This design comes from an exercise in tuning for a short achievable clock period and few clock cycles on the open sky130 flow, not from production work.
In this exercise RTL edits were held to simulation tests only and were not proved equivalent to the original.
Not every run is shown, and edits may drop behaviour that the tests do not exercise.
Power is estimated from default activity; no workload was simulated.

==> run_1/met2.png <==
Drawn at 1 px/um.
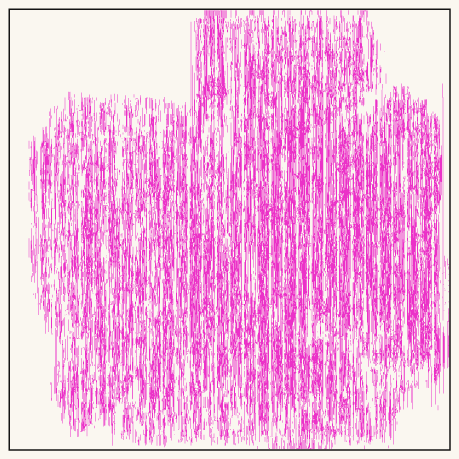
==> run_1/pdn.png <==
Drawn at 1 px/um. Pins as bars on the die edge. Tap cells in gray.
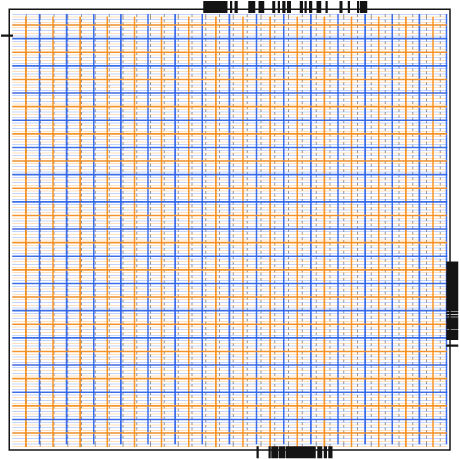
==> run_1/met3.png <==
Drawn at 1 px/um.
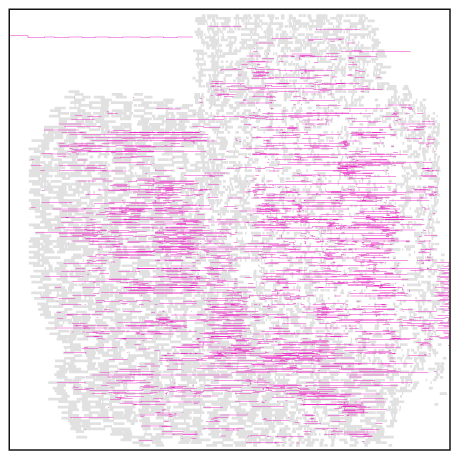
<file path="flow/config.mk">
export PLATFORM = sky130hd
export DESIGN_NAME = main
export DESIGN_NICKNAME = main
export VERILOG_FILES = /design/flow/design.v
export SDC_FILE = /design/flow/constraint.sdc
export NUM_CORES = 4
export LEC_CHECK = 0
export CAP_MARGIN = 20
export CORE_MARGIN = 2
export CORE_UTILIZATION = 40
export PLACE_DENSITY = 0.6
export SLEW_MARGIN = 20
</file>
<file path="flow/constraint.sdc">
create_clock -name core_clock -period 10.0 [get_ports {clk}]
set_input_delay 2.0000 -clock core_clock [delete_from_list [all_inputs] [get_ports {clk}]]
set_output_delay 2.0000 -clock core_clock [all_outputs]
set_load 0.01 [all_outputs]
</file>
<file path="flow/design.v">
module fetch_stage(
    input  wire        clk,
    input  wire        rst,
    input  wire        PCWrite,       
    input  wire        branch,        
    input  wire [31:0] branchPC,
    output wire [31:0] PC,
    output wire [31:0] imem_addr,
    input  wire [31:0] imem_rdata,
    output wire [31:0] instruction
);
    reg [31:0] out;
    always @(posedge clk) begin
        if (rst)
            out <= 32'd0;
        else if (branch)
            out <= branchPC;
        else if (PCWrite)
            out <= out + 32'd4;
    end
    assign PC          = out;
    assign imem_addr   = out;
    assign instruction = imem_rdata;
endmodule
module IFIDRegister (
    input  wire        clk,
    input  wire        rst,
    input  wire        IF_flush,
    input  wire        IFIDWrite,
    input  wire [31:0] PC,
    input  wire [31:0] instruction,
    output reg  [31:0] nextinst,
    output reg  [31:0] nextPC,
    output reg         nextvalid
);
    always @(posedge clk) begin
        if (rst || IF_flush) begin
            nextvalid <= 1'b0;
            nextinst  <= 32'h00000013;  
            nextPC    <= 32'd0;
        end else if (IFIDWrite) begin
            nextvalid <= 1'b1;
            nextinst  <= instruction;
            nextPC    <= PC;
        end
    end
endmodule
module register (
    input  wire        clk,
    input  wire        regWrite,
    input  wire [31:0] write_data,
    input  wire [4:0]  rd_data,
    input  wire [4:0]  rs1_data,
    input  wire [4:0]  rs2_data,
    output reg  [31:0] read_data1,
    output reg  [31:0] read_data2
);
    reg [31:0] registerf [1:31];
    always @(posedge clk) begin
        if (regWrite && rd_data != 5'd0)
            registerf[rd_data] <= write_data;
    end
    always @(*) begin
        if (rs1_data == 5'd0)
            read_data1 = 32'b0;
        else if (regWrite && rd_data == rs1_data)
            read_data1 = write_data;
        else
            read_data1 = registerf[rs1_data];
        if (rs2_data == 5'd0)
            read_data2 = 32'b0;
        else if (regWrite && rd_data == rs2_data)
            read_data2 = write_data;
        else
            read_data2 = registerf[rs2_data];
    end
endmodule
module decode_stage(
    input  wire        clk,
    input  wire [31:0] PC,
    input  wire [31:0] instruction,
    input  wire        valid,
    input  wire [31:0] MEMWB_WriteBack_val,
    input  wire        MEMWB_WriteBack,
    input  wire [4:0]  MEMWB_rd,
    input  wire        IDEX_MemoryRead,
    input  wire [4:0]  IDEX_rd,
    output wire [4:0]  IFID_rs1,
    output wire [4:0]  IFID_rs2,
    output reg  [4:0]  IFID_rd,
    output reg  [31:0] IFID_imm,
    output wire [31:0] IFID_read_data1,
    output wire [31:0] IFID_read_data2,
    output reg         WriteBack,
    output reg         MemoryRead,
    output reg         MemoryWrite,
    output reg  [3:0]  aluOP,
    output reg  [2:0]  aluOP_2,      
    output reg         AluSrc,       
    output reg  [1:0]  AsrcSel,      
    output reg         Branch,
    output reg         Jal,
    output reg         Jalr,
    output wire        HDU           
);
    wire [6:0] opcode = instruction[6:0];
    wire [2:0] func3  = instruction[14:12];
    wire [6:0] func7  = instruction[31:25];
    assign IFID_rs1 = instruction[19:15];
    assign IFID_rs2 = instruction[24:20];
    reg uses_rs1, uses_rs2;
    register u_register (
        .clk(clk),
        .regWrite(MEMWB_WriteBack),
        .write_data(MEMWB_WriteBack_val),
        .rd_data(MEMWB_rd),
        .rs1_data(IFID_rs1),
        .rs2_data(IFID_rs2),
        .read_data1(IFID_read_data1),
        .read_data2(IFID_read_data2)
    );
    always @(*) begin
        case (opcode)
            7'd35:         IFID_imm = {{20{instruction[31]}}, instruction[31:25], instruction[11:7]};
            7'd23, 7'd55:  IFID_imm = {instruction[31:12], 12'b0};
            7'd111:        IFID_imm = {{11{instruction[31]}}, instruction[31], instruction[19:12], instruction[20], instruction[30:21], 1'b0};
            7'd99:         IFID_imm = {{19{instruction[31]}}, instruction[31], instruction[7], instruction[30:25], instruction[11:8], 1'b0};
            default:       IFID_imm = {{20{instruction[31]}}, instruction[31:20]};
        endcase
    end
    always @(*) begin
        IFID_rd     = instruction[11:7];
        WriteBack   = 1'b0;
        MemoryRead  = 1'b0;
        MemoryWrite = 1'b0;
        aluOP       = 4'd2;
        aluOP_2     = func3;
        AluSrc      = 1'b0;
        AsrcSel     = 2'd0;
        Branch      = 1'b0;
        Jal         = 1'b0;
        Jalr        = 1'b0;
        uses_rs1    = 1'b0;
        uses_rs2    = 1'b0;
        case (opcode)
            7'd51, 7'd19: begin  
                case (func3)
                    3'd0: aluOP = (opcode == 7'd51 && func7[5]) ? 4'd3 : 4'd2;  
                    3'd1: aluOP = 4'd8;   
                    3'd2: aluOP = 4'd4;   
                    3'd3: aluOP = 4'd5;   
                    3'd4: aluOP = 4'd6;   
                    3'd5: aluOP = func7[5] ? 4'd9 : 4'd10;  
                    3'd6: aluOP = 4'd1;   
                    3'd7: aluOP = 4'd0;   
                endcase
                AluSrc    = (opcode == 7'd19);
                WriteBack = 1'b1;
                uses_rs1  = 1'b1;
                uses_rs2  = (opcode == 7'd51);
            end
            7'd3: begin  
                MemoryRead = 1'b1;
                WriteBack  = 1'b1;
                AluSrc     = 1'b1;
                uses_rs1   = 1'b1;
            end
            7'd35: begin  
                MemoryWrite = 1'b1;
                AluSrc      = 1'b1;
                uses_rs1    = 1'b1;
                uses_rs2    = 1'b1;
            end
            7'd103: begin  
                Jalr      = 1'b1;
                WriteBack = 1'b1;
                uses_rs1  = 1'b1;
            end
            7'd111: begin  
                Jal       = 1'b1;
                WriteBack = 1'b1;
            end
            7'd23: begin  
                AsrcSel   = 2'd1;
                AluSrc    = 1'b1;
                WriteBack = 1'b1;
            end
            7'd55: begin  
                AsrcSel   = 2'd2;
                AluSrc    = 1'b1;
                WriteBack = 1'b1;
            end
            7'd99: begin  
                Branch   = 1'b1;
                uses_rs1 = 1'b1;
                uses_rs2 = 1'b1;
            end
            default: ;
        endcase
        if (!valid) begin
            WriteBack   = 1'b0;
            MemoryRead  = 1'b0;
            MemoryWrite = 1'b0;
            Branch      = 1'b0;
            Jal         = 1'b0;
            Jalr        = 1'b0;
        end
    end
    assign HDU = valid && IDEX_MemoryRead && (IDEX_rd != 5'd0) &&
                 ((uses_rs1 && IDEX_rd == IFID_rs1) || (uses_rs2 && IDEX_rd == IFID_rs2));
endmodule
module IDEXRegister(
    input  wire        clk,
    input  wire        rst,
    input  wire        ID_flush,     
    input  wire [31:0] IFID_PC,
    input  wire [4:0]  IFID_rs1,
    input  wire [4:0]  IFID_rs2,
    input  wire [4:0]  IFID_rd,
    input  wire [31:0] IFID_imm,
    input  wire [31:0] IFID_read_data1,
    input  wire [31:0] IFID_read_data2,
    input  wire        IFID_WriteBack,
    input  wire        IFID_MemoryRead,
    input  wire        IFID_MemoryWrite,
    input  wire [2:0]  IFID_aluOP_2,
    input  wire [3:0]  IFID_aluOP,
    input  wire        IFID_AluSrc,
    input  wire [1:0]  IFID_AsrcSel,
    input  wire        IFID_Branch,
    input  wire        IFID_Jal,
    input  wire        IFID_Jalr,
    output reg  [31:0] IDEX_PC,
    output reg  [4:0]  IDEX_rs1,
    output reg  [4:0]  IDEX_rs2,
    output reg  [4:0]  IDEX_rd,
    output reg  [31:0] IDEX_imm,
    output reg  [31:0] IDEX_read_data1,
    output reg  [31:0] IDEX_read_data2,
    output reg         IDEX_WriteBack,
    output reg         IDEX_MemoryRead,
    output reg         IDEX_MemoryWrite,
    output reg  [2:0]  IDEX_aluOP_2,
    output reg  [3:0]  IDEX_aluOP,
    output reg         IDEX_AluSrc,
    output reg  [1:0]  IDEX_AsrcSel,
    output reg         IDEX_Branch,
    output reg         IDEX_Jal,
    output reg         IDEX_Jalr
);
    always @(posedge clk) begin
        if (rst || ID_flush) begin
            IDEX_WriteBack   <= 1'b0;
            IDEX_MemoryRead  <= 1'b0;
            IDEX_MemoryWrite <= 1'b0;
            IDEX_Branch      <= 1'b0;
            IDEX_Jal         <= 1'b0;
            IDEX_Jalr        <= 1'b0;
        end else begin
            IDEX_WriteBack   <= IFID_WriteBack;
            IDEX_MemoryRead  <= IFID_MemoryRead;
            IDEX_MemoryWrite <= IFID_MemoryWrite;
            IDEX_Branch      <= IFID_Branch;
            IDEX_Jal         <= IFID_Jal;
            IDEX_Jalr        <= IFID_Jalr;
        end
        IDEX_PC         <= IFID_PC;
        IDEX_rs1        <= IFID_rs1;
        IDEX_rs2        <= IFID_rs2;
        IDEX_rd         <= IFID_rd;
        IDEX_imm        <= IFID_imm;
        IDEX_read_data1 <= IFID_read_data1;
        IDEX_read_data2 <= IFID_read_data2;
        IDEX_aluOP      <= IFID_aluOP;
        IDEX_aluOP_2    <= IFID_aluOP_2;
        IDEX_AluSrc     <= IFID_AluSrc;
        IDEX_AsrcSel    <= IFID_AsrcSel;
    end
endmodule
module forwarding_unit(
    input  wire [4:0] IDEX_rs1,
    input  wire [4:0] IDEX_rs2,
    input  wire [4:0] EXMEM_rd,
    input  wire [4:0] MEMWB_rd,
    input  wire       EXMEM_WriteBack,
    input  wire       MEMWB_WriteBack,
    output reg  [1:0] forwardA,
    output reg  [1:0] forwardB
);
    always @(*) begin
        forwardA = 2'b00;
        forwardB = 2'b00;
        if (MEMWB_WriteBack && MEMWB_rd != 5'd0) begin
            if (MEMWB_rd == IDEX_rs1) forwardA = 2'b01;
            if (MEMWB_rd == IDEX_rs2) forwardB = 2'b01;
        end
        if (EXMEM_WriteBack && EXMEM_rd != 5'd0) begin
            if (EXMEM_rd == IDEX_rs1) forwardA = 2'b10;
            if (EXMEM_rd == IDEX_rs2) forwardB = 2'b10;
        end
    end
endmodule
module alu(
    input  wire [31:0] a,
    input  wire [31:0] b,
    input  wire [3:0]  aluOP,
    output reg  [31:0] c
);
    always @(*) begin
        case (aluOP)
            4'd0:  c = a & b;
            4'd1:  c = a | b;
            4'd2:  c = a + b;
            4'd3:  c = a - b;
            4'd4:  c = {31'b0, $signed(a) < $signed(b)};
            4'd5:  c = {31'b0, a < b};
            4'd6:  c = a ^ b;
            4'd8:  c = a << b[4:0];
            4'd9:  c = $signed(a) >>> b[4:0];
            4'd10: c = a >> b[4:0];
            default: c = 32'b0;
        endcase
    end
endmodule
module execution_stage(
    input  wire [31:0] IDEX_PC,
    input  wire [4:0]  IDEX_rs1,
    input  wire [4:0]  IDEX_rs2,
    input  wire [4:0]  EXMEM_rd,
    input  wire [4:0]  MEMWB_rd,
    input  wire [31:0] IDEX_imm,
    input  wire [31:0] IDEX_read_data1,
    input  wire [31:0] IDEX_read_data2,
    input  wire [31:0] EXMEM_AluRES,
    input  wire [31:0] MEMWB_WriteBack_Val,
    input  wire        EXMEM_WriteBack,
    input  wire        MEMWB_WriteBack,
    input  wire [2:0]  IDEX_aluOP_2,
    input  wire [3:0]  IDEX_aluOP,
    input  wire        IDEX_AluSrc,
    input  wire [1:0]  IDEX_AsrcSel,
    input  wire        IDEX_Branch,
    input  wire        IDEX_Jal,
    input  wire        IDEX_Jalr,
    output wire [31:0] c,           
    output wire [31:0] opB,         
    output wire        branch,      
    output wire [31:0] branchPC
);
    reg  [31:0] a, b;
    wire [1:0]  forwardA, forwardB;
    wire [31:0] aluA, aluB, aluC;
    reg         taken;
    forwarding_unit u_forwarding_unit(
        .IDEX_rs1(IDEX_rs1),
        .IDEX_rs2(IDEX_rs2),
        .EXMEM_rd(EXMEM_rd),
        .MEMWB_rd(MEMWB_rd),
        .EXMEM_WriteBack(EXMEM_WriteBack),
        .MEMWB_WriteBack(MEMWB_WriteBack),
        .forwardA(forwardA),
        .forwardB(forwardB)
    );
    always @(*) begin
        case (forwardA)
            2'b01:   a = MEMWB_WriteBack_Val;
            2'b10:   a = EXMEM_AluRES;
            default: a = IDEX_read_data1;
        endcase
        case (forwardB)
            2'b01:   b = MEMWB_WriteBack_Val;
            2'b10:   b = EXMEM_AluRES;
            default: b = IDEX_read_data2;
        endcase
    end
    assign aluA = (IDEX_AsrcSel == 2'd1) ? IDEX_PC :
                  (IDEX_AsrcSel == 2'd2) ? 32'd0 : a;
    assign aluB = IDEX_AluSrc ? IDEX_imm : b;
    assign opB  = b;
    alu u_alu(
        .a(aluA),
        .b(aluB),
        .aluOP(IDEX_aluOP),
        .c(aluC)
    );
    always @(*) begin
        case (IDEX_aluOP_2)
            3'd0:    taken = (a == b);                    
            3'd1:    taken = (a != b);                    
            3'd4:    taken = ($signed(a) <  $signed(b));  
            3'd5:    taken = ($signed(a) >= $signed(b));  
            3'd6:    taken = (a <  b);                    
            3'd7:    taken = (a >= b);                    
            default: taken = 1'b0;
        endcase
    end
    assign branch   = IDEX_Jal || IDEX_Jalr || (IDEX_Branch && taken);
    assign branchPC = IDEX_Jalr ? ((a + IDEX_imm) & 32'hFFFFFFFE) : (IDEX_PC + IDEX_imm);
    assign c        = (IDEX_Jal || IDEX_Jalr) ? (IDEX_PC + 32'd4) : aluC;
endmodule
module EXMEMRegister(
    input  wire        clk,
    input  wire        rst,
    input  wire [31:0] c,
    input  wire [31:0] opB,
    input  wire        IDEX_WriteBack,
    input  wire [2:0]  IDEX_AluOP_2,
    input  wire        IDEX_MemoryRead,
    input  wire        IDEX_MemoryWrite,
    input  wire [4:0]  IDEX_rd,
    output reg  [31:0] EXMEM_AluRES,
    output reg  [31:0] rs2,
    output reg         EXMEM_WriteBack,
    output reg         EXMEM_MemoryRead,
    output reg         EXMEM_MemoryWrite,
    output reg  [4:0]  EXMEM_rd,
    output reg  [2:0]  EXMEM_AluOP_2
);
    always @(posedge clk) begin
        if (rst) begin
            EXMEM_WriteBack   <= 1'b0;
            EXMEM_MemoryRead  <= 1'b0;
            EXMEM_MemoryWrite <= 1'b0;
        end else begin
            EXMEM_WriteBack   <= IDEX_WriteBack;
            EXMEM_MemoryRead  <= IDEX_MemoryRead;
            EXMEM_MemoryWrite <= IDEX_MemoryWrite;
        end
        EXMEM_AluRES  <= c;
        rs2           <= opB;
        EXMEM_rd      <= IDEX_rd;
        EXMEM_AluOP_2 <= IDEX_AluOP_2;
    end
endmodule
module memory_stage(
    input  wire [2:0]  aluOP_2,
    input  wire [31:0] EXMEM_AluRES,
    input  wire [31:0] rs2,
    input  wire        EXMEM_MemoryRead,
    input  wire        EXMEM_MemoryWrite,
    output wire [31:0] dmem_addr,
    output wire        dmem_re,
    output reg  [3:0]  dmem_wstrb,
    output reg  [31:0] dmem_wdata,
    input  wire [31:0] dmem_rdata,
    output reg  [31:0] EXMEM_LoadData
);
    wire [1:0]  off = EXMEM_AluRES[1:0];
    wire [31:0] sh  = dmem_rdata >> {off, 3'b000};
    assign dmem_addr = EXMEM_AluRES;
    assign dmem_re   = EXMEM_MemoryRead;
    always @(*) begin
        dmem_wstrb = 4'b0000;
        dmem_wdata = rs2;
        case (aluOP_2[1:0])
            2'd0: begin  
                dmem_wdata = {4{rs2[7:0]}};
                dmem_wstrb = 4'b0001 << off;
            end
            2'd1: begin  
                dmem_wdata = {2{rs2[15:0]}};
                dmem_wstrb = off[1] ? 4'b1100 : 4'b0011;
            end
            default: begin  
                dmem_wdata = rs2;
                dmem_wstrb = 4'b1111;
            end
        endcase
        if (!EXMEM_MemoryWrite)
            dmem_wstrb = 4'b0000;
    end
    always @(*) begin
        case (aluOP_2)
            3'd0:    EXMEM_LoadData = {{24{sh[7]}}, sh[7:0]};    
            3'd1:    EXMEM_LoadData = {{16{sh[15]}}, sh[15:0]};  
            3'd4:    EXMEM_LoadData = {24'b0, sh[7:0]};          
            3'd5:    EXMEM_LoadData = {16'b0, sh[15:0]};         
            default: EXMEM_LoadData = dmem_rdata;                
        endcase
    end
endmodule
module MEMWBRegister (
    input  wire        clk,
    input  wire        rst,
    input  wire [31:0] EXMEM_LoadData,
    input  wire [31:0] EXMEM_AluRES,
    input  wire [4:0]  EXMEM_rd,
    input  wire        EXMEM_WriteBack,
    input  wire        EXMEM_MemoryRead,
    output reg  [31:0] MEMWB_LoadData,
    output reg  [31:0] MEMWB_AluRES,
    output reg  [4:0]  MEMWB_rd,
    output reg         MEMWB_WriteBack,
    output reg         MEMWB_MemoryRead
);
    always @(posedge clk) begin
        if (rst)
            MEMWB_WriteBack <= 1'b0;
        else
            MEMWB_WriteBack <= EXMEM_WriteBack;
        MEMWB_LoadData   <= EXMEM_LoadData;
        MEMWB_AluRES     <= EXMEM_AluRES;
        MEMWB_rd         <= EXMEM_rd;
        MEMWB_MemoryRead <= EXMEM_MemoryRead;
    end
endmodule
module writeback_stage(
    input  wire [31:0] MEMWB_LoadData,
    input  wire [31:0] MEMWB_AluRES,
    input  wire        MEMWB_MemoryRead,
    output wire [31:0] MEMWB_WriteBack_Val
);
    assign MEMWB_WriteBack_Val = MEMWB_MemoryRead ? MEMWB_LoadData : MEMWB_AluRES;
endmodule
module main(
    input  wire        clk,
    input  wire        rst,
    output wire [31:0] imem_addr,
    input  wire [31:0] imem_rdata,
    output wire [31:0] dmem_addr,
    output wire        dmem_re,
    output wire [3:0]  dmem_wstrb,
    output wire [31:0] dmem_wdata,
    input  wire [31:0] dmem_rdata
);
    wire        branch, HDU;
    wire [31:0] branchPC, PC, instruction, nextinst, nextPC;
    wire        nextvalid;
    wire [4:0]  IFID_rs1, IFID_rs2, IFID_rd;
    wire [31:0] IFID_imm, IFID_read_data1, IFID_read_data2;
    wire        IFID_WriteBack, IFID_MemoryRead, IFID_MemoryWrite, IFID_AluSrc;
    wire        IFID_Branch, IFID_Jal, IFID_Jalr;
    wire [3:0]  IFID_aluOP;
    wire [2:0]  IFID_aluOP_2;
    wire [1:0]  IFID_AsrcSel;
    wire [31:0] IDEX_PC, IDEX_imm, IDEX_read_data1, IDEX_read_data2;
    wire [4:0]  IDEX_rs1, IDEX_rs2, IDEX_rd;
    wire        IDEX_WriteBack, IDEX_MemoryRead, IDEX_MemoryWrite, IDEX_AluSrc;
    wire        IDEX_Branch, IDEX_Jal, IDEX_Jalr;
    wire [3:0]  IDEX_aluOP;
    wire [2:0]  IDEX_aluOP_2;
    wire [1:0]  IDEX_AsrcSel;
    wire [31:0] c, opB;
    wire [31:0] EXMEM_AluRES, rs2, EXMEM_LoadData;
    wire        EXMEM_WriteBack, EXMEM_MemoryRead, EXMEM_MemoryWrite;
    wire [4:0]  EXMEM_rd;
    wire [2:0]  EXMEM_AluOP_2;
    wire [31:0] MEMWB_LoadData, MEMWB_AluRES, MEMWB_WriteBack_Val;
    wire [4:0]  MEMWB_rd;
    wire        MEMWB_WriteBack, MEMWB_MemoryRead;
    wire PCWrite   = ~HDU;
    wire IFIDWrite = ~HDU;
    wire IF_flush  = branch;
    wire ID_flush  = branch | HDU;
    fetch_stage u_fetch_stage(
        .clk(clk),
        .rst(rst),
        .PCWrite(PCWrite),
        .branch(branch),
        .branchPC(branchPC),
        .PC(PC),
        .imem_addr(imem_addr),
        .imem_rdata(imem_rdata),
        .instruction(instruction)
    );
    IFIDRegister u_IFIDRegister(
        .clk(clk),
        .rst(rst),
        .IF_flush(IF_flush),
        .IFIDWrite(IFIDWrite),
        .PC(PC),
        .instruction(instruction),
        .nextinst(nextinst),
        .nextPC(nextPC),
        .nextvalid(nextvalid)
    );
    decode_stage u_decode_stage(
        .clk(clk),
        .PC(nextPC),
        .instruction(nextinst),
        .valid(nextvalid),
        .MEMWB_WriteBack_val(MEMWB_WriteBack_Val),
        .MEMWB_WriteBack(MEMWB_WriteBack),
        .MEMWB_rd(MEMWB_rd),
        .IDEX_MemoryRead(IDEX_MemoryRead),
        .IDEX_rd(IDEX_rd),
        .IFID_rs1(IFID_rs1),
        .IFID_rs2(IFID_rs2),
        .IFID_rd(IFID_rd),
        .IFID_imm(IFID_imm),
        .IFID_read_data1(IFID_read_data1),
        .IFID_read_data2(IFID_read_data2),
        .WriteBack(IFID_WriteBack),
        .MemoryRead(IFID_MemoryRead),
        .MemoryWrite(IFID_MemoryWrite),
        .aluOP(IFID_aluOP),
        .aluOP_2(IFID_aluOP_2),
        .AluSrc(IFID_AluSrc),
        .AsrcSel(IFID_AsrcSel),
        .Branch(IFID_Branch),
        .Jal(IFID_Jal),
        .Jalr(IFID_Jalr),
        .HDU(HDU)
    );
    IDEXRegister u_IDEXRegister(
        .clk(clk),
        .rst(rst),
        .ID_flush(ID_flush),
        .IFID_PC(nextPC),
        .IFID_rs1(IFID_rs1),
        .IFID_rs2(IFID_rs2),
        .IFID_rd(IFID_rd),
        .IFID_imm(IFID_imm),
        .IFID_read_data1(IFID_read_data1),
        .IFID_read_data2(IFID_read_data2),
        .IFID_WriteBack(IFID_WriteBack),
        .IFID_MemoryRead(IFID_MemoryRead),
        .IFID_MemoryWrite(IFID_MemoryWrite),
        .IFID_aluOP_2(IFID_aluOP_2),
        .IFID_aluOP(IFID_aluOP),
        .IFID_AluSrc(IFID_AluSrc),
        .IFID_AsrcSel(IFID_AsrcSel),
        .IFID_Branch(IFID_Branch),
        .IFID_Jal(IFID_Jal),
        .IFID_Jalr(IFID_Jalr),
        .IDEX_PC(IDEX_PC),
        .IDEX_rs1(IDEX_rs1),
        .IDEX_rs2(IDEX_rs2),
        .IDEX_rd(IDEX_rd),
        .IDEX_imm(IDEX_imm),
        .IDEX_read_data1(IDEX_read_data1),
        .IDEX_read_data2(IDEX_read_data2),
        .IDEX_WriteBack(IDEX_WriteBack),
        .IDEX_MemoryRead(IDEX_MemoryRead),
        .IDEX_MemoryWrite(IDEX_MemoryWrite),
        .IDEX_aluOP_2(IDEX_aluOP_2),
        .IDEX_aluOP(IDEX_aluOP),
        .IDEX_AluSrc(IDEX_AluSrc),
        .IDEX_AsrcSel(IDEX_AsrcSel),
        .IDEX_Branch(IDEX_Branch),
        .IDEX_Jal(IDEX_Jal),
        .IDEX_Jalr(IDEX_Jalr)
    );
    execution_stage u_execution_stage(
        .IDEX_PC(IDEX_PC),
        .IDEX_rs1(IDEX_rs1),
        .IDEX_rs2(IDEX_rs2),
        .EXMEM_rd(EXMEM_rd),
        .MEMWB_rd(MEMWB_rd),
        .IDEX_imm(IDEX_imm),
        .IDEX_read_data1(IDEX_read_data1),
        .IDEX_read_data2(IDEX_read_data2),
        .EXMEM_AluRES(EXMEM_AluRES),
        .MEMWB_WriteBack_Val(MEMWB_WriteBack_Val),
        .EXMEM_WriteBack(EXMEM_WriteBack),
        .MEMWB_WriteBack(MEMWB_WriteBack),
        .IDEX_aluOP_2(IDEX_aluOP_2),
        .IDEX_aluOP(IDEX_aluOP),
        .IDEX_AluSrc(IDEX_AluSrc),
        .IDEX_AsrcSel(IDEX_AsrcSel),
        .IDEX_Branch(IDEX_Branch),
        .IDEX_Jal(IDEX_Jal),
        .IDEX_Jalr(IDEX_Jalr),
        .c(c),
        .opB(opB),
        .branch(branch),
        .branchPC(branchPC)
    );
    EXMEMRegister u_EXMEMRegister(
        .clk(clk),
        .rst(rst),
        .c(c),
        .opB(opB),
        .IDEX_WriteBack(IDEX_WriteBack),
        .IDEX_AluOP_2(IDEX_aluOP_2),
        .IDEX_MemoryRead(IDEX_MemoryRead),
        .IDEX_MemoryWrite(IDEX_MemoryWrite),
        .IDEX_rd(IDEX_rd),
        .EXMEM_AluRES(EXMEM_AluRES),
        .rs2(rs2),
        .EXMEM_WriteBack(EXMEM_WriteBack),
        .EXMEM_MemoryRead(EXMEM_MemoryRead),
        .EXMEM_MemoryWrite(EXMEM_MemoryWrite),
        .EXMEM_rd(EXMEM_rd),
        .EXMEM_AluOP_2(EXMEM_AluOP_2)
    );
    memory_stage u_memory_stage(
        .aluOP_2(EXMEM_AluOP_2),
        .EXMEM_AluRES(EXMEM_AluRES),
        .rs2(rs2),
        .EXMEM_MemoryRead(EXMEM_MemoryRead),
        .EXMEM_MemoryWrite(EXMEM_MemoryWrite),
        .dmem_addr(dmem_addr),
        .dmem_re(dmem_re),
        .dmem_wstrb(dmem_wstrb),
        .dmem_wdata(dmem_wdata),
        .dmem_rdata(dmem_rdata),
        .EXMEM_LoadData(EXMEM_LoadData)
    );
    MEMWBRegister u_MEMWBRegister(
        .clk(clk),
        .rst(rst),
        .EXMEM_LoadData(EXMEM_LoadData),
        .EXMEM_AluRES(EXMEM_AluRES),
        .EXMEM_rd(EXMEM_rd),
        .EXMEM_WriteBack(EXMEM_WriteBack),
        .EXMEM_MemoryRead(EXMEM_MemoryRead),
        .MEMWB_LoadData(MEMWB_LoadData),
        .MEMWB_AluRES(MEMWB_AluRES),
        .MEMWB_rd(MEMWB_rd),
        .MEMWB_WriteBack(MEMWB_WriteBack),
        .MEMWB_MemoryRead(MEMWB_MemoryRead)
    );
    writeback_stage u_writeback_stage(
        .MEMWB_LoadData(MEMWB_LoadData),
        .MEMWB_AluRES(MEMWB_AluRES),
        .MEMWB_MemoryRead(MEMWB_MemoryRead),
        .MEMWB_WriteBack_Val(MEMWB_WriteBack_Val)
    );
endmodule
</file>
<file path="flow/run.sh">
#!/bin/bash
# synth_recipe.tcl (not shown) runs the flow's synth.tcl, then flattens the netlist and writes it again
# the make line also repeats each setting of config.mk as NAME=value (left out here)
make -C /OpenROAD-flow-scripts/flow DESIGN_CONFIG=/design/flow/config.mk WORK_HOME=/design/flow/orfs CLKGATE_MAP_FILE= SYNTH_SCRIPT=/design/flow/synth_recipe.tcl finish
</file>
==> results.txt, run 1 <==
run status=complete, no violations; P per Cell Area=~210 mW/mm^2; Syn Std Cell Area=0.0758 sq mm; r2r setup slk=between 1.5 and 2 ns; Synth area leaders=edfxtp_1 (39%), mux4_2 (14%), dfxtp_1 (11%); setup bufs post-CTS=0; area growth from synthesis to layout=12.8%; Final Instance Count excl. Fillers=8,915; top power group=sequential cells; Internal=around 12,000 uW; Signal buffers=roughly 330; drt drc=0; final worst-path cycle share=0.803; most frequent cells after synthesis=edfxtp_1 (992), a21oi_1 (520), mux4_2 (460); CP Max Fanout=42; cts hold-fix bufs=0; Post-synth ARST share=0; area of the multi-input gates=roughly 0.036 sq mm; CP Capture Type=register; post-synth cell types=92; Hold Crit Class=reg2reg; max_slew headroom=0.148; placed insts=~8,600; Synth top area share=0.393; Cell Chain, Critical Path=or3_1, o31ai_1, nor4_1, and3_1, ha_2, buf_4, a221oi_1, a21oi_1, ha_1, nand2_1, nor3_1, a2111o_1, a31oi_1, a2111oi_0, a31oi_1, a41o_1, nand4_1, or2_2; GRT Overall Usage=0.320; max incr delay on CP=between 0.9 and 1 ns; synth warn=11; Largest Register=u_decode_stage.u_register.registerf; Max Used Layer=met5; Final Wtd Congestion=1.11; Clock Path Buffers=3; data required time of the worst path=10.69 ns; Worst-Skew Late Latency=approximately 0.84 ns; drt pass-1 iters=8; combinational power share=0.247; I/O pins=approximately 170; startpoint type of the worst setup path=register; max-cap viol count=0; area leader, netlist=edfxtp_1; Synth Area in Compound Gates=0.143; NetSw=between 6000 and 7000 uW; seq pwr=around 7500 uW; Clk. pwr=around 5700 uW; Max Freq=approximately 0.12 GHz; clkbuf count=185; Sw Share=0.344; commonest non-fill, non-tap cell in the layout=edfxtp_1; wire per inst=35.4 um; Synth Area in XOR/XNOR=0.0174; antenna viol nets, final=0; hold path depth=0; max reg flops=around 990; DR vias/cell=about 6.6; origin of the critical flop-to-flop path=u_MEMWBRegister.MEMWB_rd[3]$_DFF_P_; post-DP HPWL=between 200,000 and 250,000 um; total wire length=316,000 um; Adder-Cell Fraction of Synth Area=0.0334; Comb group=4360 uW; Post-synth EDFFs=approximately 990; Register Area=0.0379 sq mm; clock network power share=0.325; clock root buffer=clkbuf_16; highest-delay cell along the critical path=ha_2; Mapped Cells=roughly 6,300; CTS tree=done; clk sinks=approximately 1,400; Buf+Inv Stages, Crit Path=1; M3 GR Usage=0.0731; critical path's top delay family=compound AO/OA/AOI/OAI gates; hold_sp=u_IFIDRegister.nextPC[10]$_SDFFE_PP0N_; synthesized net count=around 6,500; initial antenna violation count=13; initial DRC count=roughly 8,000; CP dominant cell by count=a31oi_1; Max Clock Skew=slightly below 0.06 ns; r2r worst-path depth=18; Fillers=approximately 17,000; fraction of area in multi-input gates=0.417; post-cts repair resize count=0; most frequent cells in the layout=edfxtp_1 (992), a21oi_1 (520), mux4_2 (460); met2 Track Usage GR=0.490; count of non-CTS inverters in the layout=220; Leakage=a little under 0.03 uW; ANT cells=15; final core occ=0.455; Worst Setup SP=u_MEMWBRegister.MEMWB_rd[3]$_DFF_P_; H-tree depth=4; post-route setup slack=around 2 ns; vias in the first global route=56,600; die footprint=around 0.19 sq mm; combinational family with the most area after synthesis=multiplexers; cell row count=~160; Final Setup Violations=0; FF+latch count, synth=1,394; largest class=flip-flops and latches; Multi-In Gates=roughly 4,200; sequential cell area share=0.443; Met2 Wirelength=roughly 140,000 um; pre-CTS setup slack=between 2 and 2.5 ns; IO Port Bufs=166; Clock buf/inv share=0.0587; Setup crit end=u_IFIDRegister.nextinst[0]$_SDFFE_PP1N_; Starting Density=0.403; clock-pin slew on the worst setup and hold paths=about 0.06 ns; Cell Area, Placed=just over 0.08 sq mm; met1 wire length=119,000 um; Crit path depth=18; layout cells sized above 1=0.176; TritonCTS Buffers=150; fraction of synthesized area in multiplexers=0.192; global route overflow=0; first-pass GRT wire length=437,000 um; post-synthesis sequential area ratio=0.499; Design Power=17,600 uW
Testbench counts for the RTL of run 1, summed over its fixed seeds: cycles 39,136.
About met2.png:
main direction: vertical
nets with wire on the layer: 5,617
share of all routed wire: 45%
wire length on this layer: 141 mm
longest straight run: 223 um

About pdn.png:
legend:
  VSS:
    color: orange
  VDD:
    color: blue
met1 rails: 160
signal pins: 167
core box area: 0.188 sq mm
Worst VDD drop: 0.139 mV
Die X: 439 um
Die Y: 439 um

About met3.png:
share of all routed wire: 9.7%
main direction: horizontal
longest straight run: 138 um
nets with wire on the layer: 907
wire length on this layer: 30.6 mm

==> run_1/final_congestion.png <==
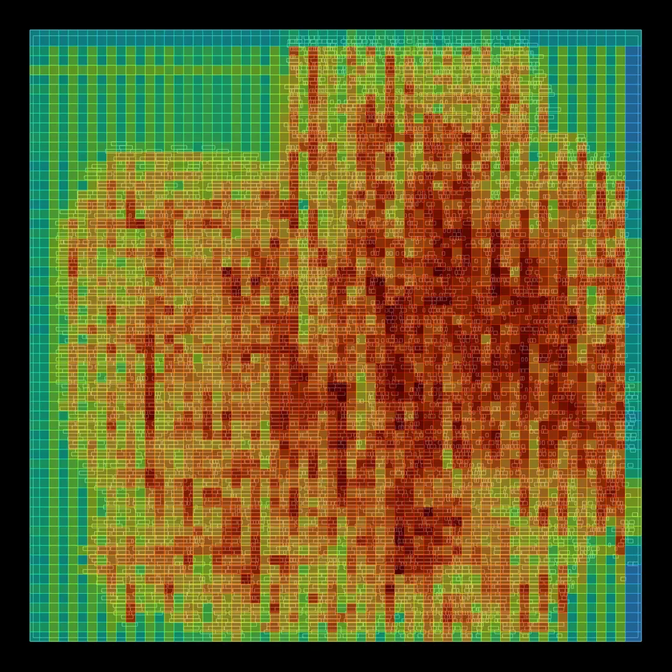

## Run 2: files that changed since run 1, shown whole
removed: flow/run.sh
==> flow/design.v <==
module main(
    input  wire        clk,
    input  wire        rst,
    output wire [31:0] imem_addr,
    input  wire [31:0] imem_rdata,
    output wire [31:0] dmem_addr,
    output wire        dmem_re,
    output wire [3:0]  dmem_wstrb,
    output wire [31:0] dmem_wdata,
    input  wire [31:0] dmem_rdata
);
    reg  [31:0] pc;
    reg         d_valid;
    reg  [31:0] d_pc, d_inst, d_imm;
    reg         d_wb, d_mr, d_mw, d_br, d_jal, d_jalr, d_lui, d_urs1, d_urs2;
    reg         d_alusrc, d_pre;
    reg  [9:0]  d_aluop;    
    reg         e_wbe, e_mr, e_mw, e_jal, e_jalr;
    reg         e_teq, e_tne, e_tlt, e_tge, e_tltu, e_tgeu;
    reg  [4:0]  e_rd;
    reg  [2:0]  e_f3;
    reg  [31:0] e_rd1, e_rd2, e_imm, e_tgt, e_prev;
    reg         e_fam, e_faw, e_far, e_fbm, e_fbw, e_fbr;
    reg         e_bm, e_bw, e_br, e_bi;    
    reg  [9:0]  e_aluop;
    reg         e_pre;
    reg  [31:0] m_res, m_wdata;
    reg  [3:0]  m_wstrb;
    reg  [4:0]  m_rd;
    reg         m_wbe, m_mr;
    reg  [2:0]  m_f3;
    reg  [31:0] w_val;
    reg  [4:0]  w_rd;
    reg         w_wbe;
    reg  [31:0] rf [1:31];
    wire branch, hdu;
    wire [31:0] bpc;
    assign imem_addr = pc;
    wire [31:0] fi = imem_rdata;
    wire [6:0]  fop = fi[6:0];
    wire [2:0]  ff3 = fi[14:12];
    wire f_op    = (fop == 7'd51);
    wire f_opimm = (fop == 7'd19);
    wire f_load  = (fop == 7'd3);
    wire f_store = (fop == 7'd35);
    wire f_jalr  = (fop == 7'd103);
    wire f_jal   = (fop == 7'd111);
    wire f_auipc = (fop == 7'd23);
    wire f_lui   = (fop == 7'd55);
    wire f_br    = (fop == 7'd99);
    wire f_alu   = f_op | f_opimm;
    reg [31:0] f_imm;
    always @(*) begin
        if (f_store)              f_imm = {{20{fi[31]}}, fi[31:25], fi[11:7]};
        else if (f_auipc | f_lui) f_imm = {fi[31:12], 12'b0};
        else if (f_jal)           f_imm = {{11{fi[31]}}, fi[31], fi[19:12], fi[20], fi[30:21], 1'b0};
        else if (f_br)            f_imm = {{19{fi[31]}}, fi[31], fi[7], fi[30:25], fi[11:8], 1'b0};
        else                      f_imm = {{20{fi[31]}}, fi[31:20]};
    end
    reg [9:0] f_aluop;
    always @(*) begin
        f_aluop = 10'b0000000001;                       
        if (f_alu) begin
            case (ff3)
                3'd0: f_aluop = (f_op & fi[30]) ? 10'b0000000010 : 10'b0000000001;
                3'd1: f_aluop = 10'b0000000100;
                3'd2: f_aluop = 10'b0000001000;
                3'd3: f_aluop = 10'b0000010000;
                3'd4: f_aluop = 10'b0000100000;
                3'd5: f_aluop = fi[30] ? 10'b0010000000 : 10'b0001000000;
                3'd6: f_aluop = 10'b0100000000;
                3'd7: f_aluop = 10'b1000000000;
            endcase
        end
    end
    always @(posedge clk) begin
        if (rst)
            pc <= 32'd0;
        else if (branch)
            pc <= bpc;
        else if (!hdu)
            pc <= pc + 32'd4;
    end
    always @(posedge clk) begin
        if (rst || branch)
            d_valid <= 1'b0;
        else if (!hdu)
            d_valid <= 1'b1;
        if (!hdu) begin
            d_pc     <= pc;
            d_inst   <= fi;
            d_imm    <= f_imm;
            d_wb     <= f_alu | f_load | f_jalr | f_jal | f_auipc | f_lui;
            d_mr     <= f_load;
            d_mw     <= f_store;
            d_br     <= f_br;
            d_jal    <= f_jal;
            d_jalr   <= f_jalr;
            d_lui    <= f_lui;
            d_urs1   <= f_alu | f_load | f_store | f_jalr | f_br;
            d_urs2   <= f_op | f_store | f_br;
            d_alusrc <= f_opimm | f_load | f_store;
            d_pre    <= f_jal | f_jalr | f_auipc | f_lui;
            d_aluop  <= f_aluop;
        end
    end
    wire [4:0] rs1 = d_inst[19:15];
    wire [4:0] rs2 = d_inst[24:20];
    wire [4:0] rd  = d_inst[11:7];
    wire [2:0] f3  = d_inst[14:12];
    reg [31:0] rd1, rd2;
    always @(*) begin
        if (rs1 == 5'd0)                 rd1 = 32'd0;
        else if (w_wbe && w_rd == rs1)   rd1 = w_val;
        else                             rd1 = rf[rs1];
        if (rs2 == 5'd0)                 rd2 = 32'd0;
        else if (w_wbe && w_rd == rs2)   rd2 = w_val;
        else                             rd2 = rf[rs2];
    end
    wire [31:0] tgt = d_pc + d_imm;
    wire [31:0] pc4 = d_pc + 32'd4;
    wire [31:0] prev = (d_jal | d_jalr) ? pc4 : d_lui ? d_imm : tgt;
    assign hdu = d_valid && e_mr && (e_rd != 5'd0) &&
                 ((d_urs1 && e_rd == rs1) || (d_urs2 && e_rd == rs2));
    wire fam = !rst && e_wbe && e_rd == rs1;
    wire faw = !fam && !rst && m_wbe && m_rd == rs1;
    wire fbm = !rst && e_wbe && e_rd == rs2;
    wire fbw = !fbm && !rst && m_wbe && m_rd == rs2;
    wire kill = rst || branch || hdu;
    wire dv   = d_valid;
    always @(posedge clk) begin
        e_wbe  <= !kill && dv && d_wb && rd != 5'd0;
        e_mr   <= !kill && dv && d_mr;
        e_mw   <= !kill && dv && d_mw;
        e_jal  <= !kill && dv && d_jal;
        e_jalr <= !kill && dv && d_jalr;
        e_teq  <= !kill && dv && d_br && f3 == 3'd0;
        e_tne  <= !kill && dv && d_br && f3 == 3'd1;
        e_tlt  <= !kill && dv && d_br && f3 == 3'd4;
        e_tge  <= !kill && dv && d_br && f3 == 3'd5;
        e_tltu <= !kill && dv && d_br && f3 == 3'd6;
        e_tgeu <= !kill && dv && d_br && f3 == 3'd7;
        e_rd   <= rd;
        e_f3   <= f3;
        e_rd1  <= rd1;
        e_rd2  <= rd2;
        e_imm  <= d_imm;
        e_tgt  <= tgt;
        e_prev <= prev;
        e_fam  <= fam;
        e_faw  <= faw;
        e_far  <= !fam && !faw;
        e_fbm  <= fbm;
        e_fbw  <= fbw;
        e_fbr  <= !fbm && !fbw;
        e_bi   <= d_alusrc;
        e_bm   <= !d_alusrc && fbm;
        e_bw   <= !d_alusrc && fbw;
        e_br   <= !d_alusrc && !fbm && !fbw;
        e_aluop <= d_pre ? 10'd0 : d_aluop;
        e_pre  <= d_pre;
    end
    wire [31:0] a  = ({32{e_fam}} & m_res) | ({32{e_faw}} & w_val) | ({32{e_far}} & e_rd1);
    wire [31:0] b  = ({32{e_fbm}} & m_res) | ({32{e_fbw}} & w_val) | ({32{e_fbr}} & e_rd2);
    wire [31:0] ob = ({32{e_bm}} & m_res) | ({32{e_bw}} & w_val) | ({32{e_br}} & e_rd2) |
                     ({32{e_bi}} & e_imm);
    wire [31:0] sum  = a + ob;
    wire [31:0] diff = a - ob;
    wire        slt  = $signed(a) < $signed(ob);
    wire        sltu = a < ob;
    wire [31:0] sll  = a << ob[4:0];
    wire [31:0] srl  = a >> ob[4:0];
    wire [31:0] sra  = $signed(a) >>> ob[4:0];
    wire [31:0] c = ({32{e_aluop[0]}} & sum) |
                    ({32{e_aluop[1]}} & diff) |
                    ({32{e_aluop[2]}} & sll) |
                    {31'd0, e_aluop[3] & slt} |
                    {31'd0, e_aluop[4] & sltu} |
                    ({32{e_aluop[5]}} & (a ^ ob)) |
                    ({32{e_aluop[6]}} & srl) |
                    ({32{e_aluop[7]}} & sra) |
                    ({32{e_aluop[8]}} & (a | ob)) |
                    ({32{e_aluop[9]}} & (a & ob)) |
                    ({32{e_pre}} & e_prev);
    wire beq  = (a == b);
    wire blt  = $signed(a) < $signed(b);
    wire bltu = a < b;
    assign branch = e_jal | e_jalr |
                    (e_teq & beq) | (e_tne & ~beq) |
                    (e_tlt & blt) | (e_tge & ~blt) |
                    (e_tltu & bltu) | (e_tgeu & ~bltu);
    wire [31:0] jt = a + e_imm;
    assign bpc = e_jalr ? {jt[31:1], 1'b0} : e_tgt;
    always @(posedge clk) begin
        m_res   <= c;
        m_rd    <= e_rd;
        m_f3    <= e_f3;
        m_wbe   <= !rst && e_wbe;
        m_mr    <= !rst && e_mr;
        if (rst || !e_mw)
            m_wstrb <= 4'b0000;
        else case (e_f3[1:0])
            2'd0:    m_wstrb <= 4'b0001 << sum[1:0];
            2'd1:    m_wstrb <= sum[1] ? 4'b1100 : 4'b0011;
            default: m_wstrb <= 4'b1111;
        endcase
        case (e_f3[1:0])
            2'd0:    m_wdata <= {4{b[7:0]}};
            2'd1:    m_wdata <= {2{b[15:0]}};
            default: m_wdata <= b;
        endcase
    end
    assign dmem_addr  = m_res;
    assign dmem_re    = m_mr;
    assign dmem_wstrb = m_wstrb;
    assign dmem_wdata = m_wdata;
    wire [31:0] sh = dmem_rdata >> {m_res[1:0], 3'b000};
    reg  [31:0] ld;
    always @(*) begin
        case (m_f3)
            3'd0:    ld = {{24{sh[7]}}, sh[7:0]};
            3'd1:    ld = {{16{sh[15]}}, sh[15:0]};
            3'd4:    ld = {24'b0, sh[7:0]};
            3'd5:    ld = {16'b0, sh[15:0]};
            default: ld = dmem_rdata;
        endcase
    end
    always @(posedge clk) begin
        w_val <= m_mr ? ld : m_res;
        w_rd  <= m_rd;
        w_wbe <= !rst && m_wbe;
    end
    always @(posedge clk) begin
        if (w_wbe && w_rd != 5'd0)
            rf[w_rd] <= w_val;
    end
endmodule
==> flow/flow/run.sh <==
#!/bin/bash
set -euo pipefail
bash standard.sh SETUP_SLACK_MARGIN=6.8 finish > flow_orfs.log 2>&1
==> flow/standard.sh <==
#!/bin/bash
# synth_recipe.tcl (not shown) runs the flow's synth.tcl, then flattens the netlist and writes it again
# the make line also repeats each setting of config.mk as NAME=value (left out here)
make -C /OpenROAD-flow-scripts/flow DESIGN_CONFIG=/design/flow/config.mk WORK_HOME=/design/flow/orfs CLKGATE_MAP_FILE= SYNTH_SCRIPT=/design/flow/synth_recipe.tcl "${@:-finish}"
==> flow/config.mk <==
export PLATFORM = sky130hd
export DESIGN_NAME = main
export DESIGN_NICKNAME = main
export VERILOG_FILES = /design/flow/design.v
export SDC_FILE = /design/flow/constraint.sdc
export NUM_CORES = 4
export LEC_CHECK = 0
export ABC_CLOCK_PERIOD_IN_PS = 3000
export CAP_MARGIN = 20
export CORE_MARGIN = 2
export CORE_UTILIZATION = 40
export PLACE_DENSITY = 0.6
export SLEW_MARGIN = 20
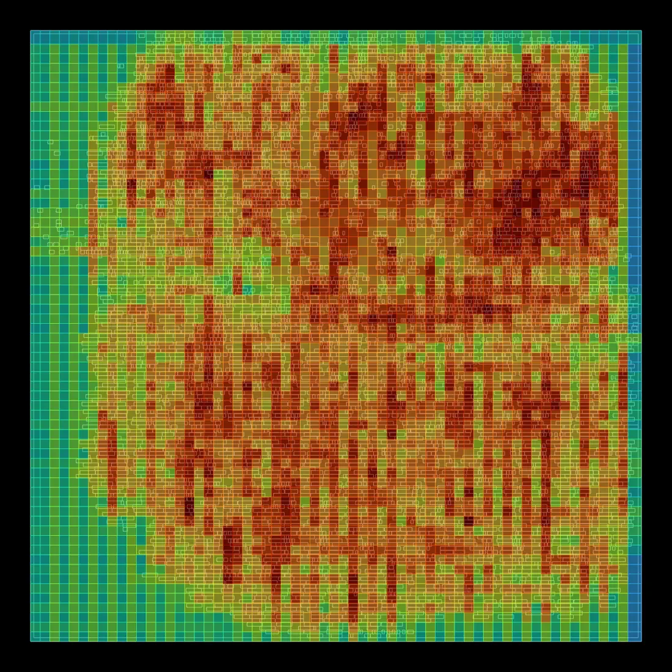
(run_2/final_congestion.png)
GR Layer Usage met1: 0.460
M3 GR Usage: 0.0783

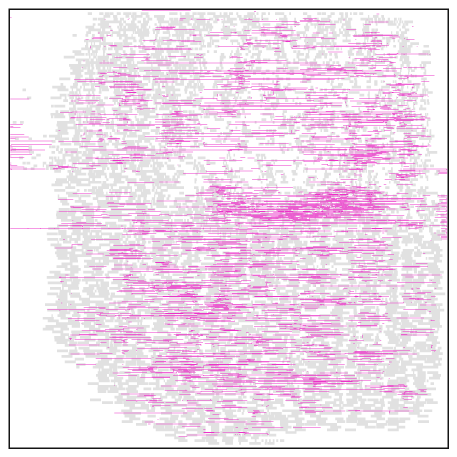
(run_2/met3.png)
Drawn at 1 px/um.
main direction: horizontal
wire length on this layer: 36.6 mm
longest straight run: 196 um
nets with wire on the layer: 1,059
share of all routed wire: 11%

==> run 2 against run 1 <==
Compared with the run above:
- total power rose by 14%
- clock skew is 0.0015 ns higher
- critical path depth is 2 lower
- critical path type unchanged
- largest cell class unchanged
==> results.txt, run 2 <==
origin of the critical flop-to-flop path=e_far$_DFF_P_; Worst-Skew Late Latency=0.86 ns (+0.02 ns); first-pass GRT wire length=449,000 um (+2.9%); P per Cell Area=217 mW/mm^2 (+5.3%); Cell Area, Placed=0.0804 sq mm (-0.10%); area growth from synthesis to layout=23.0%; largest class=flip-flops and latches; placed insts=8,254 (-4.3%); clock-pin slew on the worst setup and hold paths=0.06 ns (about the same); fraction of synthesized area in multiplexers=0.188 (-0.00415); hold path depth=0 (unchanged); core box area=0.187 sq mm (-0.42%); most frequent cells in the layout=edfxtp_1 (1,095), mux4_2 (449), buf_4 (369); critical path's top delay family=compound AO/OA/AOI/OAI gates; Final min period=4.20 ns; Die X=437 um (-0.43%); CTS tree=done; DR vias/cell=6.62 (+0.68%); setup bufs post-CTS=273 (+273); Cell Chain, Critical Path=buf_8, a222oi_1, buf_4, clkinvlp_4, ha_4, or2_4, or4_4, o21ai_4, a31oi_4, a2111oi_4, o31ai_4, a21oi_2, o31ai_4, buf_4, o211a_1, o2111ai_1; highest-delay cell along the critical path=or4_4; synth warn=1 (-10); Worst Path Arrival=a little under 5 ns; Comb group=5730 uW (+31%); count of non-CTS inverters in the layout=152 (-31%); commonest non-fill, non-tap cell in the layout=edfxtp_1; Synth Area in Compound Gates=0.124 (-0.0191); Clk. pwr=5990 uW (+4.5%); TritonCTS Buffers=155 (+3.3%); r2r setup slk=5.80 ns (+3.83 ns); Synth Area in XOR/XNOR=0.0190 (+0.00155); Fillers=16,200 (-4.2%); Signal buffers=686 (+110%); Final Setup Violations=0 (unchanged); post-route setup slack=5.80 ns (+3.83 ns); I/O pins=167 (unchanged); final hold vios=0; H-tree depth=4 (unchanged); die footprint=0.191 sq mm (-0.87%); fraction of area in multi-input gates=0.389 (-0.0275); Synth area leaders=edfxtp_1 (44%), mux4_2 (13%), dfxtp_1 (9.3%); Worst VDD drop=0.224 mV (+61%); CP Capture Type=register; run status=complete, no violations; r2r worst-path depth=16 (-2); Hold Crit Class=reg2reg; clkbuf count=201 (+8.6%); Max Freq=0.238 GHz (+91%); post-cts repair resize count=1,143 (+1,143); Register Area=0.0402 sq mm (+6.1%); Die Y=437 um (-0.43%); most frequent cells after synthesis=edfxtp_1 (1,095), mux4_2 (449), a21oi_1 (431); post-DP HPWL=209,000 um (-2.8%); Setup crit end=m_res[27]$_DFF_P_; layout cells sized above 1=0.309 (+0.133); sequential cell area share=0.435 (-0.00827); Worst Setup SP=e_far$_DFF_P_; global route overflow=0 (unchanged); hold_sp=e_f3[2]$_DFF_P_; CP Max Fanout=32 (-24%); GRT Overall Usage=0.336 (+0.0157); startpoint type of the worst setup path=register; post-synth cell types=83 (-9.8%); cell row count=159 (unchanged); initial DRC count=9,394 (+20%); pre-CTS setup slack=4.42 ns (+2.18 ns); Syn Std Cell Area=0.0752 sq mm (-0.87%); NetSw=6890 uW (+14%); vias in the first global route=56,800 (+0.43%); met1 wire length=131,000 um (+10%); clock network power share=0.298 (-0.027); area leader, netlist=edfxtp_1; drt drc=0 (unchanged); Adder-Cell Fraction of Synth Area=0.0327 (-0.000705); ANT cells=10 (-5); Max Clock Skew=0.0602 ns (+0.00153 ns); Leakage=0.0329 uW (+12%); Buf+Inv Stages, Crit Path=4 (+3); synthesized net count=6,111 (-6.4%); RSZ-0062 raised after global routing=yes; met2 Track Usage GR=0.490 (about the same); wire per inst=37.2 um (+4.9%); Met2 Wirelength=142,000 um (+0.33%); initial antenna violation count=24 (+11); Multi-In Gates=3,842 (-8.2%); FF+latch count, synth=1,444 (+3.6%); Largest Register=rf; max reg flops=992 (unchanged); Post-synth EDFFs=1,095 (+10%); combinational family with the most area after synthesis=multiplexers; Starting Density=0.401 (-0.00181); combinational power share=0.285 (+0.038); clk sinks=1,444 (+3.6%); max-cap viol count=0 (unchanged); Sw Share=0.343 (-0.000446); seq pwr=8370 uW (+11%); max_slew headroom=0.162 (+0.0134); Internal=13,200 uW (+14%); Max Used Layer=met5; clock root buffer=clkbuf_16; post-synthesis sequential area ratio=0.530 (+0.0314); top power group=sequential cells; Clock Path Buffers=3 (unchanged); Mapped Cells=5,851 (-6.6%); final core occ=0.494 (+0.0390); antenna viol nets, final=0 (unchanged); Post-synth ARST share=0 (unchanged); max incr delay on CP=0.53 ns (-0.41 ns); total wire length=331,000 um (+4.9%); final worst-path cycle share=0.420 (-0.383); Clock buf/inv share=0.0568 (-0.00191); area of the multi-input gates=0.0360 sq mm (+0.98%); Design Power=20,100 uW (+14%)
Testbench counts for the RTL of run 2, summed over its fixed seeds: cycles 39,136.
==> run_2/clock_map.png <==
Drawn at 1 px/um.
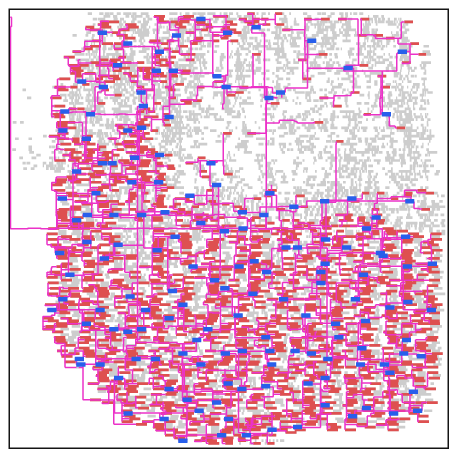

==> run 3, diff against run 2 <==
==> flow/run.sh (new file) <==
#!/bin/bash
# synth_recipe.tcl (not shown) runs the flow's synth.tcl, then flattens the netlist and writes it again
# the make line also repeats each setting of config.mk as NAME=value (left out here)
make -C /OpenROAD-flow-scripts/flow DESIGN_CONFIG=/design/flow/config.mk WORK_HOME=/design/flow/orfs CLKGATE_MAP_FILE= SYNTH_SCRIPT=/design/flow/synth_recipe.tcl finish
--- a/flow/config.mk
+++ b/flow/config.mk
@@ -12,2 +12,3 @@
 export PLACE_DENSITY = 0.6
+export SETUP_SLACK_MARGIN = 5
 export SLEW_MARGIN = 20
removed: flow/flow/run.sh
removed: flow/standard.sh
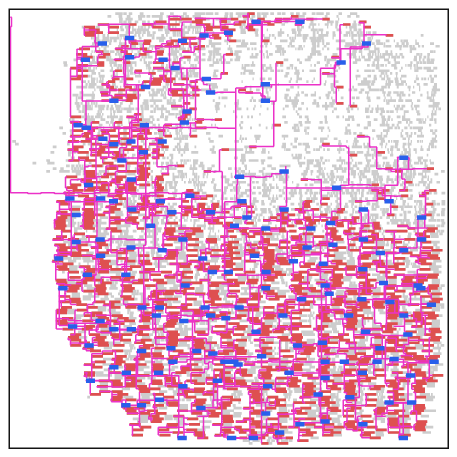
(run_3/clock_map.png)
Drawn at 1 px/um.
legend:
  clock wires:
    color: magenta
    length: 18,400 um
  flip-flops:
    color: red
    count: 1,444
  cells driving clock nets:
    color: blue
    count: 155
flops lie: widely spread

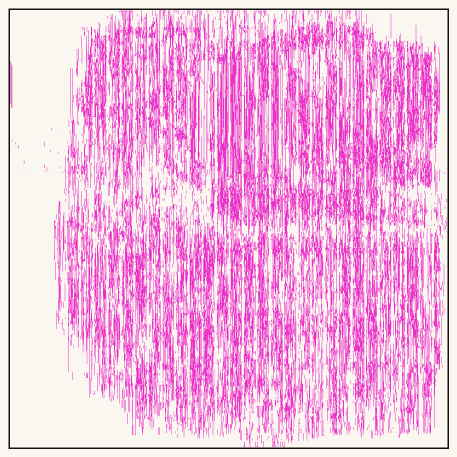
(run_3/met2.png)
Drawn at 1 px/um.
share of all routed wire: 43%
wire length on this layer: 133 mm

==> run 3 against run 2 <==
Compared with the run above:
- global-route usage down 2.0 points
- clock-buffer cell count is 4 higher
- synthesized area stayed put
- die area stayed put
- sequential share of layout area increased by 3.0 points
- register-to-register slack lost 0.69 ns
- non-clock buffer count decreased by 308
- critical path depth unchanged
- sequential cell count unchanged
- utilization decreased by 3.5 points
- synthesized cell count did not move
- critical path type unchanged
- largest cell class unchanged
- largest power group unchanged
==> results.txt, run 3 <==
run status=complete, no violations; Buf+Inv Stages, Crit Path=4 (unchanged); CTS tree=done; vias in the first global route=54,200 (-4.6%); critical path's top delay family=simple AND/OR/NAND/NOR gates; Max Used Layer=met5; post-DP HPWL=208,000 um (-0.30%); Register Area=0.0399 sq mm (-0.75%); Max Clock Skew=0.0695 ns (+0.00929 ns); Max Freq=0.205 GHz (-14%); Leakage=0.0303 uW (-8.0%); most frequent cells after synthesis=edfxtp_1 (1,095), mux4_2 (449), a21oi_1 (431); Met2 Wirelength=133,000 um (-6.4%); Post-synth ARST share=0 (unchanged); P per Cell Area=218 mW/mm^2 (+0.27%); final worst-path cycle share=0.488 (+0.0689); RSZ-0062 raised after global routing=no; area of the multi-input gates=0.0335 sq mm (-6.8%); Setup crit end=pc[11]$_SDFFE_PP0P_; post-route setup slack=5.12 ns (-0.689 ns); synth warn=1 (unchanged); hold path depth=0 (unchanged); die footprint=0.191 sq mm (unchanged); layout cells sized above 1=0.183 (-0.126); Fillers=16,600 (+2.4%); Worst VDD drop=0.229 mV (+2.3%); fraction of area in multi-input gates=0.391 (+0.00131); fraction of synthesized area in multiplexers=0.188 (unchanged); Largest Register=rf; clk sinks=1,444 (unchanged); Design Power=18,700 uW (-6.9%); area leader, netlist=edfxtp_1; hold_sp=e_f3[2]$_DFF_P_; sequential cell area share=0.465 (+0.0300); Final Setup Violations=0 (unchanged); top power group=sequential cells; Cell Chain, Critical Path=buf_4, a222oi_1, buf_4, clkinvlp_4, ha_1, nand4_1, nor4_2, nand2_1, nor2_1, nor4b_4, mux2_2, o211ai_1, and2_2, buf_12, nor2_1, a311oi_1; Cell Area, Placed=0.0802 sq mm (-0.26%); max_slew headroom=0.124 (-0.0382); DR vias/cell=6.59 (-0.41%); Starting Density=0.401 (unchanged); first-pass GRT wire length=426,000 um (-5.2%); total wire length=310,000 um (-6.5%); seq pwr=8260 uW (-1%); max incr delay on CP=0.71 ns (+0.18 ns); setup bufs post-CTS=19 (-93%); TritonCTS Buffers=155 (unchanged); highest-delay cell along the critical path=a222oi_1; global route overflow=0 (unchanged); Synth Area in Compound Gates=0.124 (unchanged); combinational family with the most area after synthesis=multiplexers; final hold vios=0 (unchanged); H-tree depth=4 (unchanged); most frequent cells in the layout=edfxtp_1 (1,095), mux4_2 (449), a21oi_1 (431); Synth Area in XOR/XNOR=0.0190 (unchanged); met2 Track Usage GR=0.456 (-0.0333); initial DRC count=8,877 (-5.5%); Syn Std Cell Area=0.0752 sq mm (unchanged); synthesized net count=6,111 (unchanged); antenna viol nets, final=0 (unchanged); Multi-In Gates=3,836 (-0.16%); Die X=437 um (unchanged); post-cts repair resize count=18 (-98%); clkbuf count=205 (+2.0%); cell row count=159 (unchanged); commonest non-fill, non-tap cell in the layout=edfxtp_1; largest class=flip-flops and latches; Adder-Cell Fraction of Synth Area=0.0327 (unchanged); Final min period=4.88 ns (+0.689 ns); Clock buf/inv share=0.0619 (+0.00508); clock root buffer=clkbuf_16; drt drc=0 (unchanged); Mapped Cells=5,851 (unchanged); count of non-CTS inverters in the layout=152 (unchanged)
==> run_3/final_congestion.png <==
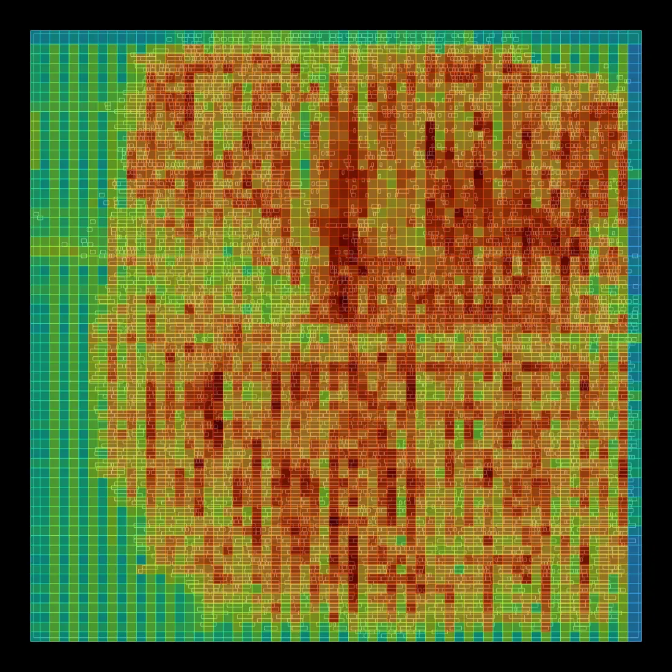

## Run 4: files that changed since run 3, shown whole
removed: flow/run.sh
==> flow/design.v <==
module main(
    input  wire        clk,
    input  wire        rst,
    output wire [31:0] imem_addr,
    input  wire [31:0] imem_rdata,
    output wire [31:0] dmem_addr,
    output wire        dmem_re,
    output wire [3:0]  dmem_wstrb,
    output wire [31:0] dmem_wdata,
    input  wire [31:0] dmem_rdata
);
    reg  [31:0] pc;
    reg         d_valid;
    reg  [31:0] d_pc, d_inst, d_imm;
    reg         d_wb, d_mr, d_mw, d_br, d_jal, d_jalr, d_lui, d_urs1, d_urs2;
    reg         d_alusrc, d_pre;
    reg  [9:0]  d_aluop;    
    reg         e_nb;      
    reg         e_wbe, e_mr, e_mw, e_jal, e_jalr;
    reg         e_isbr, e_ceq, e_clt, e_cltu, e_cinv;
    reg  [4:0]  e_rd;
    reg  [2:0]  e_f3;
    reg  [31:0] e_imm, e_tgt, e_prev;
    reg  [31:0] e_a, e_b, e_o;
    reg  [9:0]  e_aluop;
    reg         e_pre;
    reg  [31:0] m_res, m_wdata;
    reg  [3:0]  m_wstrb;
    reg  [4:0]  m_rd;
    reg         m_wbe, m_mr;
    reg  [2:0]  m_f3;
    reg  [31:0] w_val;
    reg  [4:0]  w_rd;
    reg         w_wbe;
    reg  [31:0] rf [1:31];
    wire branch, hdu;
    wire [31:0] bpc, c, wbval;
    assign imem_addr = pc;
    wire [31:0] fi = imem_rdata;
    wire [6:0]  fop = fi[6:0];
    wire [2:0]  ff3 = fi[14:12];
    wire f_op    = (fop == 7'd51);
    wire f_opimm = (fop == 7'd19);
    wire f_load  = (fop == 7'd3);
    wire f_store = (fop == 7'd35);
    wire f_jalr  = (fop == 7'd103);
    wire f_jal   = (fop == 7'd111);
    wire f_auipc = (fop == 7'd23);
    wire f_lui   = (fop == 7'd55);
    wire f_br    = (fop == 7'd99);
    wire f_alu   = f_op | f_opimm;
    reg [31:0] f_imm;
    always @(*) begin
        if (f_store)              f_imm = {{20{fi[31]}}, fi[31:25], fi[11:7]};
        else if (f_auipc | f_lui) f_imm = {fi[31:12], 12'b0};
        else if (f_jal)           f_imm = {{11{fi[31]}}, fi[31], fi[19:12], fi[20], fi[30:21], 1'b0};
        else if (f_br)            f_imm = {{19{fi[31]}}, fi[31], fi[7], fi[30:25], fi[11:8], 1'b0};
        else                      f_imm = {{20{fi[31]}}, fi[31:20]};
    end
    reg [9:0] f_aluop;
    always @(*) begin
        f_aluop = 10'b0000000001;                       
        if (f_alu) begin
            case (ff3)
                3'd0: f_aluop = (f_op & fi[30]) ? 10'b0000000010 : 10'b0000000001;
                3'd1: f_aluop = 10'b0000000100;
                3'd2: f_aluop = 10'b0000001000;
                3'd3: f_aluop = 10'b0000010000;
                3'd4: f_aluop = 10'b0000100000;
                3'd5: f_aluop = fi[30] ? 10'b0010000000 : 10'b0001000000;
                3'd6: f_aluop = 10'b0100000000;
                3'd7: f_aluop = 10'b1000000000;
            endcase
        end
    end
    wire [31:0] pcs = pc + {29'd0, !hdu, 2'b00};
    always @(posedge clk)
        pc <= rst ? 32'd0 : branch ? bpc : pcs;
    always @(posedge clk) begin
        if (rst || branch)
            d_valid <= 1'b0;
        else if (!hdu)
            d_valid <= 1'b1;
        if (!hdu) begin
            d_pc     <= pc;
            d_inst   <= fi;
            d_imm    <= f_imm;
            d_wb     <= f_alu | f_load | f_jalr | f_jal | f_auipc | f_lui;
            d_mr     <= f_load;
            d_mw     <= f_store;
            d_br     <= f_br;
            d_jal    <= f_jal;
            d_jalr   <= f_jalr;
            d_lui    <= f_lui;
            d_urs1   <= f_alu | f_load | f_store | f_jalr | f_br;
            d_urs2   <= f_op | f_store | f_br;
            d_alusrc <= f_opimm | f_load | f_store;
            d_pre    <= f_jal | f_jalr | f_auipc | f_lui;
            d_aluop  <= f_aluop;
        end
    end
    wire [4:0] rs1 = d_inst[19:15];
    wire [4:0] rs2 = d_inst[24:20];
    wire [4:0] rd  = d_inst[11:7];
    wire [2:0] f3  = d_inst[14:12];
    reg [31:0] rd1, rd2;
    always @(*) begin
        if (rs1 == 5'd0)                 rd1 = 32'd0;
        else if (w_wbe && w_rd == rs1)   rd1 = w_val;
        else                             rd1 = rf[rs1];
        if (rs2 == 5'd0)                 rd2 = 32'd0;
        else if (w_wbe && w_rd == rs2)   rd2 = w_val;
        else                             rd2 = rf[rs2];
    end
    wire [31:0] tgt = d_pc + d_imm;
    wire [31:0] pc4 = d_pc + 32'd4;
    wire [31:0] prev = (d_jal | d_jalr) ? pc4 : d_lui ? d_imm : tgt;
    assign hdu = d_valid && e_mr && e_nb && (e_rd != 5'd0) &&
                 ((d_urs1 && e_rd == rs1) || (d_urs2 && e_rd == rs2));
    wire fam = !rst && e_wbe && e_nb && e_rd == rs1;
    wire faw = !fam && !rst && m_wbe && m_rd == rs1;
    wire fbm = !rst && e_wbe && e_nb && e_rd == rs2;
    wire fbw = !fbm && !rst && m_wbe && m_rd == rs2;
    wire kill = rst || hdu;
    wire dv   = d_valid;
    always @(posedge clk) begin
        e_nb   <= !branch;
        e_wbe  <= !kill && dv && d_wb && rd != 5'd0;
        e_mr   <= !kill && dv && d_mr;
        e_mw   <= !kill && dv && d_mw;
        e_jal  <= !kill && dv && d_jal;
        e_jalr <= !kill && dv && d_jalr;
        e_isbr <= !kill && dv && d_br && f3 != 3'd2 && f3 != 3'd3;
        e_ceq  <= f3[2:1] == 2'd0;
        e_clt  <= f3[2:1] == 2'd2;
        e_cltu <= f3[2:1] == 2'd3;
        e_cinv <= f3[0];
        e_rd   <= rd;
        e_f3   <= f3;
        e_imm  <= d_imm;
        e_tgt  <= tgt;
        e_prev <= prev;
        e_a    <= fam ? c : faw ? wbval : rd1;
        e_b    <= fbm ? c : fbw ? wbval : rd2;
        e_o    <= (fbm && !d_alusrc) ? c : d_alusrc ? d_imm : fbw ? wbval : rd2;
        e_aluop <= d_pre ? 10'd0 : d_aluop;
        e_pre  <= d_pre;
    end
    wire [31:0] a  = e_a;
    wire [31:0] b  = e_b;
    wire [31:0] ob = e_o;
    wire [31:0] sum  = a + ob;
    wire [31:0] diff = a - ob;
    wire        slt  = $signed(a) < $signed(ob);
    wire        sltu = a < ob;
    wire [31:0] sll  = a << ob[4:0];
    wire [31:0] srl  = a >> ob[4:0];
    wire [31:0] sra  = $signed(a) >>> ob[4:0];
    assign c = ({32{e_aluop[0]}} & sum) |
                    ({32{e_aluop[1]}} & diff) |
                    ({32{e_aluop[2]}} & sll) |
                    {31'd0, e_aluop[3] & slt} |
                    {31'd0, e_aluop[4] & sltu} |
                    ({32{e_aluop[5]}} & (a ^ ob)) |
                    ({32{e_aluop[6]}} & srl) |
                    ({32{e_aluop[7]}} & sra) |
                    ({32{e_aluop[8]}} & (a | ob)) |
                    ({32{e_aluop[9]}} & (a & ob)) |
                    ({32{e_pre}} & e_prev);
    wire beq   = (a == b);
    wire lt31  = a[30:0] < b[30:0];
    wire samesg = a[31] == b[31];
    wire blt   = samesg ? lt31 : a[31];
    wire bltu  = samesg ? lt31 : b[31];
    wire cmp   = (e_ceq & beq) | (e_clt & blt) | (e_cltu & bltu);
    wire jj    = e_nb & (e_jal | e_jalr);
    wire bb    = e_nb & e_isbr;
    assign branch = jj | (bb & (cmp ^ e_cinv));
    wire [31:0] jt = a + e_imm;
    assign bpc = e_jalr ? {jt[31:1], 1'b0} : e_tgt;
    always @(posedge clk) begin
        m_res   <= c;
        m_rd    <= e_rd;
        m_f3    <= e_f3;
        m_wbe   <= !rst && e_wbe && e_nb;
        m_mr    <= !rst && e_mr && e_nb;
        if (rst || !e_mw || !e_nb)
            m_wstrb <= 4'b0000;
        else case (e_f3[1:0])
            2'd0:    m_wstrb <= 4'b0001 << sum[1:0];
            2'd1:    m_wstrb <= sum[1] ? 4'b1100 : 4'b0011;
            default: m_wstrb <= 4'b1111;
        endcase
        case (e_f3[1:0])
            2'd0:    m_wdata <= {4{b[7:0]}};
            2'd1:    m_wdata <= {2{b[15:0]}};
            default: m_wdata <= b;
        endcase
    end
    assign dmem_addr  = m_res;
    assign dmem_re    = m_mr;
    assign dmem_wstrb = m_wstrb;
    assign dmem_wdata = m_wdata;
    wire [31:0] sh = dmem_rdata >> {m_res[1:0], 3'b000};
    reg  [31:0] ld;
    always @(*) begin
        case (m_f3)
            3'd0:    ld = {{24{sh[7]}}, sh[7:0]};
            3'd1:    ld = {{16{sh[15]}}, sh[15:0]};
            3'd4:    ld = {24'b0, sh[7:0]};
            3'd5:    ld = {16'b0, sh[15:0]};
            default: ld = dmem_rdata;
        endcase
    end
    assign wbval = m_mr ? ld : m_res;
    always @(posedge clk) begin
        w_val <= wbval;
        w_rd  <= m_rd;
        w_wbe <= !rst && m_wbe;
    end
    always @(posedge clk) begin
        if (w_wbe && w_rd != 5'd0)
            rf[w_rd] <= w_val;
    end
endmodule
==> flow/flow/run.sh <==
#!/bin/bash
set -euo pipefail
bash standard.sh SETUP_SLACK_MARGIN=7 finish > flow_orfs.log 2>&1
==> flow/standard.sh <==
#!/bin/bash
# synth_recipe.tcl (not shown) runs the flow's synth.tcl, then flattens the netlist and writes it again
# the make line also repeats each setting of config.mk as NAME=value (left out here)
make -C /OpenROAD-flow-scripts/flow DESIGN_CONFIG=/design/flow/config.mk WORK_HOME=/design/flow/orfs CLKGATE_MAP_FILE= SYNTH_SCRIPT=/design/flow/synth_recipe.tcl "${@:-finish}"
==> flow/config.mk <==
export PLATFORM = sky130hd
export DESIGN_NAME = main
export DESIGN_NICKNAME = main
export VERILOG_FILES = /design/flow/design.v
export SDC_FILE = /design/flow/constraint.sdc
export NUM_CORES = 4
export LEC_CHECK = 0
export CAP_MARGIN = 20
export CORE_MARGIN = 2
export CORE_UTILIZATION = 60
export PLACE_DENSITY = 0.7
export SLEW_MARGIN = 20
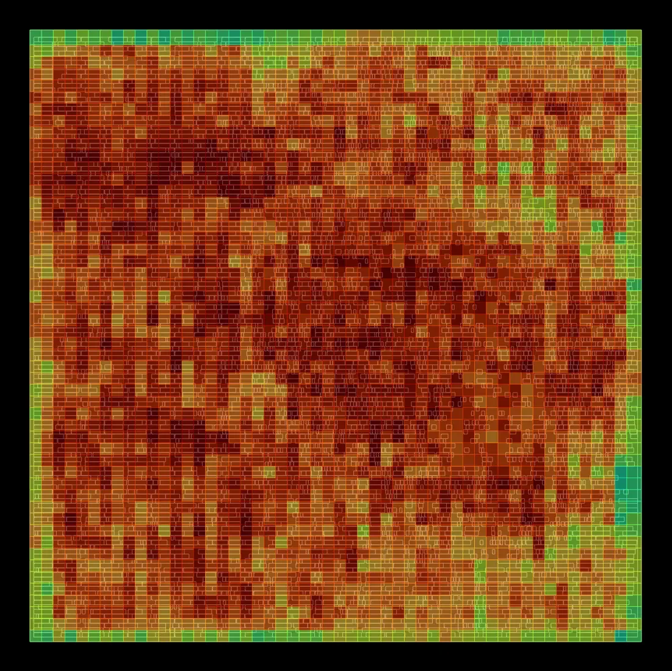
(run_4/final_congestion.png)
M3 GR Usage: 0.225
final core occ: 0.767

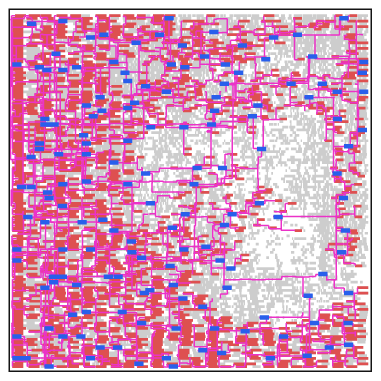
(run_4/clock_map.png)
Drawn at 1 px/um.
legend:
  clock wires:
    color: magenta
    length: 19,800 um
  flip-flops:
    color: red
    count: 1,475
  cells driving clock nets:
    color: blue
    count: 154
routed clock nets: 155
Worst-Skew Late Latency: 0.84 ns
Max Clock Skew: 0.0660 ns

==> run 4 against run 3 <==
Compared with the run above:
- clock skew fell by 0.0035 ns
- utilization up 31 points
- clock power grew 3%
- register-to-register slack better by 0.97 ns
- first-iteration DRC count is 48% higher
- worst hold slack improved by 0.014 ns
- non-clock buffer count up 454
- critical path depth is 9 lower
- total power grew 0.88%
- via count is 15% higher
- critical endpoint is now e_o[14]$_DFF_P_
- largest cell class unchanged
- highest routed layer unchanged
==> results.txt, run 4 <==
run status=complete, no violations; highest-delay cell along the critical path=buf_4; critical path type=reg2reg; die footprint=0.130 sq mm (-32%); Die X=361 um (-18%); Internal=between 10,000 and 15,000 uW; count of non-CTS inverters in the layout=193 (+27%); seq_cells=~1,500; post-route setup slack=6.09 ns (+0.973 ns); commonest non-fill, non-tap cell in the layout=edfxtp_1; Final min period=3.91 ns (-0.973 ns); CTS tree=done; drt drc=0 (unchanged); largest net degree at the start of global routing=65; Worst VDD drop=0.277 mV (+21%); Buf+Inv Stages, Crit Path=1 (-3); startpoint type of the worst setup path=register; antenna viol nets, final=0 (unchanged); total wire length=359,000 um (+16%); Starting Density=0.606 (+0.205); GRT Overall Usage=0.525; Largest Register=rf; area leader, netlist=edfxtp_1; DR vias/cell=8.06 (+22%); core box area=~0.13 sq mm; TritonCTS Buffers=154 (-0.65%); Final Instance Count excl. Fillers=8,101; Clock Path Buffers=3; Max Used Layer=met5; synthesized net count=5,945 (-2.7%); combinational family with the most area after synthesis=multiplexers; Sw Share=0.329; initial antenna violation count=32; fraction of area in multi-input gates=0.393 (+0.00206); H-tree depth=4 (unchanged); Design Area, Final=0.0965 sq mm; Post-Synth Simple-Gate Area=0.0679; Register Area=0.0409 sq mm (+2.5%); Worst Tran Pin Value=~1.2 ns; final hold vios=0 (unchanged); Mapped Cells=5,683 (-2.9%); Hold WS=0.341 ns; area of the multi-input gates=0.0379 sq mm (+13%); WL met3=62,300 um; global route overflow=0 (unchanged); r2r worst-path depth=7; critical path's top delay family=multiplexers; Multi-In Gates=3,644 (-5.0%); Comb group=4570 uW; P per Cell Area=195 mW/mm^2 (-10%); Clock buf/inv share=0.0543 (-0.00762); sequential cell area share=0.424 (-0.0408); final worst-path cycle share=0.391 (-0.0973); hold_sp=e_f3[2]$_DFF_P_; Design Power=18,900 uW (+0.88%); cts hold-fix bufs=0; max reg flops=roughly 990; Flop pwr share=0.432; Synth Area in Compound Gates=0.108 (-0.0155); Cell Area, Placed=0.0801 sq mm (about the same); GR Layer Usage met1=0.649; most frequent cells in the layout=edfxtp_1 (1,095), mux4_2 (587), buf_4 (430); Mapped Avg Cell Area=about 13 sq um; vias in the first global route=61,100 (+13%); Synth Area in XOR/XNOR=0.0166 (-0.00235); first-pass GRT wire length=475,000 um (+12%); Post-synth ARST share=0 (unchanged); Met2 Wirelength=146,000 um (+9.7%); IO Port Bufs=between 150 and 200; Post-synth EDFFs=1,095; met2 Track Usage GR=0.740 (+0.283); Leakage=0.0347 uW (+15%); most frequent cells after synthesis=edfxtp_1 (1,095), mux4_2 (582), nor2_1 (468); Cell Chain, Critical Path=buf_4, mux4_2, mux2i_2, a21oi_1, a221o_1, o21a_1, mux2_4; Fillers=7,145 (-57%); top power group=sequential cells; setup bufs post-CTS=386 (+367); largest class=flip-flops and latches; fraction of synthesized area in multiplexers=0.212 (+0.0244); Adder-Cell Fraction of Synth Area=0.0325 (-0.000162); Final Wtd Congestion=about 1.1; r2r endpoint=e_o[14]$_DFF_P_; Clk. pwr=6140 uW; clkbuf count=207 (+0.98%); Final Setup Violations=0 (unchanged); seq pwr=8150 uW (-1%); post-DP HPWL=191,000 um (-8.5%); pre-CTS setup slack=approximately 4.4 ns; r2r setup slk=about 6.1 ns; Setup crit end=e_o[14]$_DFF_P_; Hold Crit Class=reg2reg; Synth top area share=0.431; layout cells sized above 1=0.389 (+0.206); clk sinks=1,475 (+2.1%); hold endpoint=m_f3[2]$_DFF_P_; hold path depth=0 (unchanged); Max Freq=0.256 GHz (+25%); Syn Std Cell Area=0.0763 sq mm (+1.5%); cell row count=130 (-18%); synth warn=1 (unchanged); max_slew headroom=0.191 (+0.0675); post-cts repair resize count=1,543 (+1,525); clock root buffer=clkbuf_16; initial DRC count=13,100 (+48%); RSZ-0062 raised after global routing=yes; max incr delay on CP=0.71 ns (about the same); NonClk Buf Share=0.0989
Testbench counts for the RTL of run 4, summed over its fixed seeds: cycles 39,136.
==> run_4/met2.png <==
Drawn at 1 px/um.
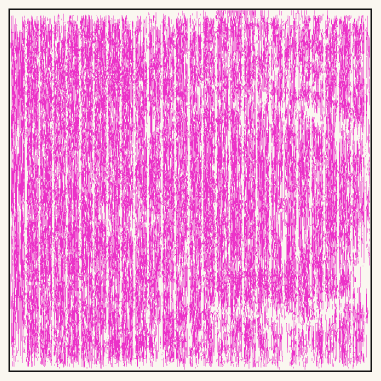

==> run 5, diff against run 4 <==
--- a/flow/config.mk
+++ b/flow/config.mk
@@ -9,4 +9,4 @@
 export CORE_MARGIN = 2
-export CORE_UTILIZATION = 60
-export PLACE_DENSITY = 0.7
+export CORE_UTILIZATION = 40
+export PLACE_DENSITY = 0.6
 export SLEW_MARGIN = 20
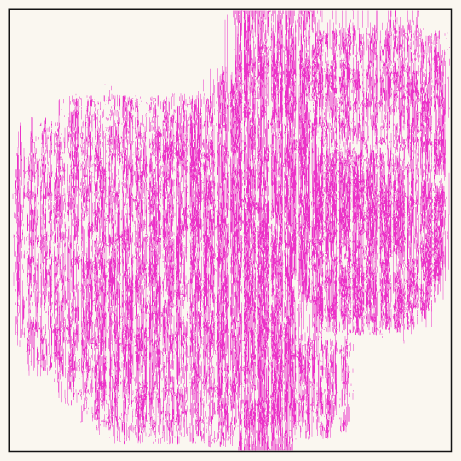
(run_5/met2.png)
Drawn at 1 px/um.
main direction: vertical
nets with wire on the layer: 5,710
share of all routed wire: 46%

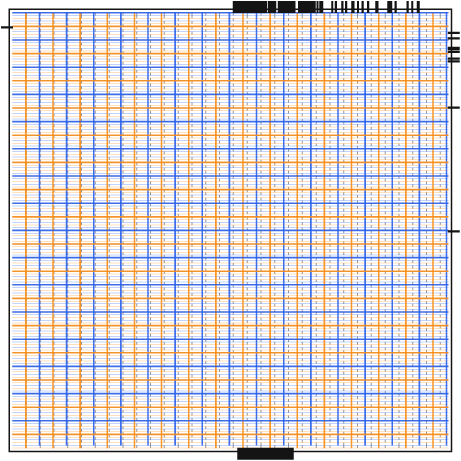
(run_5/pdn.png)
Drawn at 1 px/um. Pins as bars on the die edge. Tap cells in gray.
legend:
  VSS:
    color: orange
  VDD:
    color: blue
met5 straps: 32
rows: 160
tap cells: 2,511
met4 straps: 32
signal pins: 167

==> run 5 against run 4 <==
Compared with the run above:
- utilization down 26 points
- final area about the same
- worst hold slack better by 0.031 ns
==> results.txt, run 5 <==
run status=complete, no violations; r2r endpoint=e_a[28]$_DFF_P_; Max Freq=0.275 GHz (+7.6%); NetSw=5840 uW; P per Cell Area=190 mW/mm^2 (-2.7%); Clock Path Buffers=3 (unchanged); Syn Std Cell Area=0.0763 sq mm (unchanged); core box area=0.190 sq mm (+51%); critical path type=reg2reg; TritonCTS Buffers=159 (+3.2%); Crit path depth=16; synthesized net count=5,945 (unchanged); Setup crit end=e_a[28]$_DFF_P_; layout cells sized above 1=0.372 (-0.0170); Synth Area in XOR/XNOR=0.0166 (unchanged); Clk. pwr=5830 uW (-5.0%); die footprint=0.194 sq mm (+49%); Register Area=0.0409 sq mm (about the same); I/O pins=between 150 and 200; Post-Synth Simple-Gate Area=0.0679 (unchanged); Worst Tran Pin Value=1.17 ns (-0.0408 ns); fraction of area in multi-input gates=0.389 (-0.00368); combinational power share=0.237; Synth Area in Compound Gates=0.108 (unchanged); Cell Area, Placed=0.0812 sq mm (+1.3%); hold endpoint=e_rd[1]$_DFF_P_; initial DRC count=7,032 (-46%); Clock buf/inv share=0.0528 (-0.00148); post-DP HPWL=185,000 um (-3.2%); Worst-Skew Late Latency=0.83 ns (about the same); Comb group=4360 uW (-4.6%); Synth area leaders=edfxtp_1 (43%), mux4_2 (17%), dfxtp_1 (10%); Max Clock Skew=0.0810 ns (+0.0150 ns); seq pwr=8170 uW (about the same); wire per inst=~35 um; Adder-Cell Fraction of Synth Area=0.0325 (unchanged); DR vias/cell=6.44 (-20%); clk sinks=1,475 (unchanged); Final TNS setup=0 ns; # Taps=about 2,500; hold path depth=0 (unchanged); Flop pwr share=0.445 (+0.013); hold_sp=d_inst[8]$_DFFE_PN_; startpoint type of the worst setup path=register; cell row count=160 (+23%); Die X=441 um (+22%); Final Wtd Congestion=0.990 (-11%); Leakage=0.0342 uW (-1.4%); final hold vios=0 (unchanged); Internal=12,500 uW (-1.1%); sequential cell area share=0.424 (about the same); highest-delay cell along the critical path=or4_4; Design Area, Final=0.0965 sq mm (about the same); seq_cells=1,475 (unchanged); Post-synth EDFFs=1,095 (unchanged); via count=roughly 57,000; commonest non-fill, non-tap cell in the layout=edfxtp_1; first-pass GRT wire length=431,000 um (-9.2%); synth warn=1 (unchanged); Mapped Avg Cell Area=13.4 sq um (unchanged); GRT Overall Usage=0.317 (-0.208); largest net degree at the start of global routing=65 (unchanged); final core occ=0.509 (-0.258); max_slew headroom=0.218 (+0.0272); Hold WS=0.372 ns (+0.0306 ns); post-synth cell types=99; Post-synth ARST share=0 (unchanged); antenna viol nets, final=0 (unchanged); clkbuf count=214 (+3.4%); combinational family with the most area after synthesis=multiplexers; Final Instance Count excl. Fillers=8,905 (+9.9%); Design Power=18,400 uW (-2.7%); data required time of the worst path=around 11 ns; most frequent cells in the layout=edfxtp_1 (1,095), mux4_2 (587), nor2_1 (385); WL met3=30,300 um (-51%); most frequent cells after synthesis=edfxtp_1 (1,095), mux4_2 (582), nor2_1 (468); Most Used Layer, Global Route=met2; largest class=flip-flops and latches; setup bufs post-CTS=341 (-12%); CTS tree=done; Final Setup Violations=0 (unchanged); max incr delay on CP=0.58 ns (-0.13 ns); CP Capture Type=register; clock root buffer=clkbuf_16; Final min period=3.64 ns (-0.276 ns); Starting Density=0.402 (-0.204); Hold Crit Class=reg2reg; Worst Path Arrival=~4.3 ns; Buf+Inv Stages, Crit Path=4 (+3); GR Layer Usage met1=0.387 (-0.262); area of the multi-input gates=0.0376 sq mm (-0.92%); count of non-CTS inverters in the layout=194 (+0.52%); Largest Register=rf; global route overflow=0 (unchanged); vias in the first global route=56,000 (-8.3%); Fillers=15,800 (+120%); Met2 Wirelength=144,000 um (-1.2%); Multi-In Gates=3,641 (-0.082%); drt drc=0 (unchanged); origin of the critical flop-to-flop path=e_a[0]$_DFF_P_; placed insts=8,107; Synth Flop Type=edfxtp_1; pre-CTS setup slack=4.49 ns (+0.134 ns); r2r worst-path depth=16 (+9); NonClk Buf Share=0.0932 (-0.00569); Mapped Cells=5,683 (unchanged); area growth from synthesis to layout=26.5%; Worst Setup SP=e_a[0]$_DFF_P_; Synth top area share=0.431 (unchanged); max reg flops=992 (unchanged); RSZ-0062 raised after global routing=yes; Worst VDD drop=0.153 mV (-45%); M3 GR Usage=0.0740 (-0.151); drt pass-1 iters=6; met2 Track Usage GR=0.495 (-0.245); critical path's top delay family=simple AND/OR/NAND/NOR gates; max-cap viol count=0; area leader, netlist=edfxtp_1; met1 wire length=roughly 110,000 um; IO Port Bufs=166 (unchanged); final worst-path cycle share=0.364 (-0.0276); Cell Chain, Critical Path=buf_6, buf_12, ha_4, inv_2, fa_2, and2b_1, o21ai_2, o211a_4, nor4_4, buf_4, nor2_4, o21ai_4, a31oi_4, mux2i_1, or4_4, mux2_4; H-tree depth=4 (unchanged); total wire length=314,000 um (-13%); initial antenna violation count=19 (-41%); fraction of synthesized area in multiplexers=0.212 (unchanged); Max Used Layer=met5; Sw Share=0.318 (-0.0111); clock network power share=0.318; post-cts repair resize count=1,411 (-8.6%); cts hold-fix bufs=0 (unchanged); top power group=sequential cells; r2r setup slk=6.36 ns (+0.28 ns); post-route setup slack=6.36 ns (+0.276 ns)
==> run_5/met3.png <==
Drawn at 1 px/um.
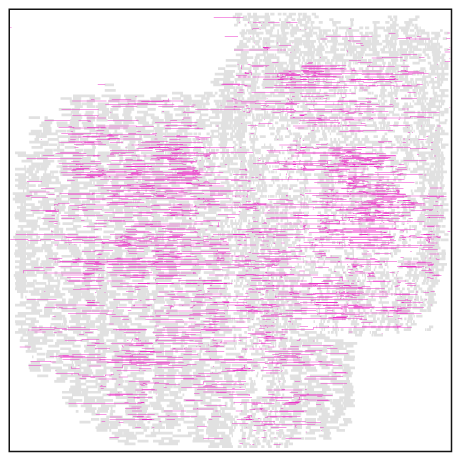

==> run 6, diff against run 5 <==
--- a/flow/design.v
+++ b/flow/design.v
@@ -1 +1,45 @@
+module alu(
+    input  wire [31:0] a,
+    input  wire [31:0] b,
+    input  wire [9:0]  op,
+    input  wire        pre,
+    input  wire [31:0] prev,
+    output wire [31:0] c,
+    output wire [31:0] sum
+);
+    wire [31:0] diff = a - b;
+    wire        slt  = $signed(a) < $signed(b);
+    wire        sltu = a < b;
+    wire [31:0] sll  = a << b[4:0];
+    wire [31:0] srl  = a >> b[4:0];
+    wire [31:0] sra  = $signed(a) >>> b[4:0];
+    assign sum = a + b;
+    assign c = ({32{op[0]}} & sum) |
+               ({32{op[1]}} & diff) |
+               ({32{op[2]}} & sll) |
+               {31'd0, op[3] & slt} |
+               {31'd0, op[4] & sltu} |
+               ({32{op[5]}} & (a ^ b)) |
+               ({32{op[6]}} & srl) |
+               ({32{op[7]}} & sra) |
+               ({32{op[8]}} & (a | b)) |
+               ({32{op[9]}} & (a & b)) |
+               ({32{pre}} & prev);
+endmodule
+module branch_cmp(
+    input  wire [31:0] a,
+    input  wire [31:0] b,
+    input  wire        ceq,
+    input  wire        clt,
+    input  wire        cltu,
+    input  wire        inv,
+    output wire        cond
+);
+    wire beq    = (a == b);
+    wire lt31   = a[30:0] < b[30:0];
+    wire samesg = a[31] == b[31];
+    wire blt    = samesg ? lt31 : a[31];
+    wire bltu   = samesg ? lt31 : b[31];
+    assign cond = ((ceq & beq) | (clt & blt) | (cltu & bltu)) ^ inv;
+endmodule
 module main(
@@ -151,29 +195,10 @@
     wire [31:0] ob = e_o;
-    wire [31:0] sum  = a + ob;
-    wire [31:0] diff = a - ob;
-    wire        slt  = $signed(a) < $signed(ob);
-    wire        sltu = a < ob;
-    wire [31:0] sll  = a << ob[4:0];
-    wire [31:0] srl  = a >> ob[4:0];
-    wire [31:0] sra  = $signed(a) >>> ob[4:0];
-    assign c = ({32{e_aluop[0]}} & sum) |
-                    ({32{e_aluop[1]}} & diff) |
-                    ({32{e_aluop[2]}} & sll) |
-                    {31'd0, e_aluop[3] & slt} |
-                    {31'd0, e_aluop[4] & sltu} |
-                    ({32{e_aluop[5]}} & (a ^ ob)) |
-                    ({32{e_aluop[6]}} & srl) |
-                    ({32{e_aluop[7]}} & sra) |
-                    ({32{e_aluop[8]}} & (a | ob)) |
-                    ({32{e_aluop[9]}} & (a & ob)) |
-                    ({32{e_pre}} & e_prev);
-    wire beq   = (a == b);
-    wire lt31  = a[30:0] < b[30:0];
-    wire samesg = a[31] == b[31];
-    wire blt   = samesg ? lt31 : a[31];
-    wire bltu  = samesg ? lt31 : b[31];
-    wire cmp   = (e_ceq & beq) | (e_clt & blt) | (e_cltu & bltu);
+    wire [31:0] sum;
+    alu u_alu(.a(a), .b(ob), .op(e_aluop), .pre(e_pre), .prev(e_prev), .c(c), .sum(sum));
+    wire cond;
+    branch_cmp u_cmp(.a(a), .b(b), .ceq(e_ceq), .clt(e_clt), .cltu(e_cltu), .inv(e_cinv),
+                     .cond(cond));
     wire jj    = e_nb & (e_jal | e_jalr);
     wire bb    = e_nb & e_isbr;
-    assign branch = jj | (bb & (cmp ^ e_cinv));
+    assign branch = jj | (bb & cond);
     wire [31:0] jt = a + e_imm;
--- a/flow/config.mk
+++ b/flow/config.mk
@@ -12 +12,2 @@
 export SLEW_MARGIN = 20
+export SYNTH_HIERARCHICAL = 1
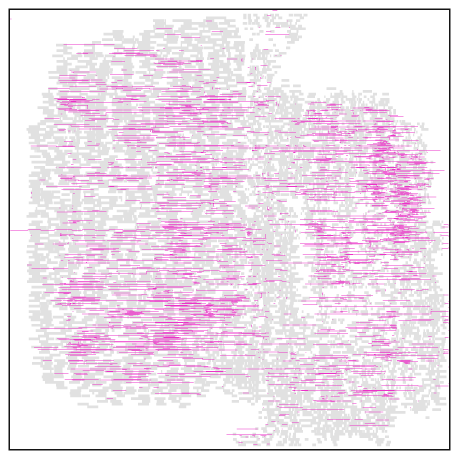
(run_6/met3.png)
Drawn at 1 px/um.
main direction: horizontal
nets with wire on the layer: 904
M3 GR Usage: 0.0639
total wire length: 304,000 um

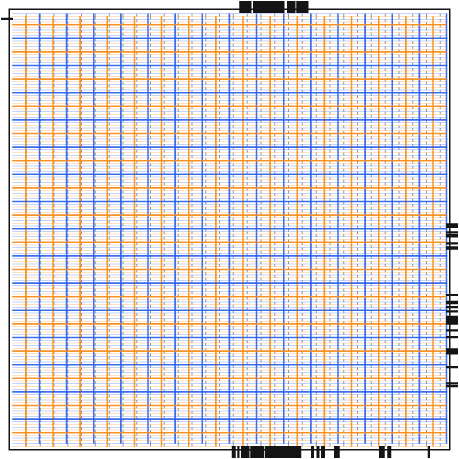
(run_6/pdn.png)
Drawn at 1 px/um. Pins as bars on the die edge. Tap cells in gray.
legend:
  VSS:
    color: orange
  VDD:
    color: blue
met1 rails: 160
met5 straps: 31
Die X: 439 um
core box area: 0.188 sq mm
Die Y: 439 um
Worst VDD drop: 0.202 mV

==> run 6 against run 5 <==
Compared with the run above:
- sequential cell count did not move
- worst hold slack got worse by 0.043 ns
- register-to-register slack worse by 0.04 ns
==> results.txt, run 6 <==
run status=complete, no violations; IO Port Bufs=166 (unchanged); max_slew headroom=0.197 (-0.0216); data required time of the worst path=10.68 ns (+0.03 ns); Worst-Skew Late Latency=0.83 ns (about the same); Hold Crit Class=reg2reg; global route overflow=0 (unchanged); Fillers=15,700 (-1.2%); startpoint type of the worst setup path=register; clock root buffer=clkbuf_16; die footprint=0.193 sq mm (-0.79%); hold path depth=0 (unchanged); Buf+Inv Stages, Crit Path=1 (-3); commonest non-fill, non-tap cell in the layout=edfxtp_1; DR vias/cell=6.39 (-0.87%); highest-delay cell along the critical path=or4_4; max incr delay on CP=0.56 ns (-0.02 ns); clkbuf count=208 (-2.8%); critical path's top delay family=simple AND/OR/NAND/NOR gates; most frequent cells in the layout=edfxtp_1 (1,095), mux4_2 (553), buf_4 (420); met1 wire length=107,000 um (-4.9%); Worst Tran Pin Value=1.20 ns (+0.0299 ns); NonClk Buf Share=0.0900 (-0.00320); Syn Std Cell Area=0.0757 sq mm (-0.80%); initial antenna violation count=19 (unchanged); post-cts repair resize count=1,407 (-0.28%); post-DP HPWL=182,000 um (-1.5%); Worst Path Arrival=4.36 ns (+0.08 ns); GR Layer Usage met1=0.373 (-0.0139); drt drc=0 (unchanged); Sw Share=0.316 (-0.00209); Crit path depth=13 (-3); initial DRC count=7,106 (+1.1%); placed insts=7,976 (-1.6%); Clk. pwr=6000 uW (+3%); r2r setup slk=6.32 ns (-0.04 ns); Max Freq=0.272 GHz (-1.2%); count of non-CTS inverters in the layout=193 (-0.52%); vias in the first global route=54,800 (-2.3%); r2r worst-path depth=13 (-3); WL met3=28,700 um (-5.2%); area of the multi-input gates=0.0370 sq mm (-1.5%); P per Cell Area=193 mW/mm^2 (+1.7%); met2 Track Usage GR=0.495 (about the same); Max Clock Skew=0.0629 ns (-0.0181 ns); Mapped Cells=5,580 (-1.8%); Design Area, Final=0.0958 sq mm (-0.72%); Worst Setup SP=e_o[0]$_DFF_P_; TritonCTS Buffers=159 (unchanged); CP Capture Type=register; Clock buf/inv share=0.0552 (+0.00237); Starting Density=0.403 (+0.000998); seq_cells=1,475 (unchanged); sequential cell area share=0.427 (+0.00369); Comb group=4280 uW (-2%); Largest Register=rf; synth warn=7 (+6); Final TNS setup=0 ns (unchanged); fraction of area in multi-input gates=0.386 (-0.00301); final hold vios=0 (unchanged); r2r endpoint=e_o[18]$_DFF_P_; first-pass GRT wire length=420,000 um (-2.7%); setup bufs post-CTS=323 (-5.3%); Final Instance Count excl. Fillers=8,793 (-1.3%); Multi-In Gates=3,536 (-2.9%); origin of the critical flop-to-flop path=e_o[0]$_DFF_P_; clock network power share=0.324 (+0.006); NetSw=5860 uW (+0.34%); pre-CTS setup slack=4.98 ns (+0.489 ns); Clock Path Buffers=3 (unchanged); seq pwr=8260 uW (+1%)
Testbench counts for the RTL of run 6, summed over its fixed seeds: cycles 39,136.
==> run_6/met2.png <==
Drawn at 1 px/um.
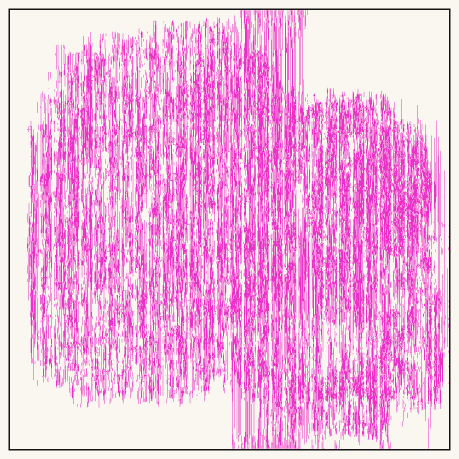

==> run 7, diff against run 6 <==
--- a/flow/design.v
+++ b/flow/design.v
@@ -71,2 +71,4 @@
     reg  [31:0] m_res, m_wdata;
+    reg  [31:0] m_addr;    
+    reg         m_ld;      
     reg  [3:0]  m_wstrb;
@@ -168,2 +170,13 @@
     wire kill = rst || hdu;
+    wire fal = faw && m_ld;
+    wire fax = faw && !m_ld;
+    wire far = !fam && !faw;
+    wire fbl = fbw && m_ld;
+    wire fbx = fbw && !m_ld;
+    wire fbr = !fbm && !fbw;
+    wire oi  = d_alusrc;
+    wire om  = fbm && !d_alusrc;
+    wire ol  = fbl && !d_alusrc;
+    wire ox  = fbx && !d_alusrc;
+    wire orr = fbr && !d_alusrc;
     wire dv   = d_valid;
@@ -186,5 +199,6 @@
         e_prev <= prev;
-        e_a    <= fam ? c : faw ? wbval : rd1;
-        e_b    <= fbm ? c : fbw ? wbval : rd2;
-        e_o    <= (fbm && !d_alusrc) ? c : d_alusrc ? d_imm : fbw ? wbval : rd2;
+        e_a    <= ({32{fam}} & c) | ({32{fal}} & ld) | ({32{fax}} & m_res) | ({32{far}} & rd1);
+        e_b    <= ({32{fbm}} & c) | ({32{fbl}} & ld) | ({32{fbx}} & m_res) | ({32{fbr}} & rd2);
+        e_o    <= ({32{om}} & c) | ({32{ol}} & ld) | ({32{ox}} & m_res) | ({32{oi}} & d_imm) |
+                  ({32{orr}} & rd2);
         e_aluop <= d_pre ? 10'd0 : d_aluop;
@@ -207,2 +221,4 @@
         m_res   <= c;
+        m_addr  <= {32{e_mr | e_mw}} & c;
+        m_ld    <= e_mr;
         m_rd    <= e_rd;
@@ -224,3 +240,3 @@
     end
-    assign dmem_addr  = m_res;
+    assign dmem_addr  = m_addr;
     assign dmem_re    = m_mr;
@@ -239,3 +255,3 @@
     end
-    assign wbval = m_mr ? ld : m_res;
+    assign wbval = m_ld ? ld : m_res;
     always @(posedge clk) begin
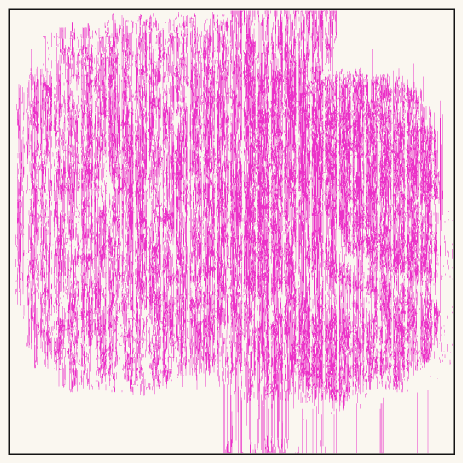
(run_7/met2.png)
Drawn at 1 px/um.
longest straight run: 212 um
main direction: vertical
nets with wire on the layer: 5,894
wire length on this layer: 145 mm

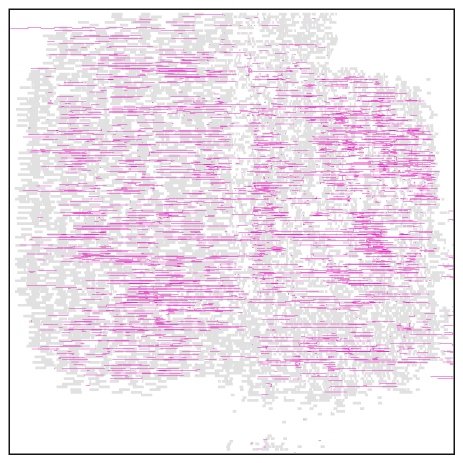
(run_7/met3.png)
Drawn at 1 px/um.
wire length on this layer: 28.8 mm
share of all routed wire: 9.3%
nets with wire on the layer: 1,027
main direction: horizontal

==> run 7 against run 6 <==
Compared with the run above:
- final cell count grew 3.7%
- final area grew 2.2%
- critical path type unchanged
- sequential cell count grew 33
- register-to-register slack gained 0.07 ns
- worst setup slack gained 0.067 ns
- die area grew 2.1%
- fmax grew 1.9%
- still clean
- synthesized cell count grew 5.4%
- highest routed layer unchanged
==> results.txt, run 7 <==
Clk. pwr=5960 uW (-0.7%); Final min period=around 3.6 ns; total wire length=311,000 um (+2.3%); final hold vios=0 (unchanged); WL met3=28,800 um (+0.51%); fraction of area in multi-input gates=0.394 (+0.00748); Worst Setup SP=e_o[0]$_DFF_P_; area of the multi-input gates=0.0386 sq mm (+4.2%); r2r worst-path depth=17 (+4); Hold Crit Class=reg2reg; Worst Tran Pin Value=1.15 ns (-0.0483 ns); nets@finish=6,707; Final TNS setup=0 ns (unchanged); Clock buf/inv share=0.0531 (-0.00209); Final Wtd Congestion=about 0.98; count of non-CTS inverters in the layout=186 (-3.6%); max reg flops=just under 1,000; IO Port Bufs=166 (unchanged); largest class=flip-flops and latches; CP Capture Type=register; Worst VDD drop=0.136 mV (-33%); initial DRC count=7,806 (+9.9%); synth warn=7 (unchanged); max-cap viol count=0; H-tree depth=4; via count=58,400; Setup crit end=e_o[26]$_DFF_P_; global route overflow=0 (unchanged); CP Max Fanout=7; cts hold-fix bufs=0; met2 Track Usage GR=0.486 (-0.00918); placed insts=8,292 (+4.0%); clock-pin slew on the worst setup and hold paths=around 0.060 ns; Design Area, Final=0.0980 sq mm (+2.2%); origin of the critical flop-to-flop path=e_o[0]$_DFF_P_; Die X=443 um (+1.0%); ANT cells=16; max incr delay on CP=0.41 ns (-0.15 ns); hold path depth=0 (unchanged); Max Clock Skew=0.0716 ns (+0.00864 ns); TritonCTS Buffers=160 (+0.63%); Crit path depth=17 (+4); clock root buffer=clkbuf_16; critical path's top delay family=compound AO/OA/AOI/OAI gates; cell row count=around 160; critical path type=reg2reg; core box area=0.192 sq mm (+2.3%); Mapped Cells=5,884 (+5.4%); DR vias/cell=6.40 (+0.28%); data required time of the worst path=10.68 ns (about the same); r2r setup slk=6.39 ns (+0.07 ns); area growth from synthesis to layout=26.8%; sequential cell area share=0.424 (-0.00317); Starting Density=0.402 (-0.00101); post-cts repair resize count=1,444 (+2.6%); Multi-In Gates=3,797 (+7.4%); wire per inst=34.2 um; r2r endpoint=e_o[26]$_DFF_P_; initial antenna violation count=24 (+5); I/O pins=roughly 170; Cell Chain, Critical Path=ha_4, fa_2, a21o_4, a211oi_4, o31ai_4, a211oi_4, o21ai_4, a31oi_4, buf_6, xnor2_1, a21oi_1, o21ai_1, buf_6, nand2_4, a21oi_2, a21oi_1, o211ai_1; Mapped Avg Cell Area=around 13 sq um; Fillers=16,200 (+3.4%); Largest Register=rf; Register Area=0.0416 sq mm; Die Y=443 um (+1.0%); met1 wire length=114,000 um (+6.6%); vias in the first global route=56,800 (+3.8%); GRT Overall Usage=0.308; Slew Limit Fails=0; Leakage=0.0350 uW; highest-delay cell along the critical path=dfxtp_4; largest net degree at the start of global routing=66; Comb group=4310 uW (about the same); Final Instance Count excl. Fillers=9,115 (+3.7%); seq_cells=1,508 (+2.2%); GR Layer Usage met1=0.388 (+0.0149); run status=complete, no violations; P per Cell Area=189 mW/mm^2 (-2.0%); Hold WS=about 0.33 ns; seq pwr=8290 uW (about the same); setup bufs post-CTS=348 (+7.7%); hold_sp=e_f3[2]$_DFF_P_; Worst Path Arrival=4.29 ns (-0.07 ns); top power group=sequential cells; Sw Share=0.314 (-0.00176); Buf+Inv Stages, Crit Path=2 (+1); final worst-path cycle share=0.361; clk sinks=~1,500; # Taps=approximately 2,500; Worst-Skew Late Latency=0.83 ns (about the same); Max Freq=0.277 GHz (+1.9%); Met2 Wirelength=145,000 um; post-route setup slack=about 6.4 ns; Most Used Layer, Global Route=met2; NonClk Buf Share=0.0884 (-0.00167); antenna viol nets, final=0; drt pass-1 iters=6; drt drc=0 (unchanged); clock network power share=0.321 (-0.003); Clock Path Buffers=3 (unchanged); combinational power share=0.232; M3 GR Usage=0.0618 (-0.00204); post-DP HPWL=189,000 um (+3.7%); startpoint type of the worst setup path=register; NetSw=5830 uW (-0.41%); synthesized net count=6,146; Syn Std Cell Area=0.0773 sq mm (+2.1%); max_slew headroom=0.231 (+0.0339); die footprint=0.197 sq mm (+2.1%); commonest non-fill, non-tap cell in the layout=edfxtp_1; pre-CTS setup slack=4.77 ns (-0.216 ns); Design Power=between 15,000 and 20,000 uW; Max Used Layer=met5; first-pass GRT wire length=432,000 um (+2.9%); most frequent cells in the layout=edfxtp_1 (1,095), mux4_2 (561), buf_4 (399); final core occ=0.510; clkbuf count=206 (-0.96%)
Testbench counts for the RTL of run 7, summed over its fixed seeds: cycles 39,136.
==> run_7/final_congestion.png <==
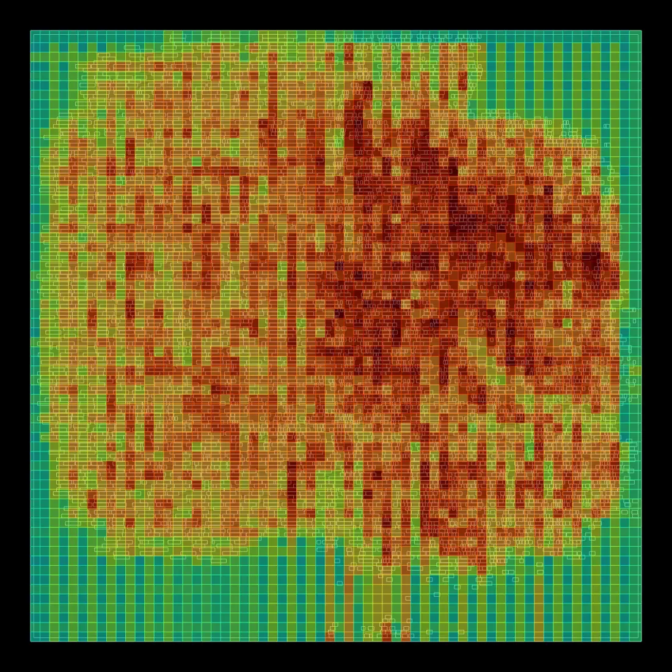

==> run 8, diff against run 7 <==
--- a/flow/design.v
+++ b/flow/design.v
@@ -6,4 +6,7 @@
     input  wire [31:0] prev,
+    input  wire        s_a, s_b, s_o, s_m,
+    input  wire [31:0] r_a, r_b, r_o,
     output wire [31:0] c,
-    output wire [31:0] sum
+    output wire [31:0] sum,
+    output wire [31:0] n_a, n_b, n_o, n_m
 );
@@ -27,4 +30,9 @@
                ({32{pre}} & prev);
+    assign n_a = ({32{s_a}} & c) | r_a;
+    assign n_b = ({32{s_b}} & c) | r_b;
+    assign n_o = ({32{s_o}} & c) | r_o;
+    assign n_m = {32{s_m}} & c;
 endmodule
-module branch_cmp(
+module branch_unit(
+    input  wire        rst,
     input  wire [31:0] a,
@@ -35,3 +43,10 @@
     input  wire        inv,
-    output wire        cond
+    input  wire        jj,
+    input  wire        bb,
+    input  wire        jalr,
+    input  wire [31:0] imm,
+    input  wire [31:0] tgt,
+    input  wire [31:0] pcs,
+    output wire        branch,
+    output wire [31:0] pc_next
 );
@@ -42,3 +57,7 @@
     wire bltu   = samesg ? lt31 : b[31];
-    assign cond = ((ceq & beq) | (clt & blt) | (cltu & bltu)) ^ inv;
+    wire cond   = ((ceq & beq) | (clt & blt) | (cltu & bltu)) ^ inv;
+    assign branch = jj | (bb & cond);
+    wire [31:0] jt  = a + imm;
+    wire [31:0] bpc = jalr ? {jt[31:1], 1'b0} : tgt;
+    assign pc_next = rst ? 32'd0 : branch ? bpc : pcs;
 endmodule
@@ -82,3 +101,3 @@
     wire branch, hdu;
-    wire [31:0] bpc, c, wbval;
+    wire [31:0] pc_next, c, wbval;
     assign imem_addr = pc;
@@ -123,3 +142,3 @@
     always @(posedge clk)
-        pc <= rst ? 32'd0 : branch ? bpc : pcs;
+        pc <= pc_next;
     always @(posedge clk) begin
@@ -182,2 +201,6 @@
     wire dv   = d_valid;
+    wire [31:0] r_a = ({32{fal}} & ld) | ({32{fax}} & m_res) | ({32{far}} & rd1);
+    wire [31:0] r_b = ({32{fbl}} & ld) | ({32{fbx}} & m_res) | ({32{fbr}} & rd2);
+    wire [31:0] r_o = ({32{ol}} & ld) | ({32{ox}} & m_res) | ({32{oi}} & d_imm) |
+                      ({32{orr}} & rd2);
     always @(posedge clk) begin
@@ -199,6 +222,5 @@
         e_prev <= prev;
-        e_a    <= ({32{fam}} & c) | ({32{fal}} & ld) | ({32{fax}} & m_res) | ({32{far}} & rd1);
-        e_b    <= ({32{fbm}} & c) | ({32{fbl}} & ld) | ({32{fbx}} & m_res) | ({32{fbr}} & rd2);
-        e_o    <= ({32{om}} & c) | ({32{ol}} & ld) | ({32{ox}} & m_res) | ({32{oi}} & d_imm) |
-                  ({32{orr}} & rd2);
+        e_a    <= n_a;
+        e_b    <= n_b;
+        e_o    <= n_o;
         e_aluop <= d_pre ? 10'd0 : d_aluop;
@@ -209,15 +231,15 @@
     wire [31:0] ob = e_o;
-    wire [31:0] sum;
-    alu u_alu(.a(a), .b(ob), .op(e_aluop), .pre(e_pre), .prev(e_prev), .c(c), .sum(sum));
-    wire cond;
-    branch_cmp u_cmp(.a(a), .b(b), .ceq(e_ceq), .clt(e_clt), .cltu(e_cltu), .inv(e_cinv),
-                     .cond(cond));
+    wire [31:0] sum, n_a, n_b, n_o, n_m;
+    alu u_alu(.a(a), .b(ob), .op(e_aluop), .pre(e_pre), .prev(e_prev),
+              .s_a(fam), .s_b(fbm), .s_o(om), .s_m(e_mr | e_mw),
+              .r_a(r_a), .r_b(r_b), .r_o(r_o),
+              .c(c), .sum(sum), .n_a(n_a), .n_b(n_b), .n_o(n_o), .n_m(n_m));
     wire jj    = e_nb & (e_jal | e_jalr);
     wire bb    = e_nb & e_isbr;
-    assign branch = jj | (bb & cond);
-    wire [31:0] jt = a + e_imm;
-    assign bpc = e_jalr ? {jt[31:1], 1'b0} : e_tgt;
+    branch_unit u_br(.rst(rst), .a(a), .b(b), .ceq(e_ceq), .clt(e_clt), .cltu(e_cltu),
+                     .inv(e_cinv), .jj(jj), .bb(bb), .jalr(e_jalr), .imm(e_imm), .tgt(e_tgt),
+                     .pcs(pcs), .branch(branch), .pc_next(pc_next));
     always @(posedge clk) begin
         m_res   <= c;
-        m_addr  <= {32{e_mr | e_mw}} & c;
+        m_addr  <= n_m;
         m_ld    <= e_mr;
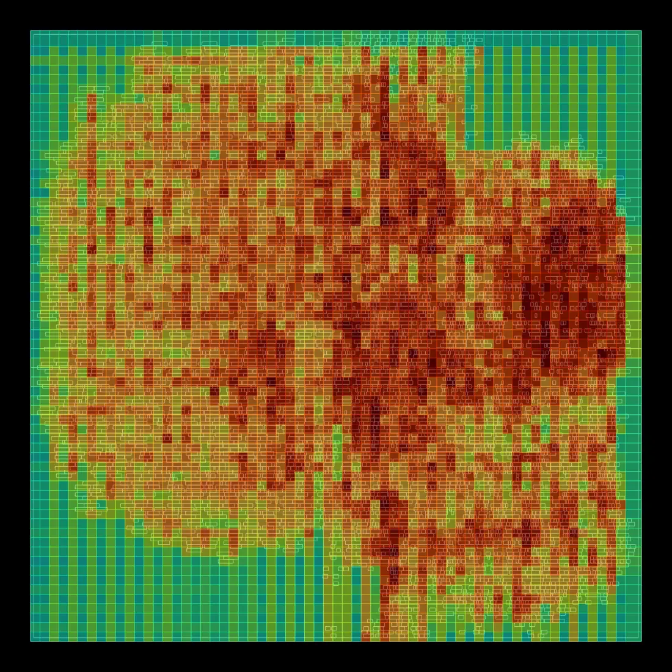
(run_8/final_congestion.png)
wire per inst: 35.4 um
GR Layer Usage met1: 0.381

==> run 8 against run 7 <==
Compared with the run above:
- register-to-register slack improved by 0.28 ns
- wire length rose by 4.5%
- global-route usage rose by 0.71 points
- clock-buffer cell count rose by 3
- sequential power fell by 0.8%
- sequential cell count did not move
- die area rose by 1.2%
- sequential share of layout area fell by 0.56 points
- clock power rose by 2%
- first-iteration DRC count fell by 0.64%
- fmax rose by 6.2%
- combinational power barely moved
- largest power group unchanged
==> results.txt, run 8 <==
area growth from synthesis to layout=26.8% (about the same); Comb group=4330 uW (about the same); clk sinks=1,508 (unchanged); WL met3=31,800 um (+10%); top power group=sequential cells; count of non-CTS inverters in the layout=200 (+7.5%); largest net degree at the start of global routing=68 (+3.0%); largest class=flip-flops and latches; max-cap viol count=0 (unchanged); Met2 Wirelength=151,000 um (+4.0%); met1 wire length=115,000 um (+0.59%); Worst Setup SP=m_addr[25]$_DFF_P_; Mapped Cells=5,901 (+0.29%); hold_sp=e_f3[2]$_DFF_P_; Worst-Skew Late Latency=0.84 ns (about the same); Leakage=0.0360 uW (+3.1%); Max Used Layer=met5; Design Power=18,600 uW (+0.16%); Register Area=0.0415 sq mm (-0.12%); Design Area, Final=0.0992 sq mm (+1.2%); final hold vios=0 (unchanged); synth warn=7 (unchanged); cts hold-fix bufs=0 (unchanged); # Taps=2,542 (+0.63%); Syn Std Cell Area=0.0782 sq mm (+1.2%); nets@finish=6,761 (+0.81%); Mapped Avg Cell Area=13.3 sq um (+0.94%); cell row count=162 (+0.62%); Die Y=446 um (+0.61%); pre-CTS setup slack=4.97 ns (+0.201 ns); DR vias/cell=6.47 (+0.96%); ANT cells=9 (-7); clock root buffer=clkbuf_16; fraction of area in multi-input gates=0.390 (-0.00321); met2 Track Usage GR=0.502 (+0.0163); Max Freq=0.294 GHz (+6.2%); Final Wtd Congestion=1.01 (+2.8%); clock-pin slew on the worst setup and hold paths=0.07 ns (about the same); Worst Tran Pin Value=1.17 ns (+0.0158 ns); sequential cell area share=0.419 (-0.00564); Worst VDD drop=0.142 mV (+4.7%); r2r worst-path depth=14 (-3); H-tree depth=4 (unchanged); initial antenna violation count=19 (-21%); GRT Overall Usage=0.315 (+0.00711); Slew Limit Fails=0 (unchanged); CP Max Fanout=1 (-6); initial DRC count=7,756 (-0.64%); area of the multi-input gates=0.0387 sq mm (+0.40%); run status=complete, no violations; die footprint=0.199 sq mm (+1.2%); Multi-In Gates=3,792 (-0.13%); Setup crit end=dmem_addr[25]; data required time of the worst path=8.00 ns (-2.68 ns); most frequent cells in the layout=edfxtp_1 (1,095), mux4_2 (530), buf_4 (434); I/O pins=167 (unchanged); Most Used Layer, Global Route=met2; synthesized net count=6,163 (+0.28%); critical path type=reg2out; drt pass-1 iters=6 (unchanged); Hold Crit Class=reg2reg; r2r endpoint=m_addr[30]$_DFF_P_; Sw Share=0.317 (+0.00313); combinational power share=0.233 (about the same); Crit path depth=1 (-16); via count=59,400 (+1.7%); Worst Path Arrival=1.40 ns (-2.89 ns); Clock Path Buffers=3 (unchanged); seq pwr=8220 uW (-0.8%); NetSw=5900 uW (+1.2%); drt drc=0 (unchanged); max incr delay on CP=0.46 ns (+0.05 ns); highest-delay cell along the critical path=dfxtp_4; Final min period=3.40 ns (-0.210 ns); post-route setup slack=6.60 ns (+0.210 ns); Clock buf/inv share=0.0537 (+0.000619); final core occ=0.510 (about the same); startpoint type of the worst setup path=register
Testbench counts for the RTL of run 8, summed over its fixed seeds: cycles 39,136.
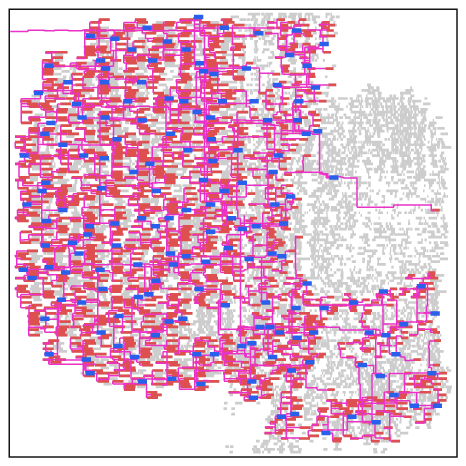
(run_8/clock_map.png)
Drawn at 1 px/um.
legend:
  cells driving clock nets:
    color: blue
    count: 162
  clock wires:
    color: magenta
    length: 19,000 um
  flip-flops:
    color: red
    count: 1,508
flops lie: widely spread
routed clock nets: 163
Clk. pwr: 6050 uW
Max Clock Skew: 0.0789 ns
clock network power share: 0.325

==> run_8/pdn.png <==
Drawn at 1 px/um. Pins as bars on the die edge. Tap cells in gray.
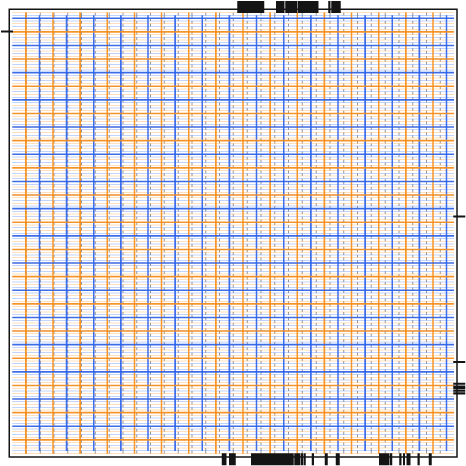

==> run 9, diff against run 8 <==
--- a/flow/config.mk
+++ b/flow/config.mk
@@ -10,3 +10,3 @@
 export CORE_UTILIZATION = 40
-export PLACE_DENSITY = 0.6
+export PLACE_DENSITY = 0.7
 export SLEW_MARGIN = 20
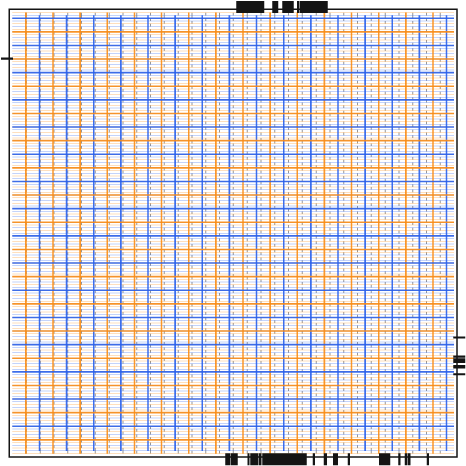
(run_9/pdn.png)
Drawn at 1 px/um. Pins as bars on the die edge. Tap cells in gray.
legend:
  VDD:
    color: blue
  VSS:
    color: orange
met5 straps: 32
met1 rails: 163

==> run 9 against run 8 <==
Compared with the run above:
- clock power shrank 1%
- synthesized cell count is the same
- highest routed layer unchanged
- final area shrank 0.19%
- clock-buffer cell count shrank 9
- wire length shrank 0.74%
- first-iteration DRC count grew 13%
- fmax grew 0.33%
- clock skew shrank 0.030 ns
==> results.txt, run 9 <==
Hold WS=0.329 ns; CTS tree=done; Die Y=446 um (unchanged); RSZ-0062 raised after global routing=yes; max incr delay on CP=0.44 ns (-0.02 ns); seq_cells=about 1,500; drt drc=0 (unchanged); combinational power share=0.231 (-0.002); global route overflow=0; r2r worst-path depth=10 (-4); Syn Std Cell Area=0.0782 sq mm (unchanged); hold path depth=0; Slew Limit Fails=0 (unchanged); run status=complete, no violations; origin of the critical flop-to-flop path=d_imm[0]$_DFFE_PP_; initial DRC count=8,782 (+13%); max-cap viol count=0 (unchanged); largest class=flip-flops and latches; # Taps=2,542 (unchanged); Design Area, Final=0.0990 sq mm (-0.19%); post-DP HPWL=186,000 um; Clock buf/inv share=0.0526 (-0.00107); DR vias/cell=6.63 (+2.6%); Final Wtd Congestion=1.01 (-0.52%); clkbuf count=200; Worst Setup SP=m_addr[21]$_DFF_P_; Hold Crit Class=reg2reg; clock-pin slew on the worst setup and hold paths=0.06 ns (about the same); Cell Chain, Critical Path=buf_6; initial antenna violation count=24 (+5); nets@finish=6,715 (-0.68%); synth warn=7 (unchanged); antenna viol nets, final=0; Clk. pwr=5980 uW (-1%); Fillers=15,900; P per Cell Area=roughly 190 mW/mm^2; clock root buffer=clkbuf_16; Register Area=0.0415 sq mm (about the same); Sw Share=0.316 (-0.00178); hold endpoint=m_f3[2]$_DFF_P_; IO Port Bufs=about 170; setup bufs post-CTS=296; Setup crit end=dmem_addr[21]; Multi-In Gates=3,792 (unchanged); core box area=between 0.15 and 0.2 sq mm; CP Max Fanout=1 (unchanged); Flop pwr share=0.447; Internal=~13,000 uW; largest net degree at the start of global routing=65 (-4.4%); Largest Register=rf; GR Layer Usage met1=0.363 (-0.0174); most frequent cells in the layout=edfxtp_1 (1,095), mux4_2 (530), buf_4 (394); r2r setup slk=between 6 and 7 ns; Worst Path Arrival=1.39 ns (about the same); first-pass GRT wire length=between 400,000 and 500,000 um; Worst Tran Pin Value=1.18 ns (+0.0101 ns); fraction of area in multi-input gates=0.393 (+0.00315); count of non-CTS inverters in the layout=197 (-1.5%); via count=60,600 (+2.1%); Die X=roughly 450 um; Leakage=0.0359 uW (-0.51%); commonest non-fill, non-tap cell in the layout=edfxtp_1; total wire length=323,000 um; Final min period=3.39 ns (-0.0113 ns); clock network power share=0.322 (-0.003); post-cts repair resize count=roughly 1,400; startpoint type of the worst setup path=register; highest-delay cell along the critical path=dfxtp_4; final hold vios=0 (unchanged); critical path type=reg2out; Met2 Wirelength=147,000 um (-2.4%); Mapped Cells=5,901 (unchanged); clk sinks=1,508 (unchanged); Max Freq=0.295 GHz (+0.33%); Starting Density=0.402; die footprint=0.199 sq mm (unchanged); Max Used Layer=met5; Worst VDD drop=0.221 mV (+55%); hold_sp=e_f3[2]$_DFF_P_; GRT Overall Usage=0.309 (-0.00616); area growth from synthesis to layout=26.6%; critical path's top delay family=flip-flops; post-route setup slack=6.61 ns (+0.0113 ns); wire per inst=35.3 um (-0.29%); data required time of the worst path=8.00 ns (about the same); placed insts=between 8,000 and 9,000; Most Used Layer, Global Route=met2; H-tree depth=4 (unchanged); max reg flops=between 900 and 1,000; TritonCTS Buffers=roughly 160; area of the multi-input gates=0.0390 sq mm (+0.61%); Comb group=4300 uW (about the same); sequential cell area share=0.420 (+0.00104); Max Clock Skew=0.0488 ns (-0.0301 ns); top power group=sequential cells; Design Power=18,600 uW (about the same); Buf+Inv Stages, Crit Path=1; I/O pins=167 (unchanged); drt pass-1 iters=6 (unchanged); NonClk Buf Share=0.0934; seq pwr=8330 uW (+1%); Clock Path Buffers=3 (unchanged); synthesized net count=6,163 (unchanged); Signal buffers=approximately 800; Mapped Avg Cell Area=13.3 sq um (unchanged); Final TNS setup=0 ns; final worst-path cycle share=0.339; met1 wire length=107,000 um (-7.2%); pre-CTS setup slack=4.89 ns (-0.0819 ns); WL met3=37,400 um (+18%); NetSw=5870 uW (-0.47%); Worst-Skew Late Latency=0.83 ns (about the same); Final Setup Violations=0; Final Instance Count excl. Fillers=between 9,000 and 10,000; r2r endpoint=e_prev[28]$_DFF_P_; ANT cells=18 (+9); cell row count=162 (unchanged); Crit path depth=1 (unchanged); vias in the first global route=just under 60,000; layout cells sized above 1=0.371; cts hold-fix bufs=0 (unchanged); max_slew headroom=0.206; CP Capture Type=output port; Cell Area, Placed=between 0.08 and 0.09 sq mm
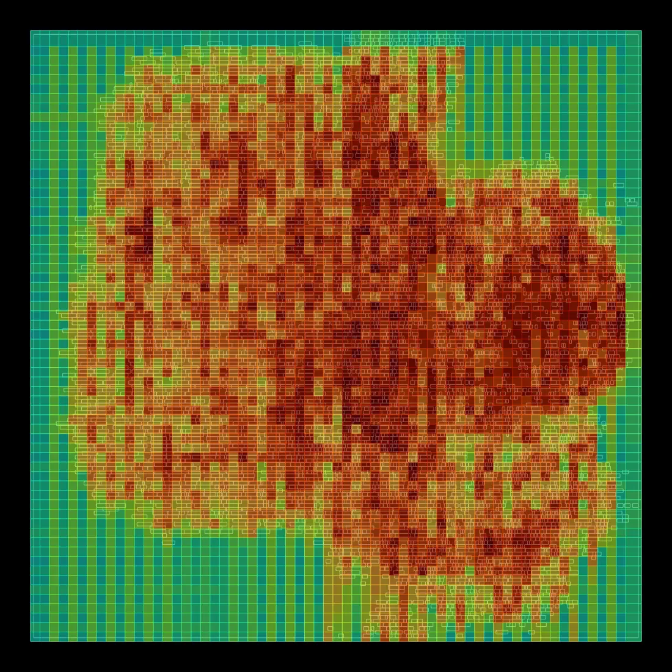
(run_9/final_congestion.png)
met2 Track Usage GR: 0.480
final core occ: 0.509
M3 GR Usage: 0.0814


==> screenshots <==
Supply network.
Drawn at 1 px/um. Pins as bars on the die edge. Tap cells in gray.
picture 1
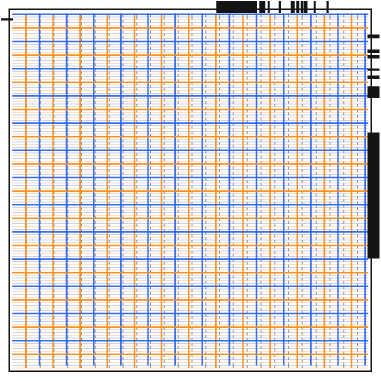
picture 2
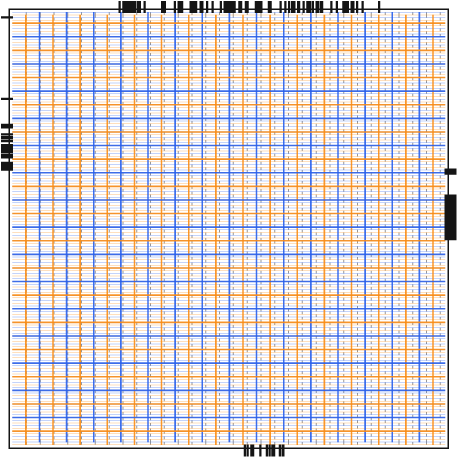
picture 3
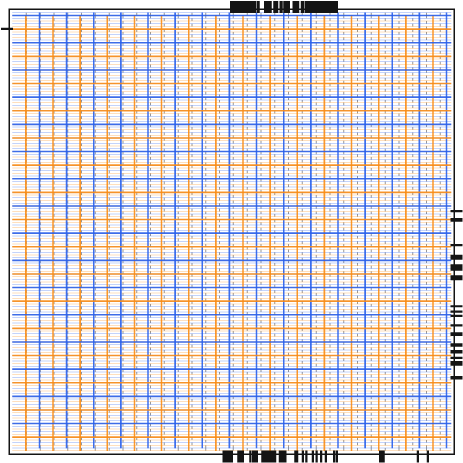
| picture | from |
|---|---|
| picture 1 | run 4 |
| picture 3 | run 7 |
| picture 2 | run 2 |
Of these, smallest die: picture 1

Key to picture 2:
legend:
  VSS:
    color: orange
  VDD:
    color: blue
met5 straps: 31
signal pins: 167
tap cells: 2,495


==> notes/layouts.md <==
Pictures saved along the way, in no particular order.

M2 wires.
Drawn at 1 px/um.
panel A
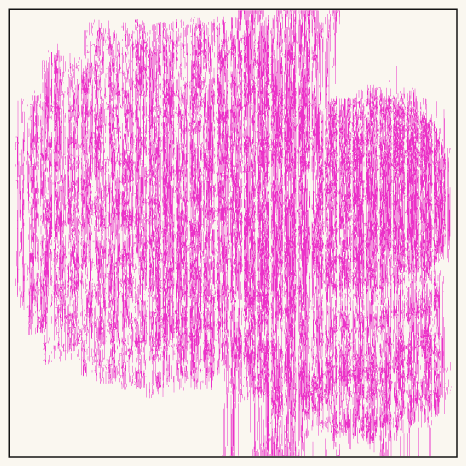
panel B
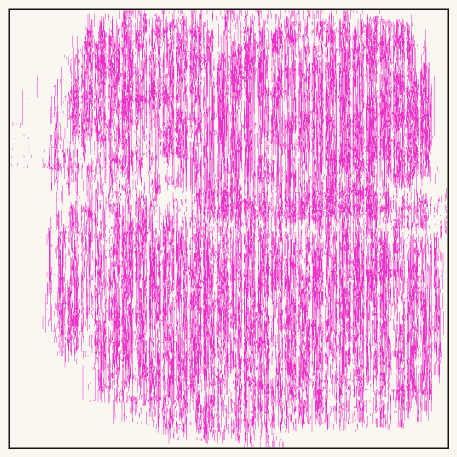
| picture | from |
|---|---|
| panel A | run 8 |
| panel B | run 2 |

Key to panel A:
nets with wire on the layer: 5,949
longest straight run: 244 um
share of all routed wire: 46%
wire length on this layer: 151 mm

-- separate check: timing with driven ports --
No port has a modelled driver above. Below, the same layouts with a new extraction and two added sets of constraints. Step 1, drivers: a clkbuf_16 drives clk and a buf_2 each remaining input, both assumed. Step 2 moves the port delays by t, midway between the first and last clock arrival at a register: inputs arrive t later, outputs are due t later. That takes back most of the time a late clock gives input paths. a / b / c = ideal ports / drivers / drivers and shift; a / b = the first two.
run | shift t [ns] | setup WS [ns] | clock arrival spread, ns | pins driven straight from the clock port
run 1 | 0.899 | 1.970 / 1.970 / 1.970 | 0.061 / 0.061 | 1
run 2 | 0.912 | 5.805 / 5.805 / 5.805 | 0.061 / 0.062 | 1
run 3 | 0.884 | 5.116 / 5.116 / 5.116 | 0.071 / 0.072 | 1
run 4 | 0.898 | 6.089 / 6.089 / 5.709 | 0.079 / 0.078 | 1
run 5 | 0.877 | 6.365 / 6.365 / 5.736 | 0.081 / 0.081 | 1
run 6 | 0.891 | 6.320 / 6.320 / 5.844 | 0.071 / 0.071 | 1
run 7 | 0.883 | 6.388 / 6.388 / 5.979 | 0.075 / 0.075 | 1
run 8 | 0.889 | 6.598 / 6.506 / 5.900 | 0.082 / 0.081 | 1
run 9 | 0.903 | 6.609 / 6.518 / 5.886 | 0.068 / 0.068 | 1
After both steps setup and hold are still met in every run listed. For run 9, which loses most, drivers alone change the setup slack by -0.091 ns; drivers and shift together by -0.723 ns.
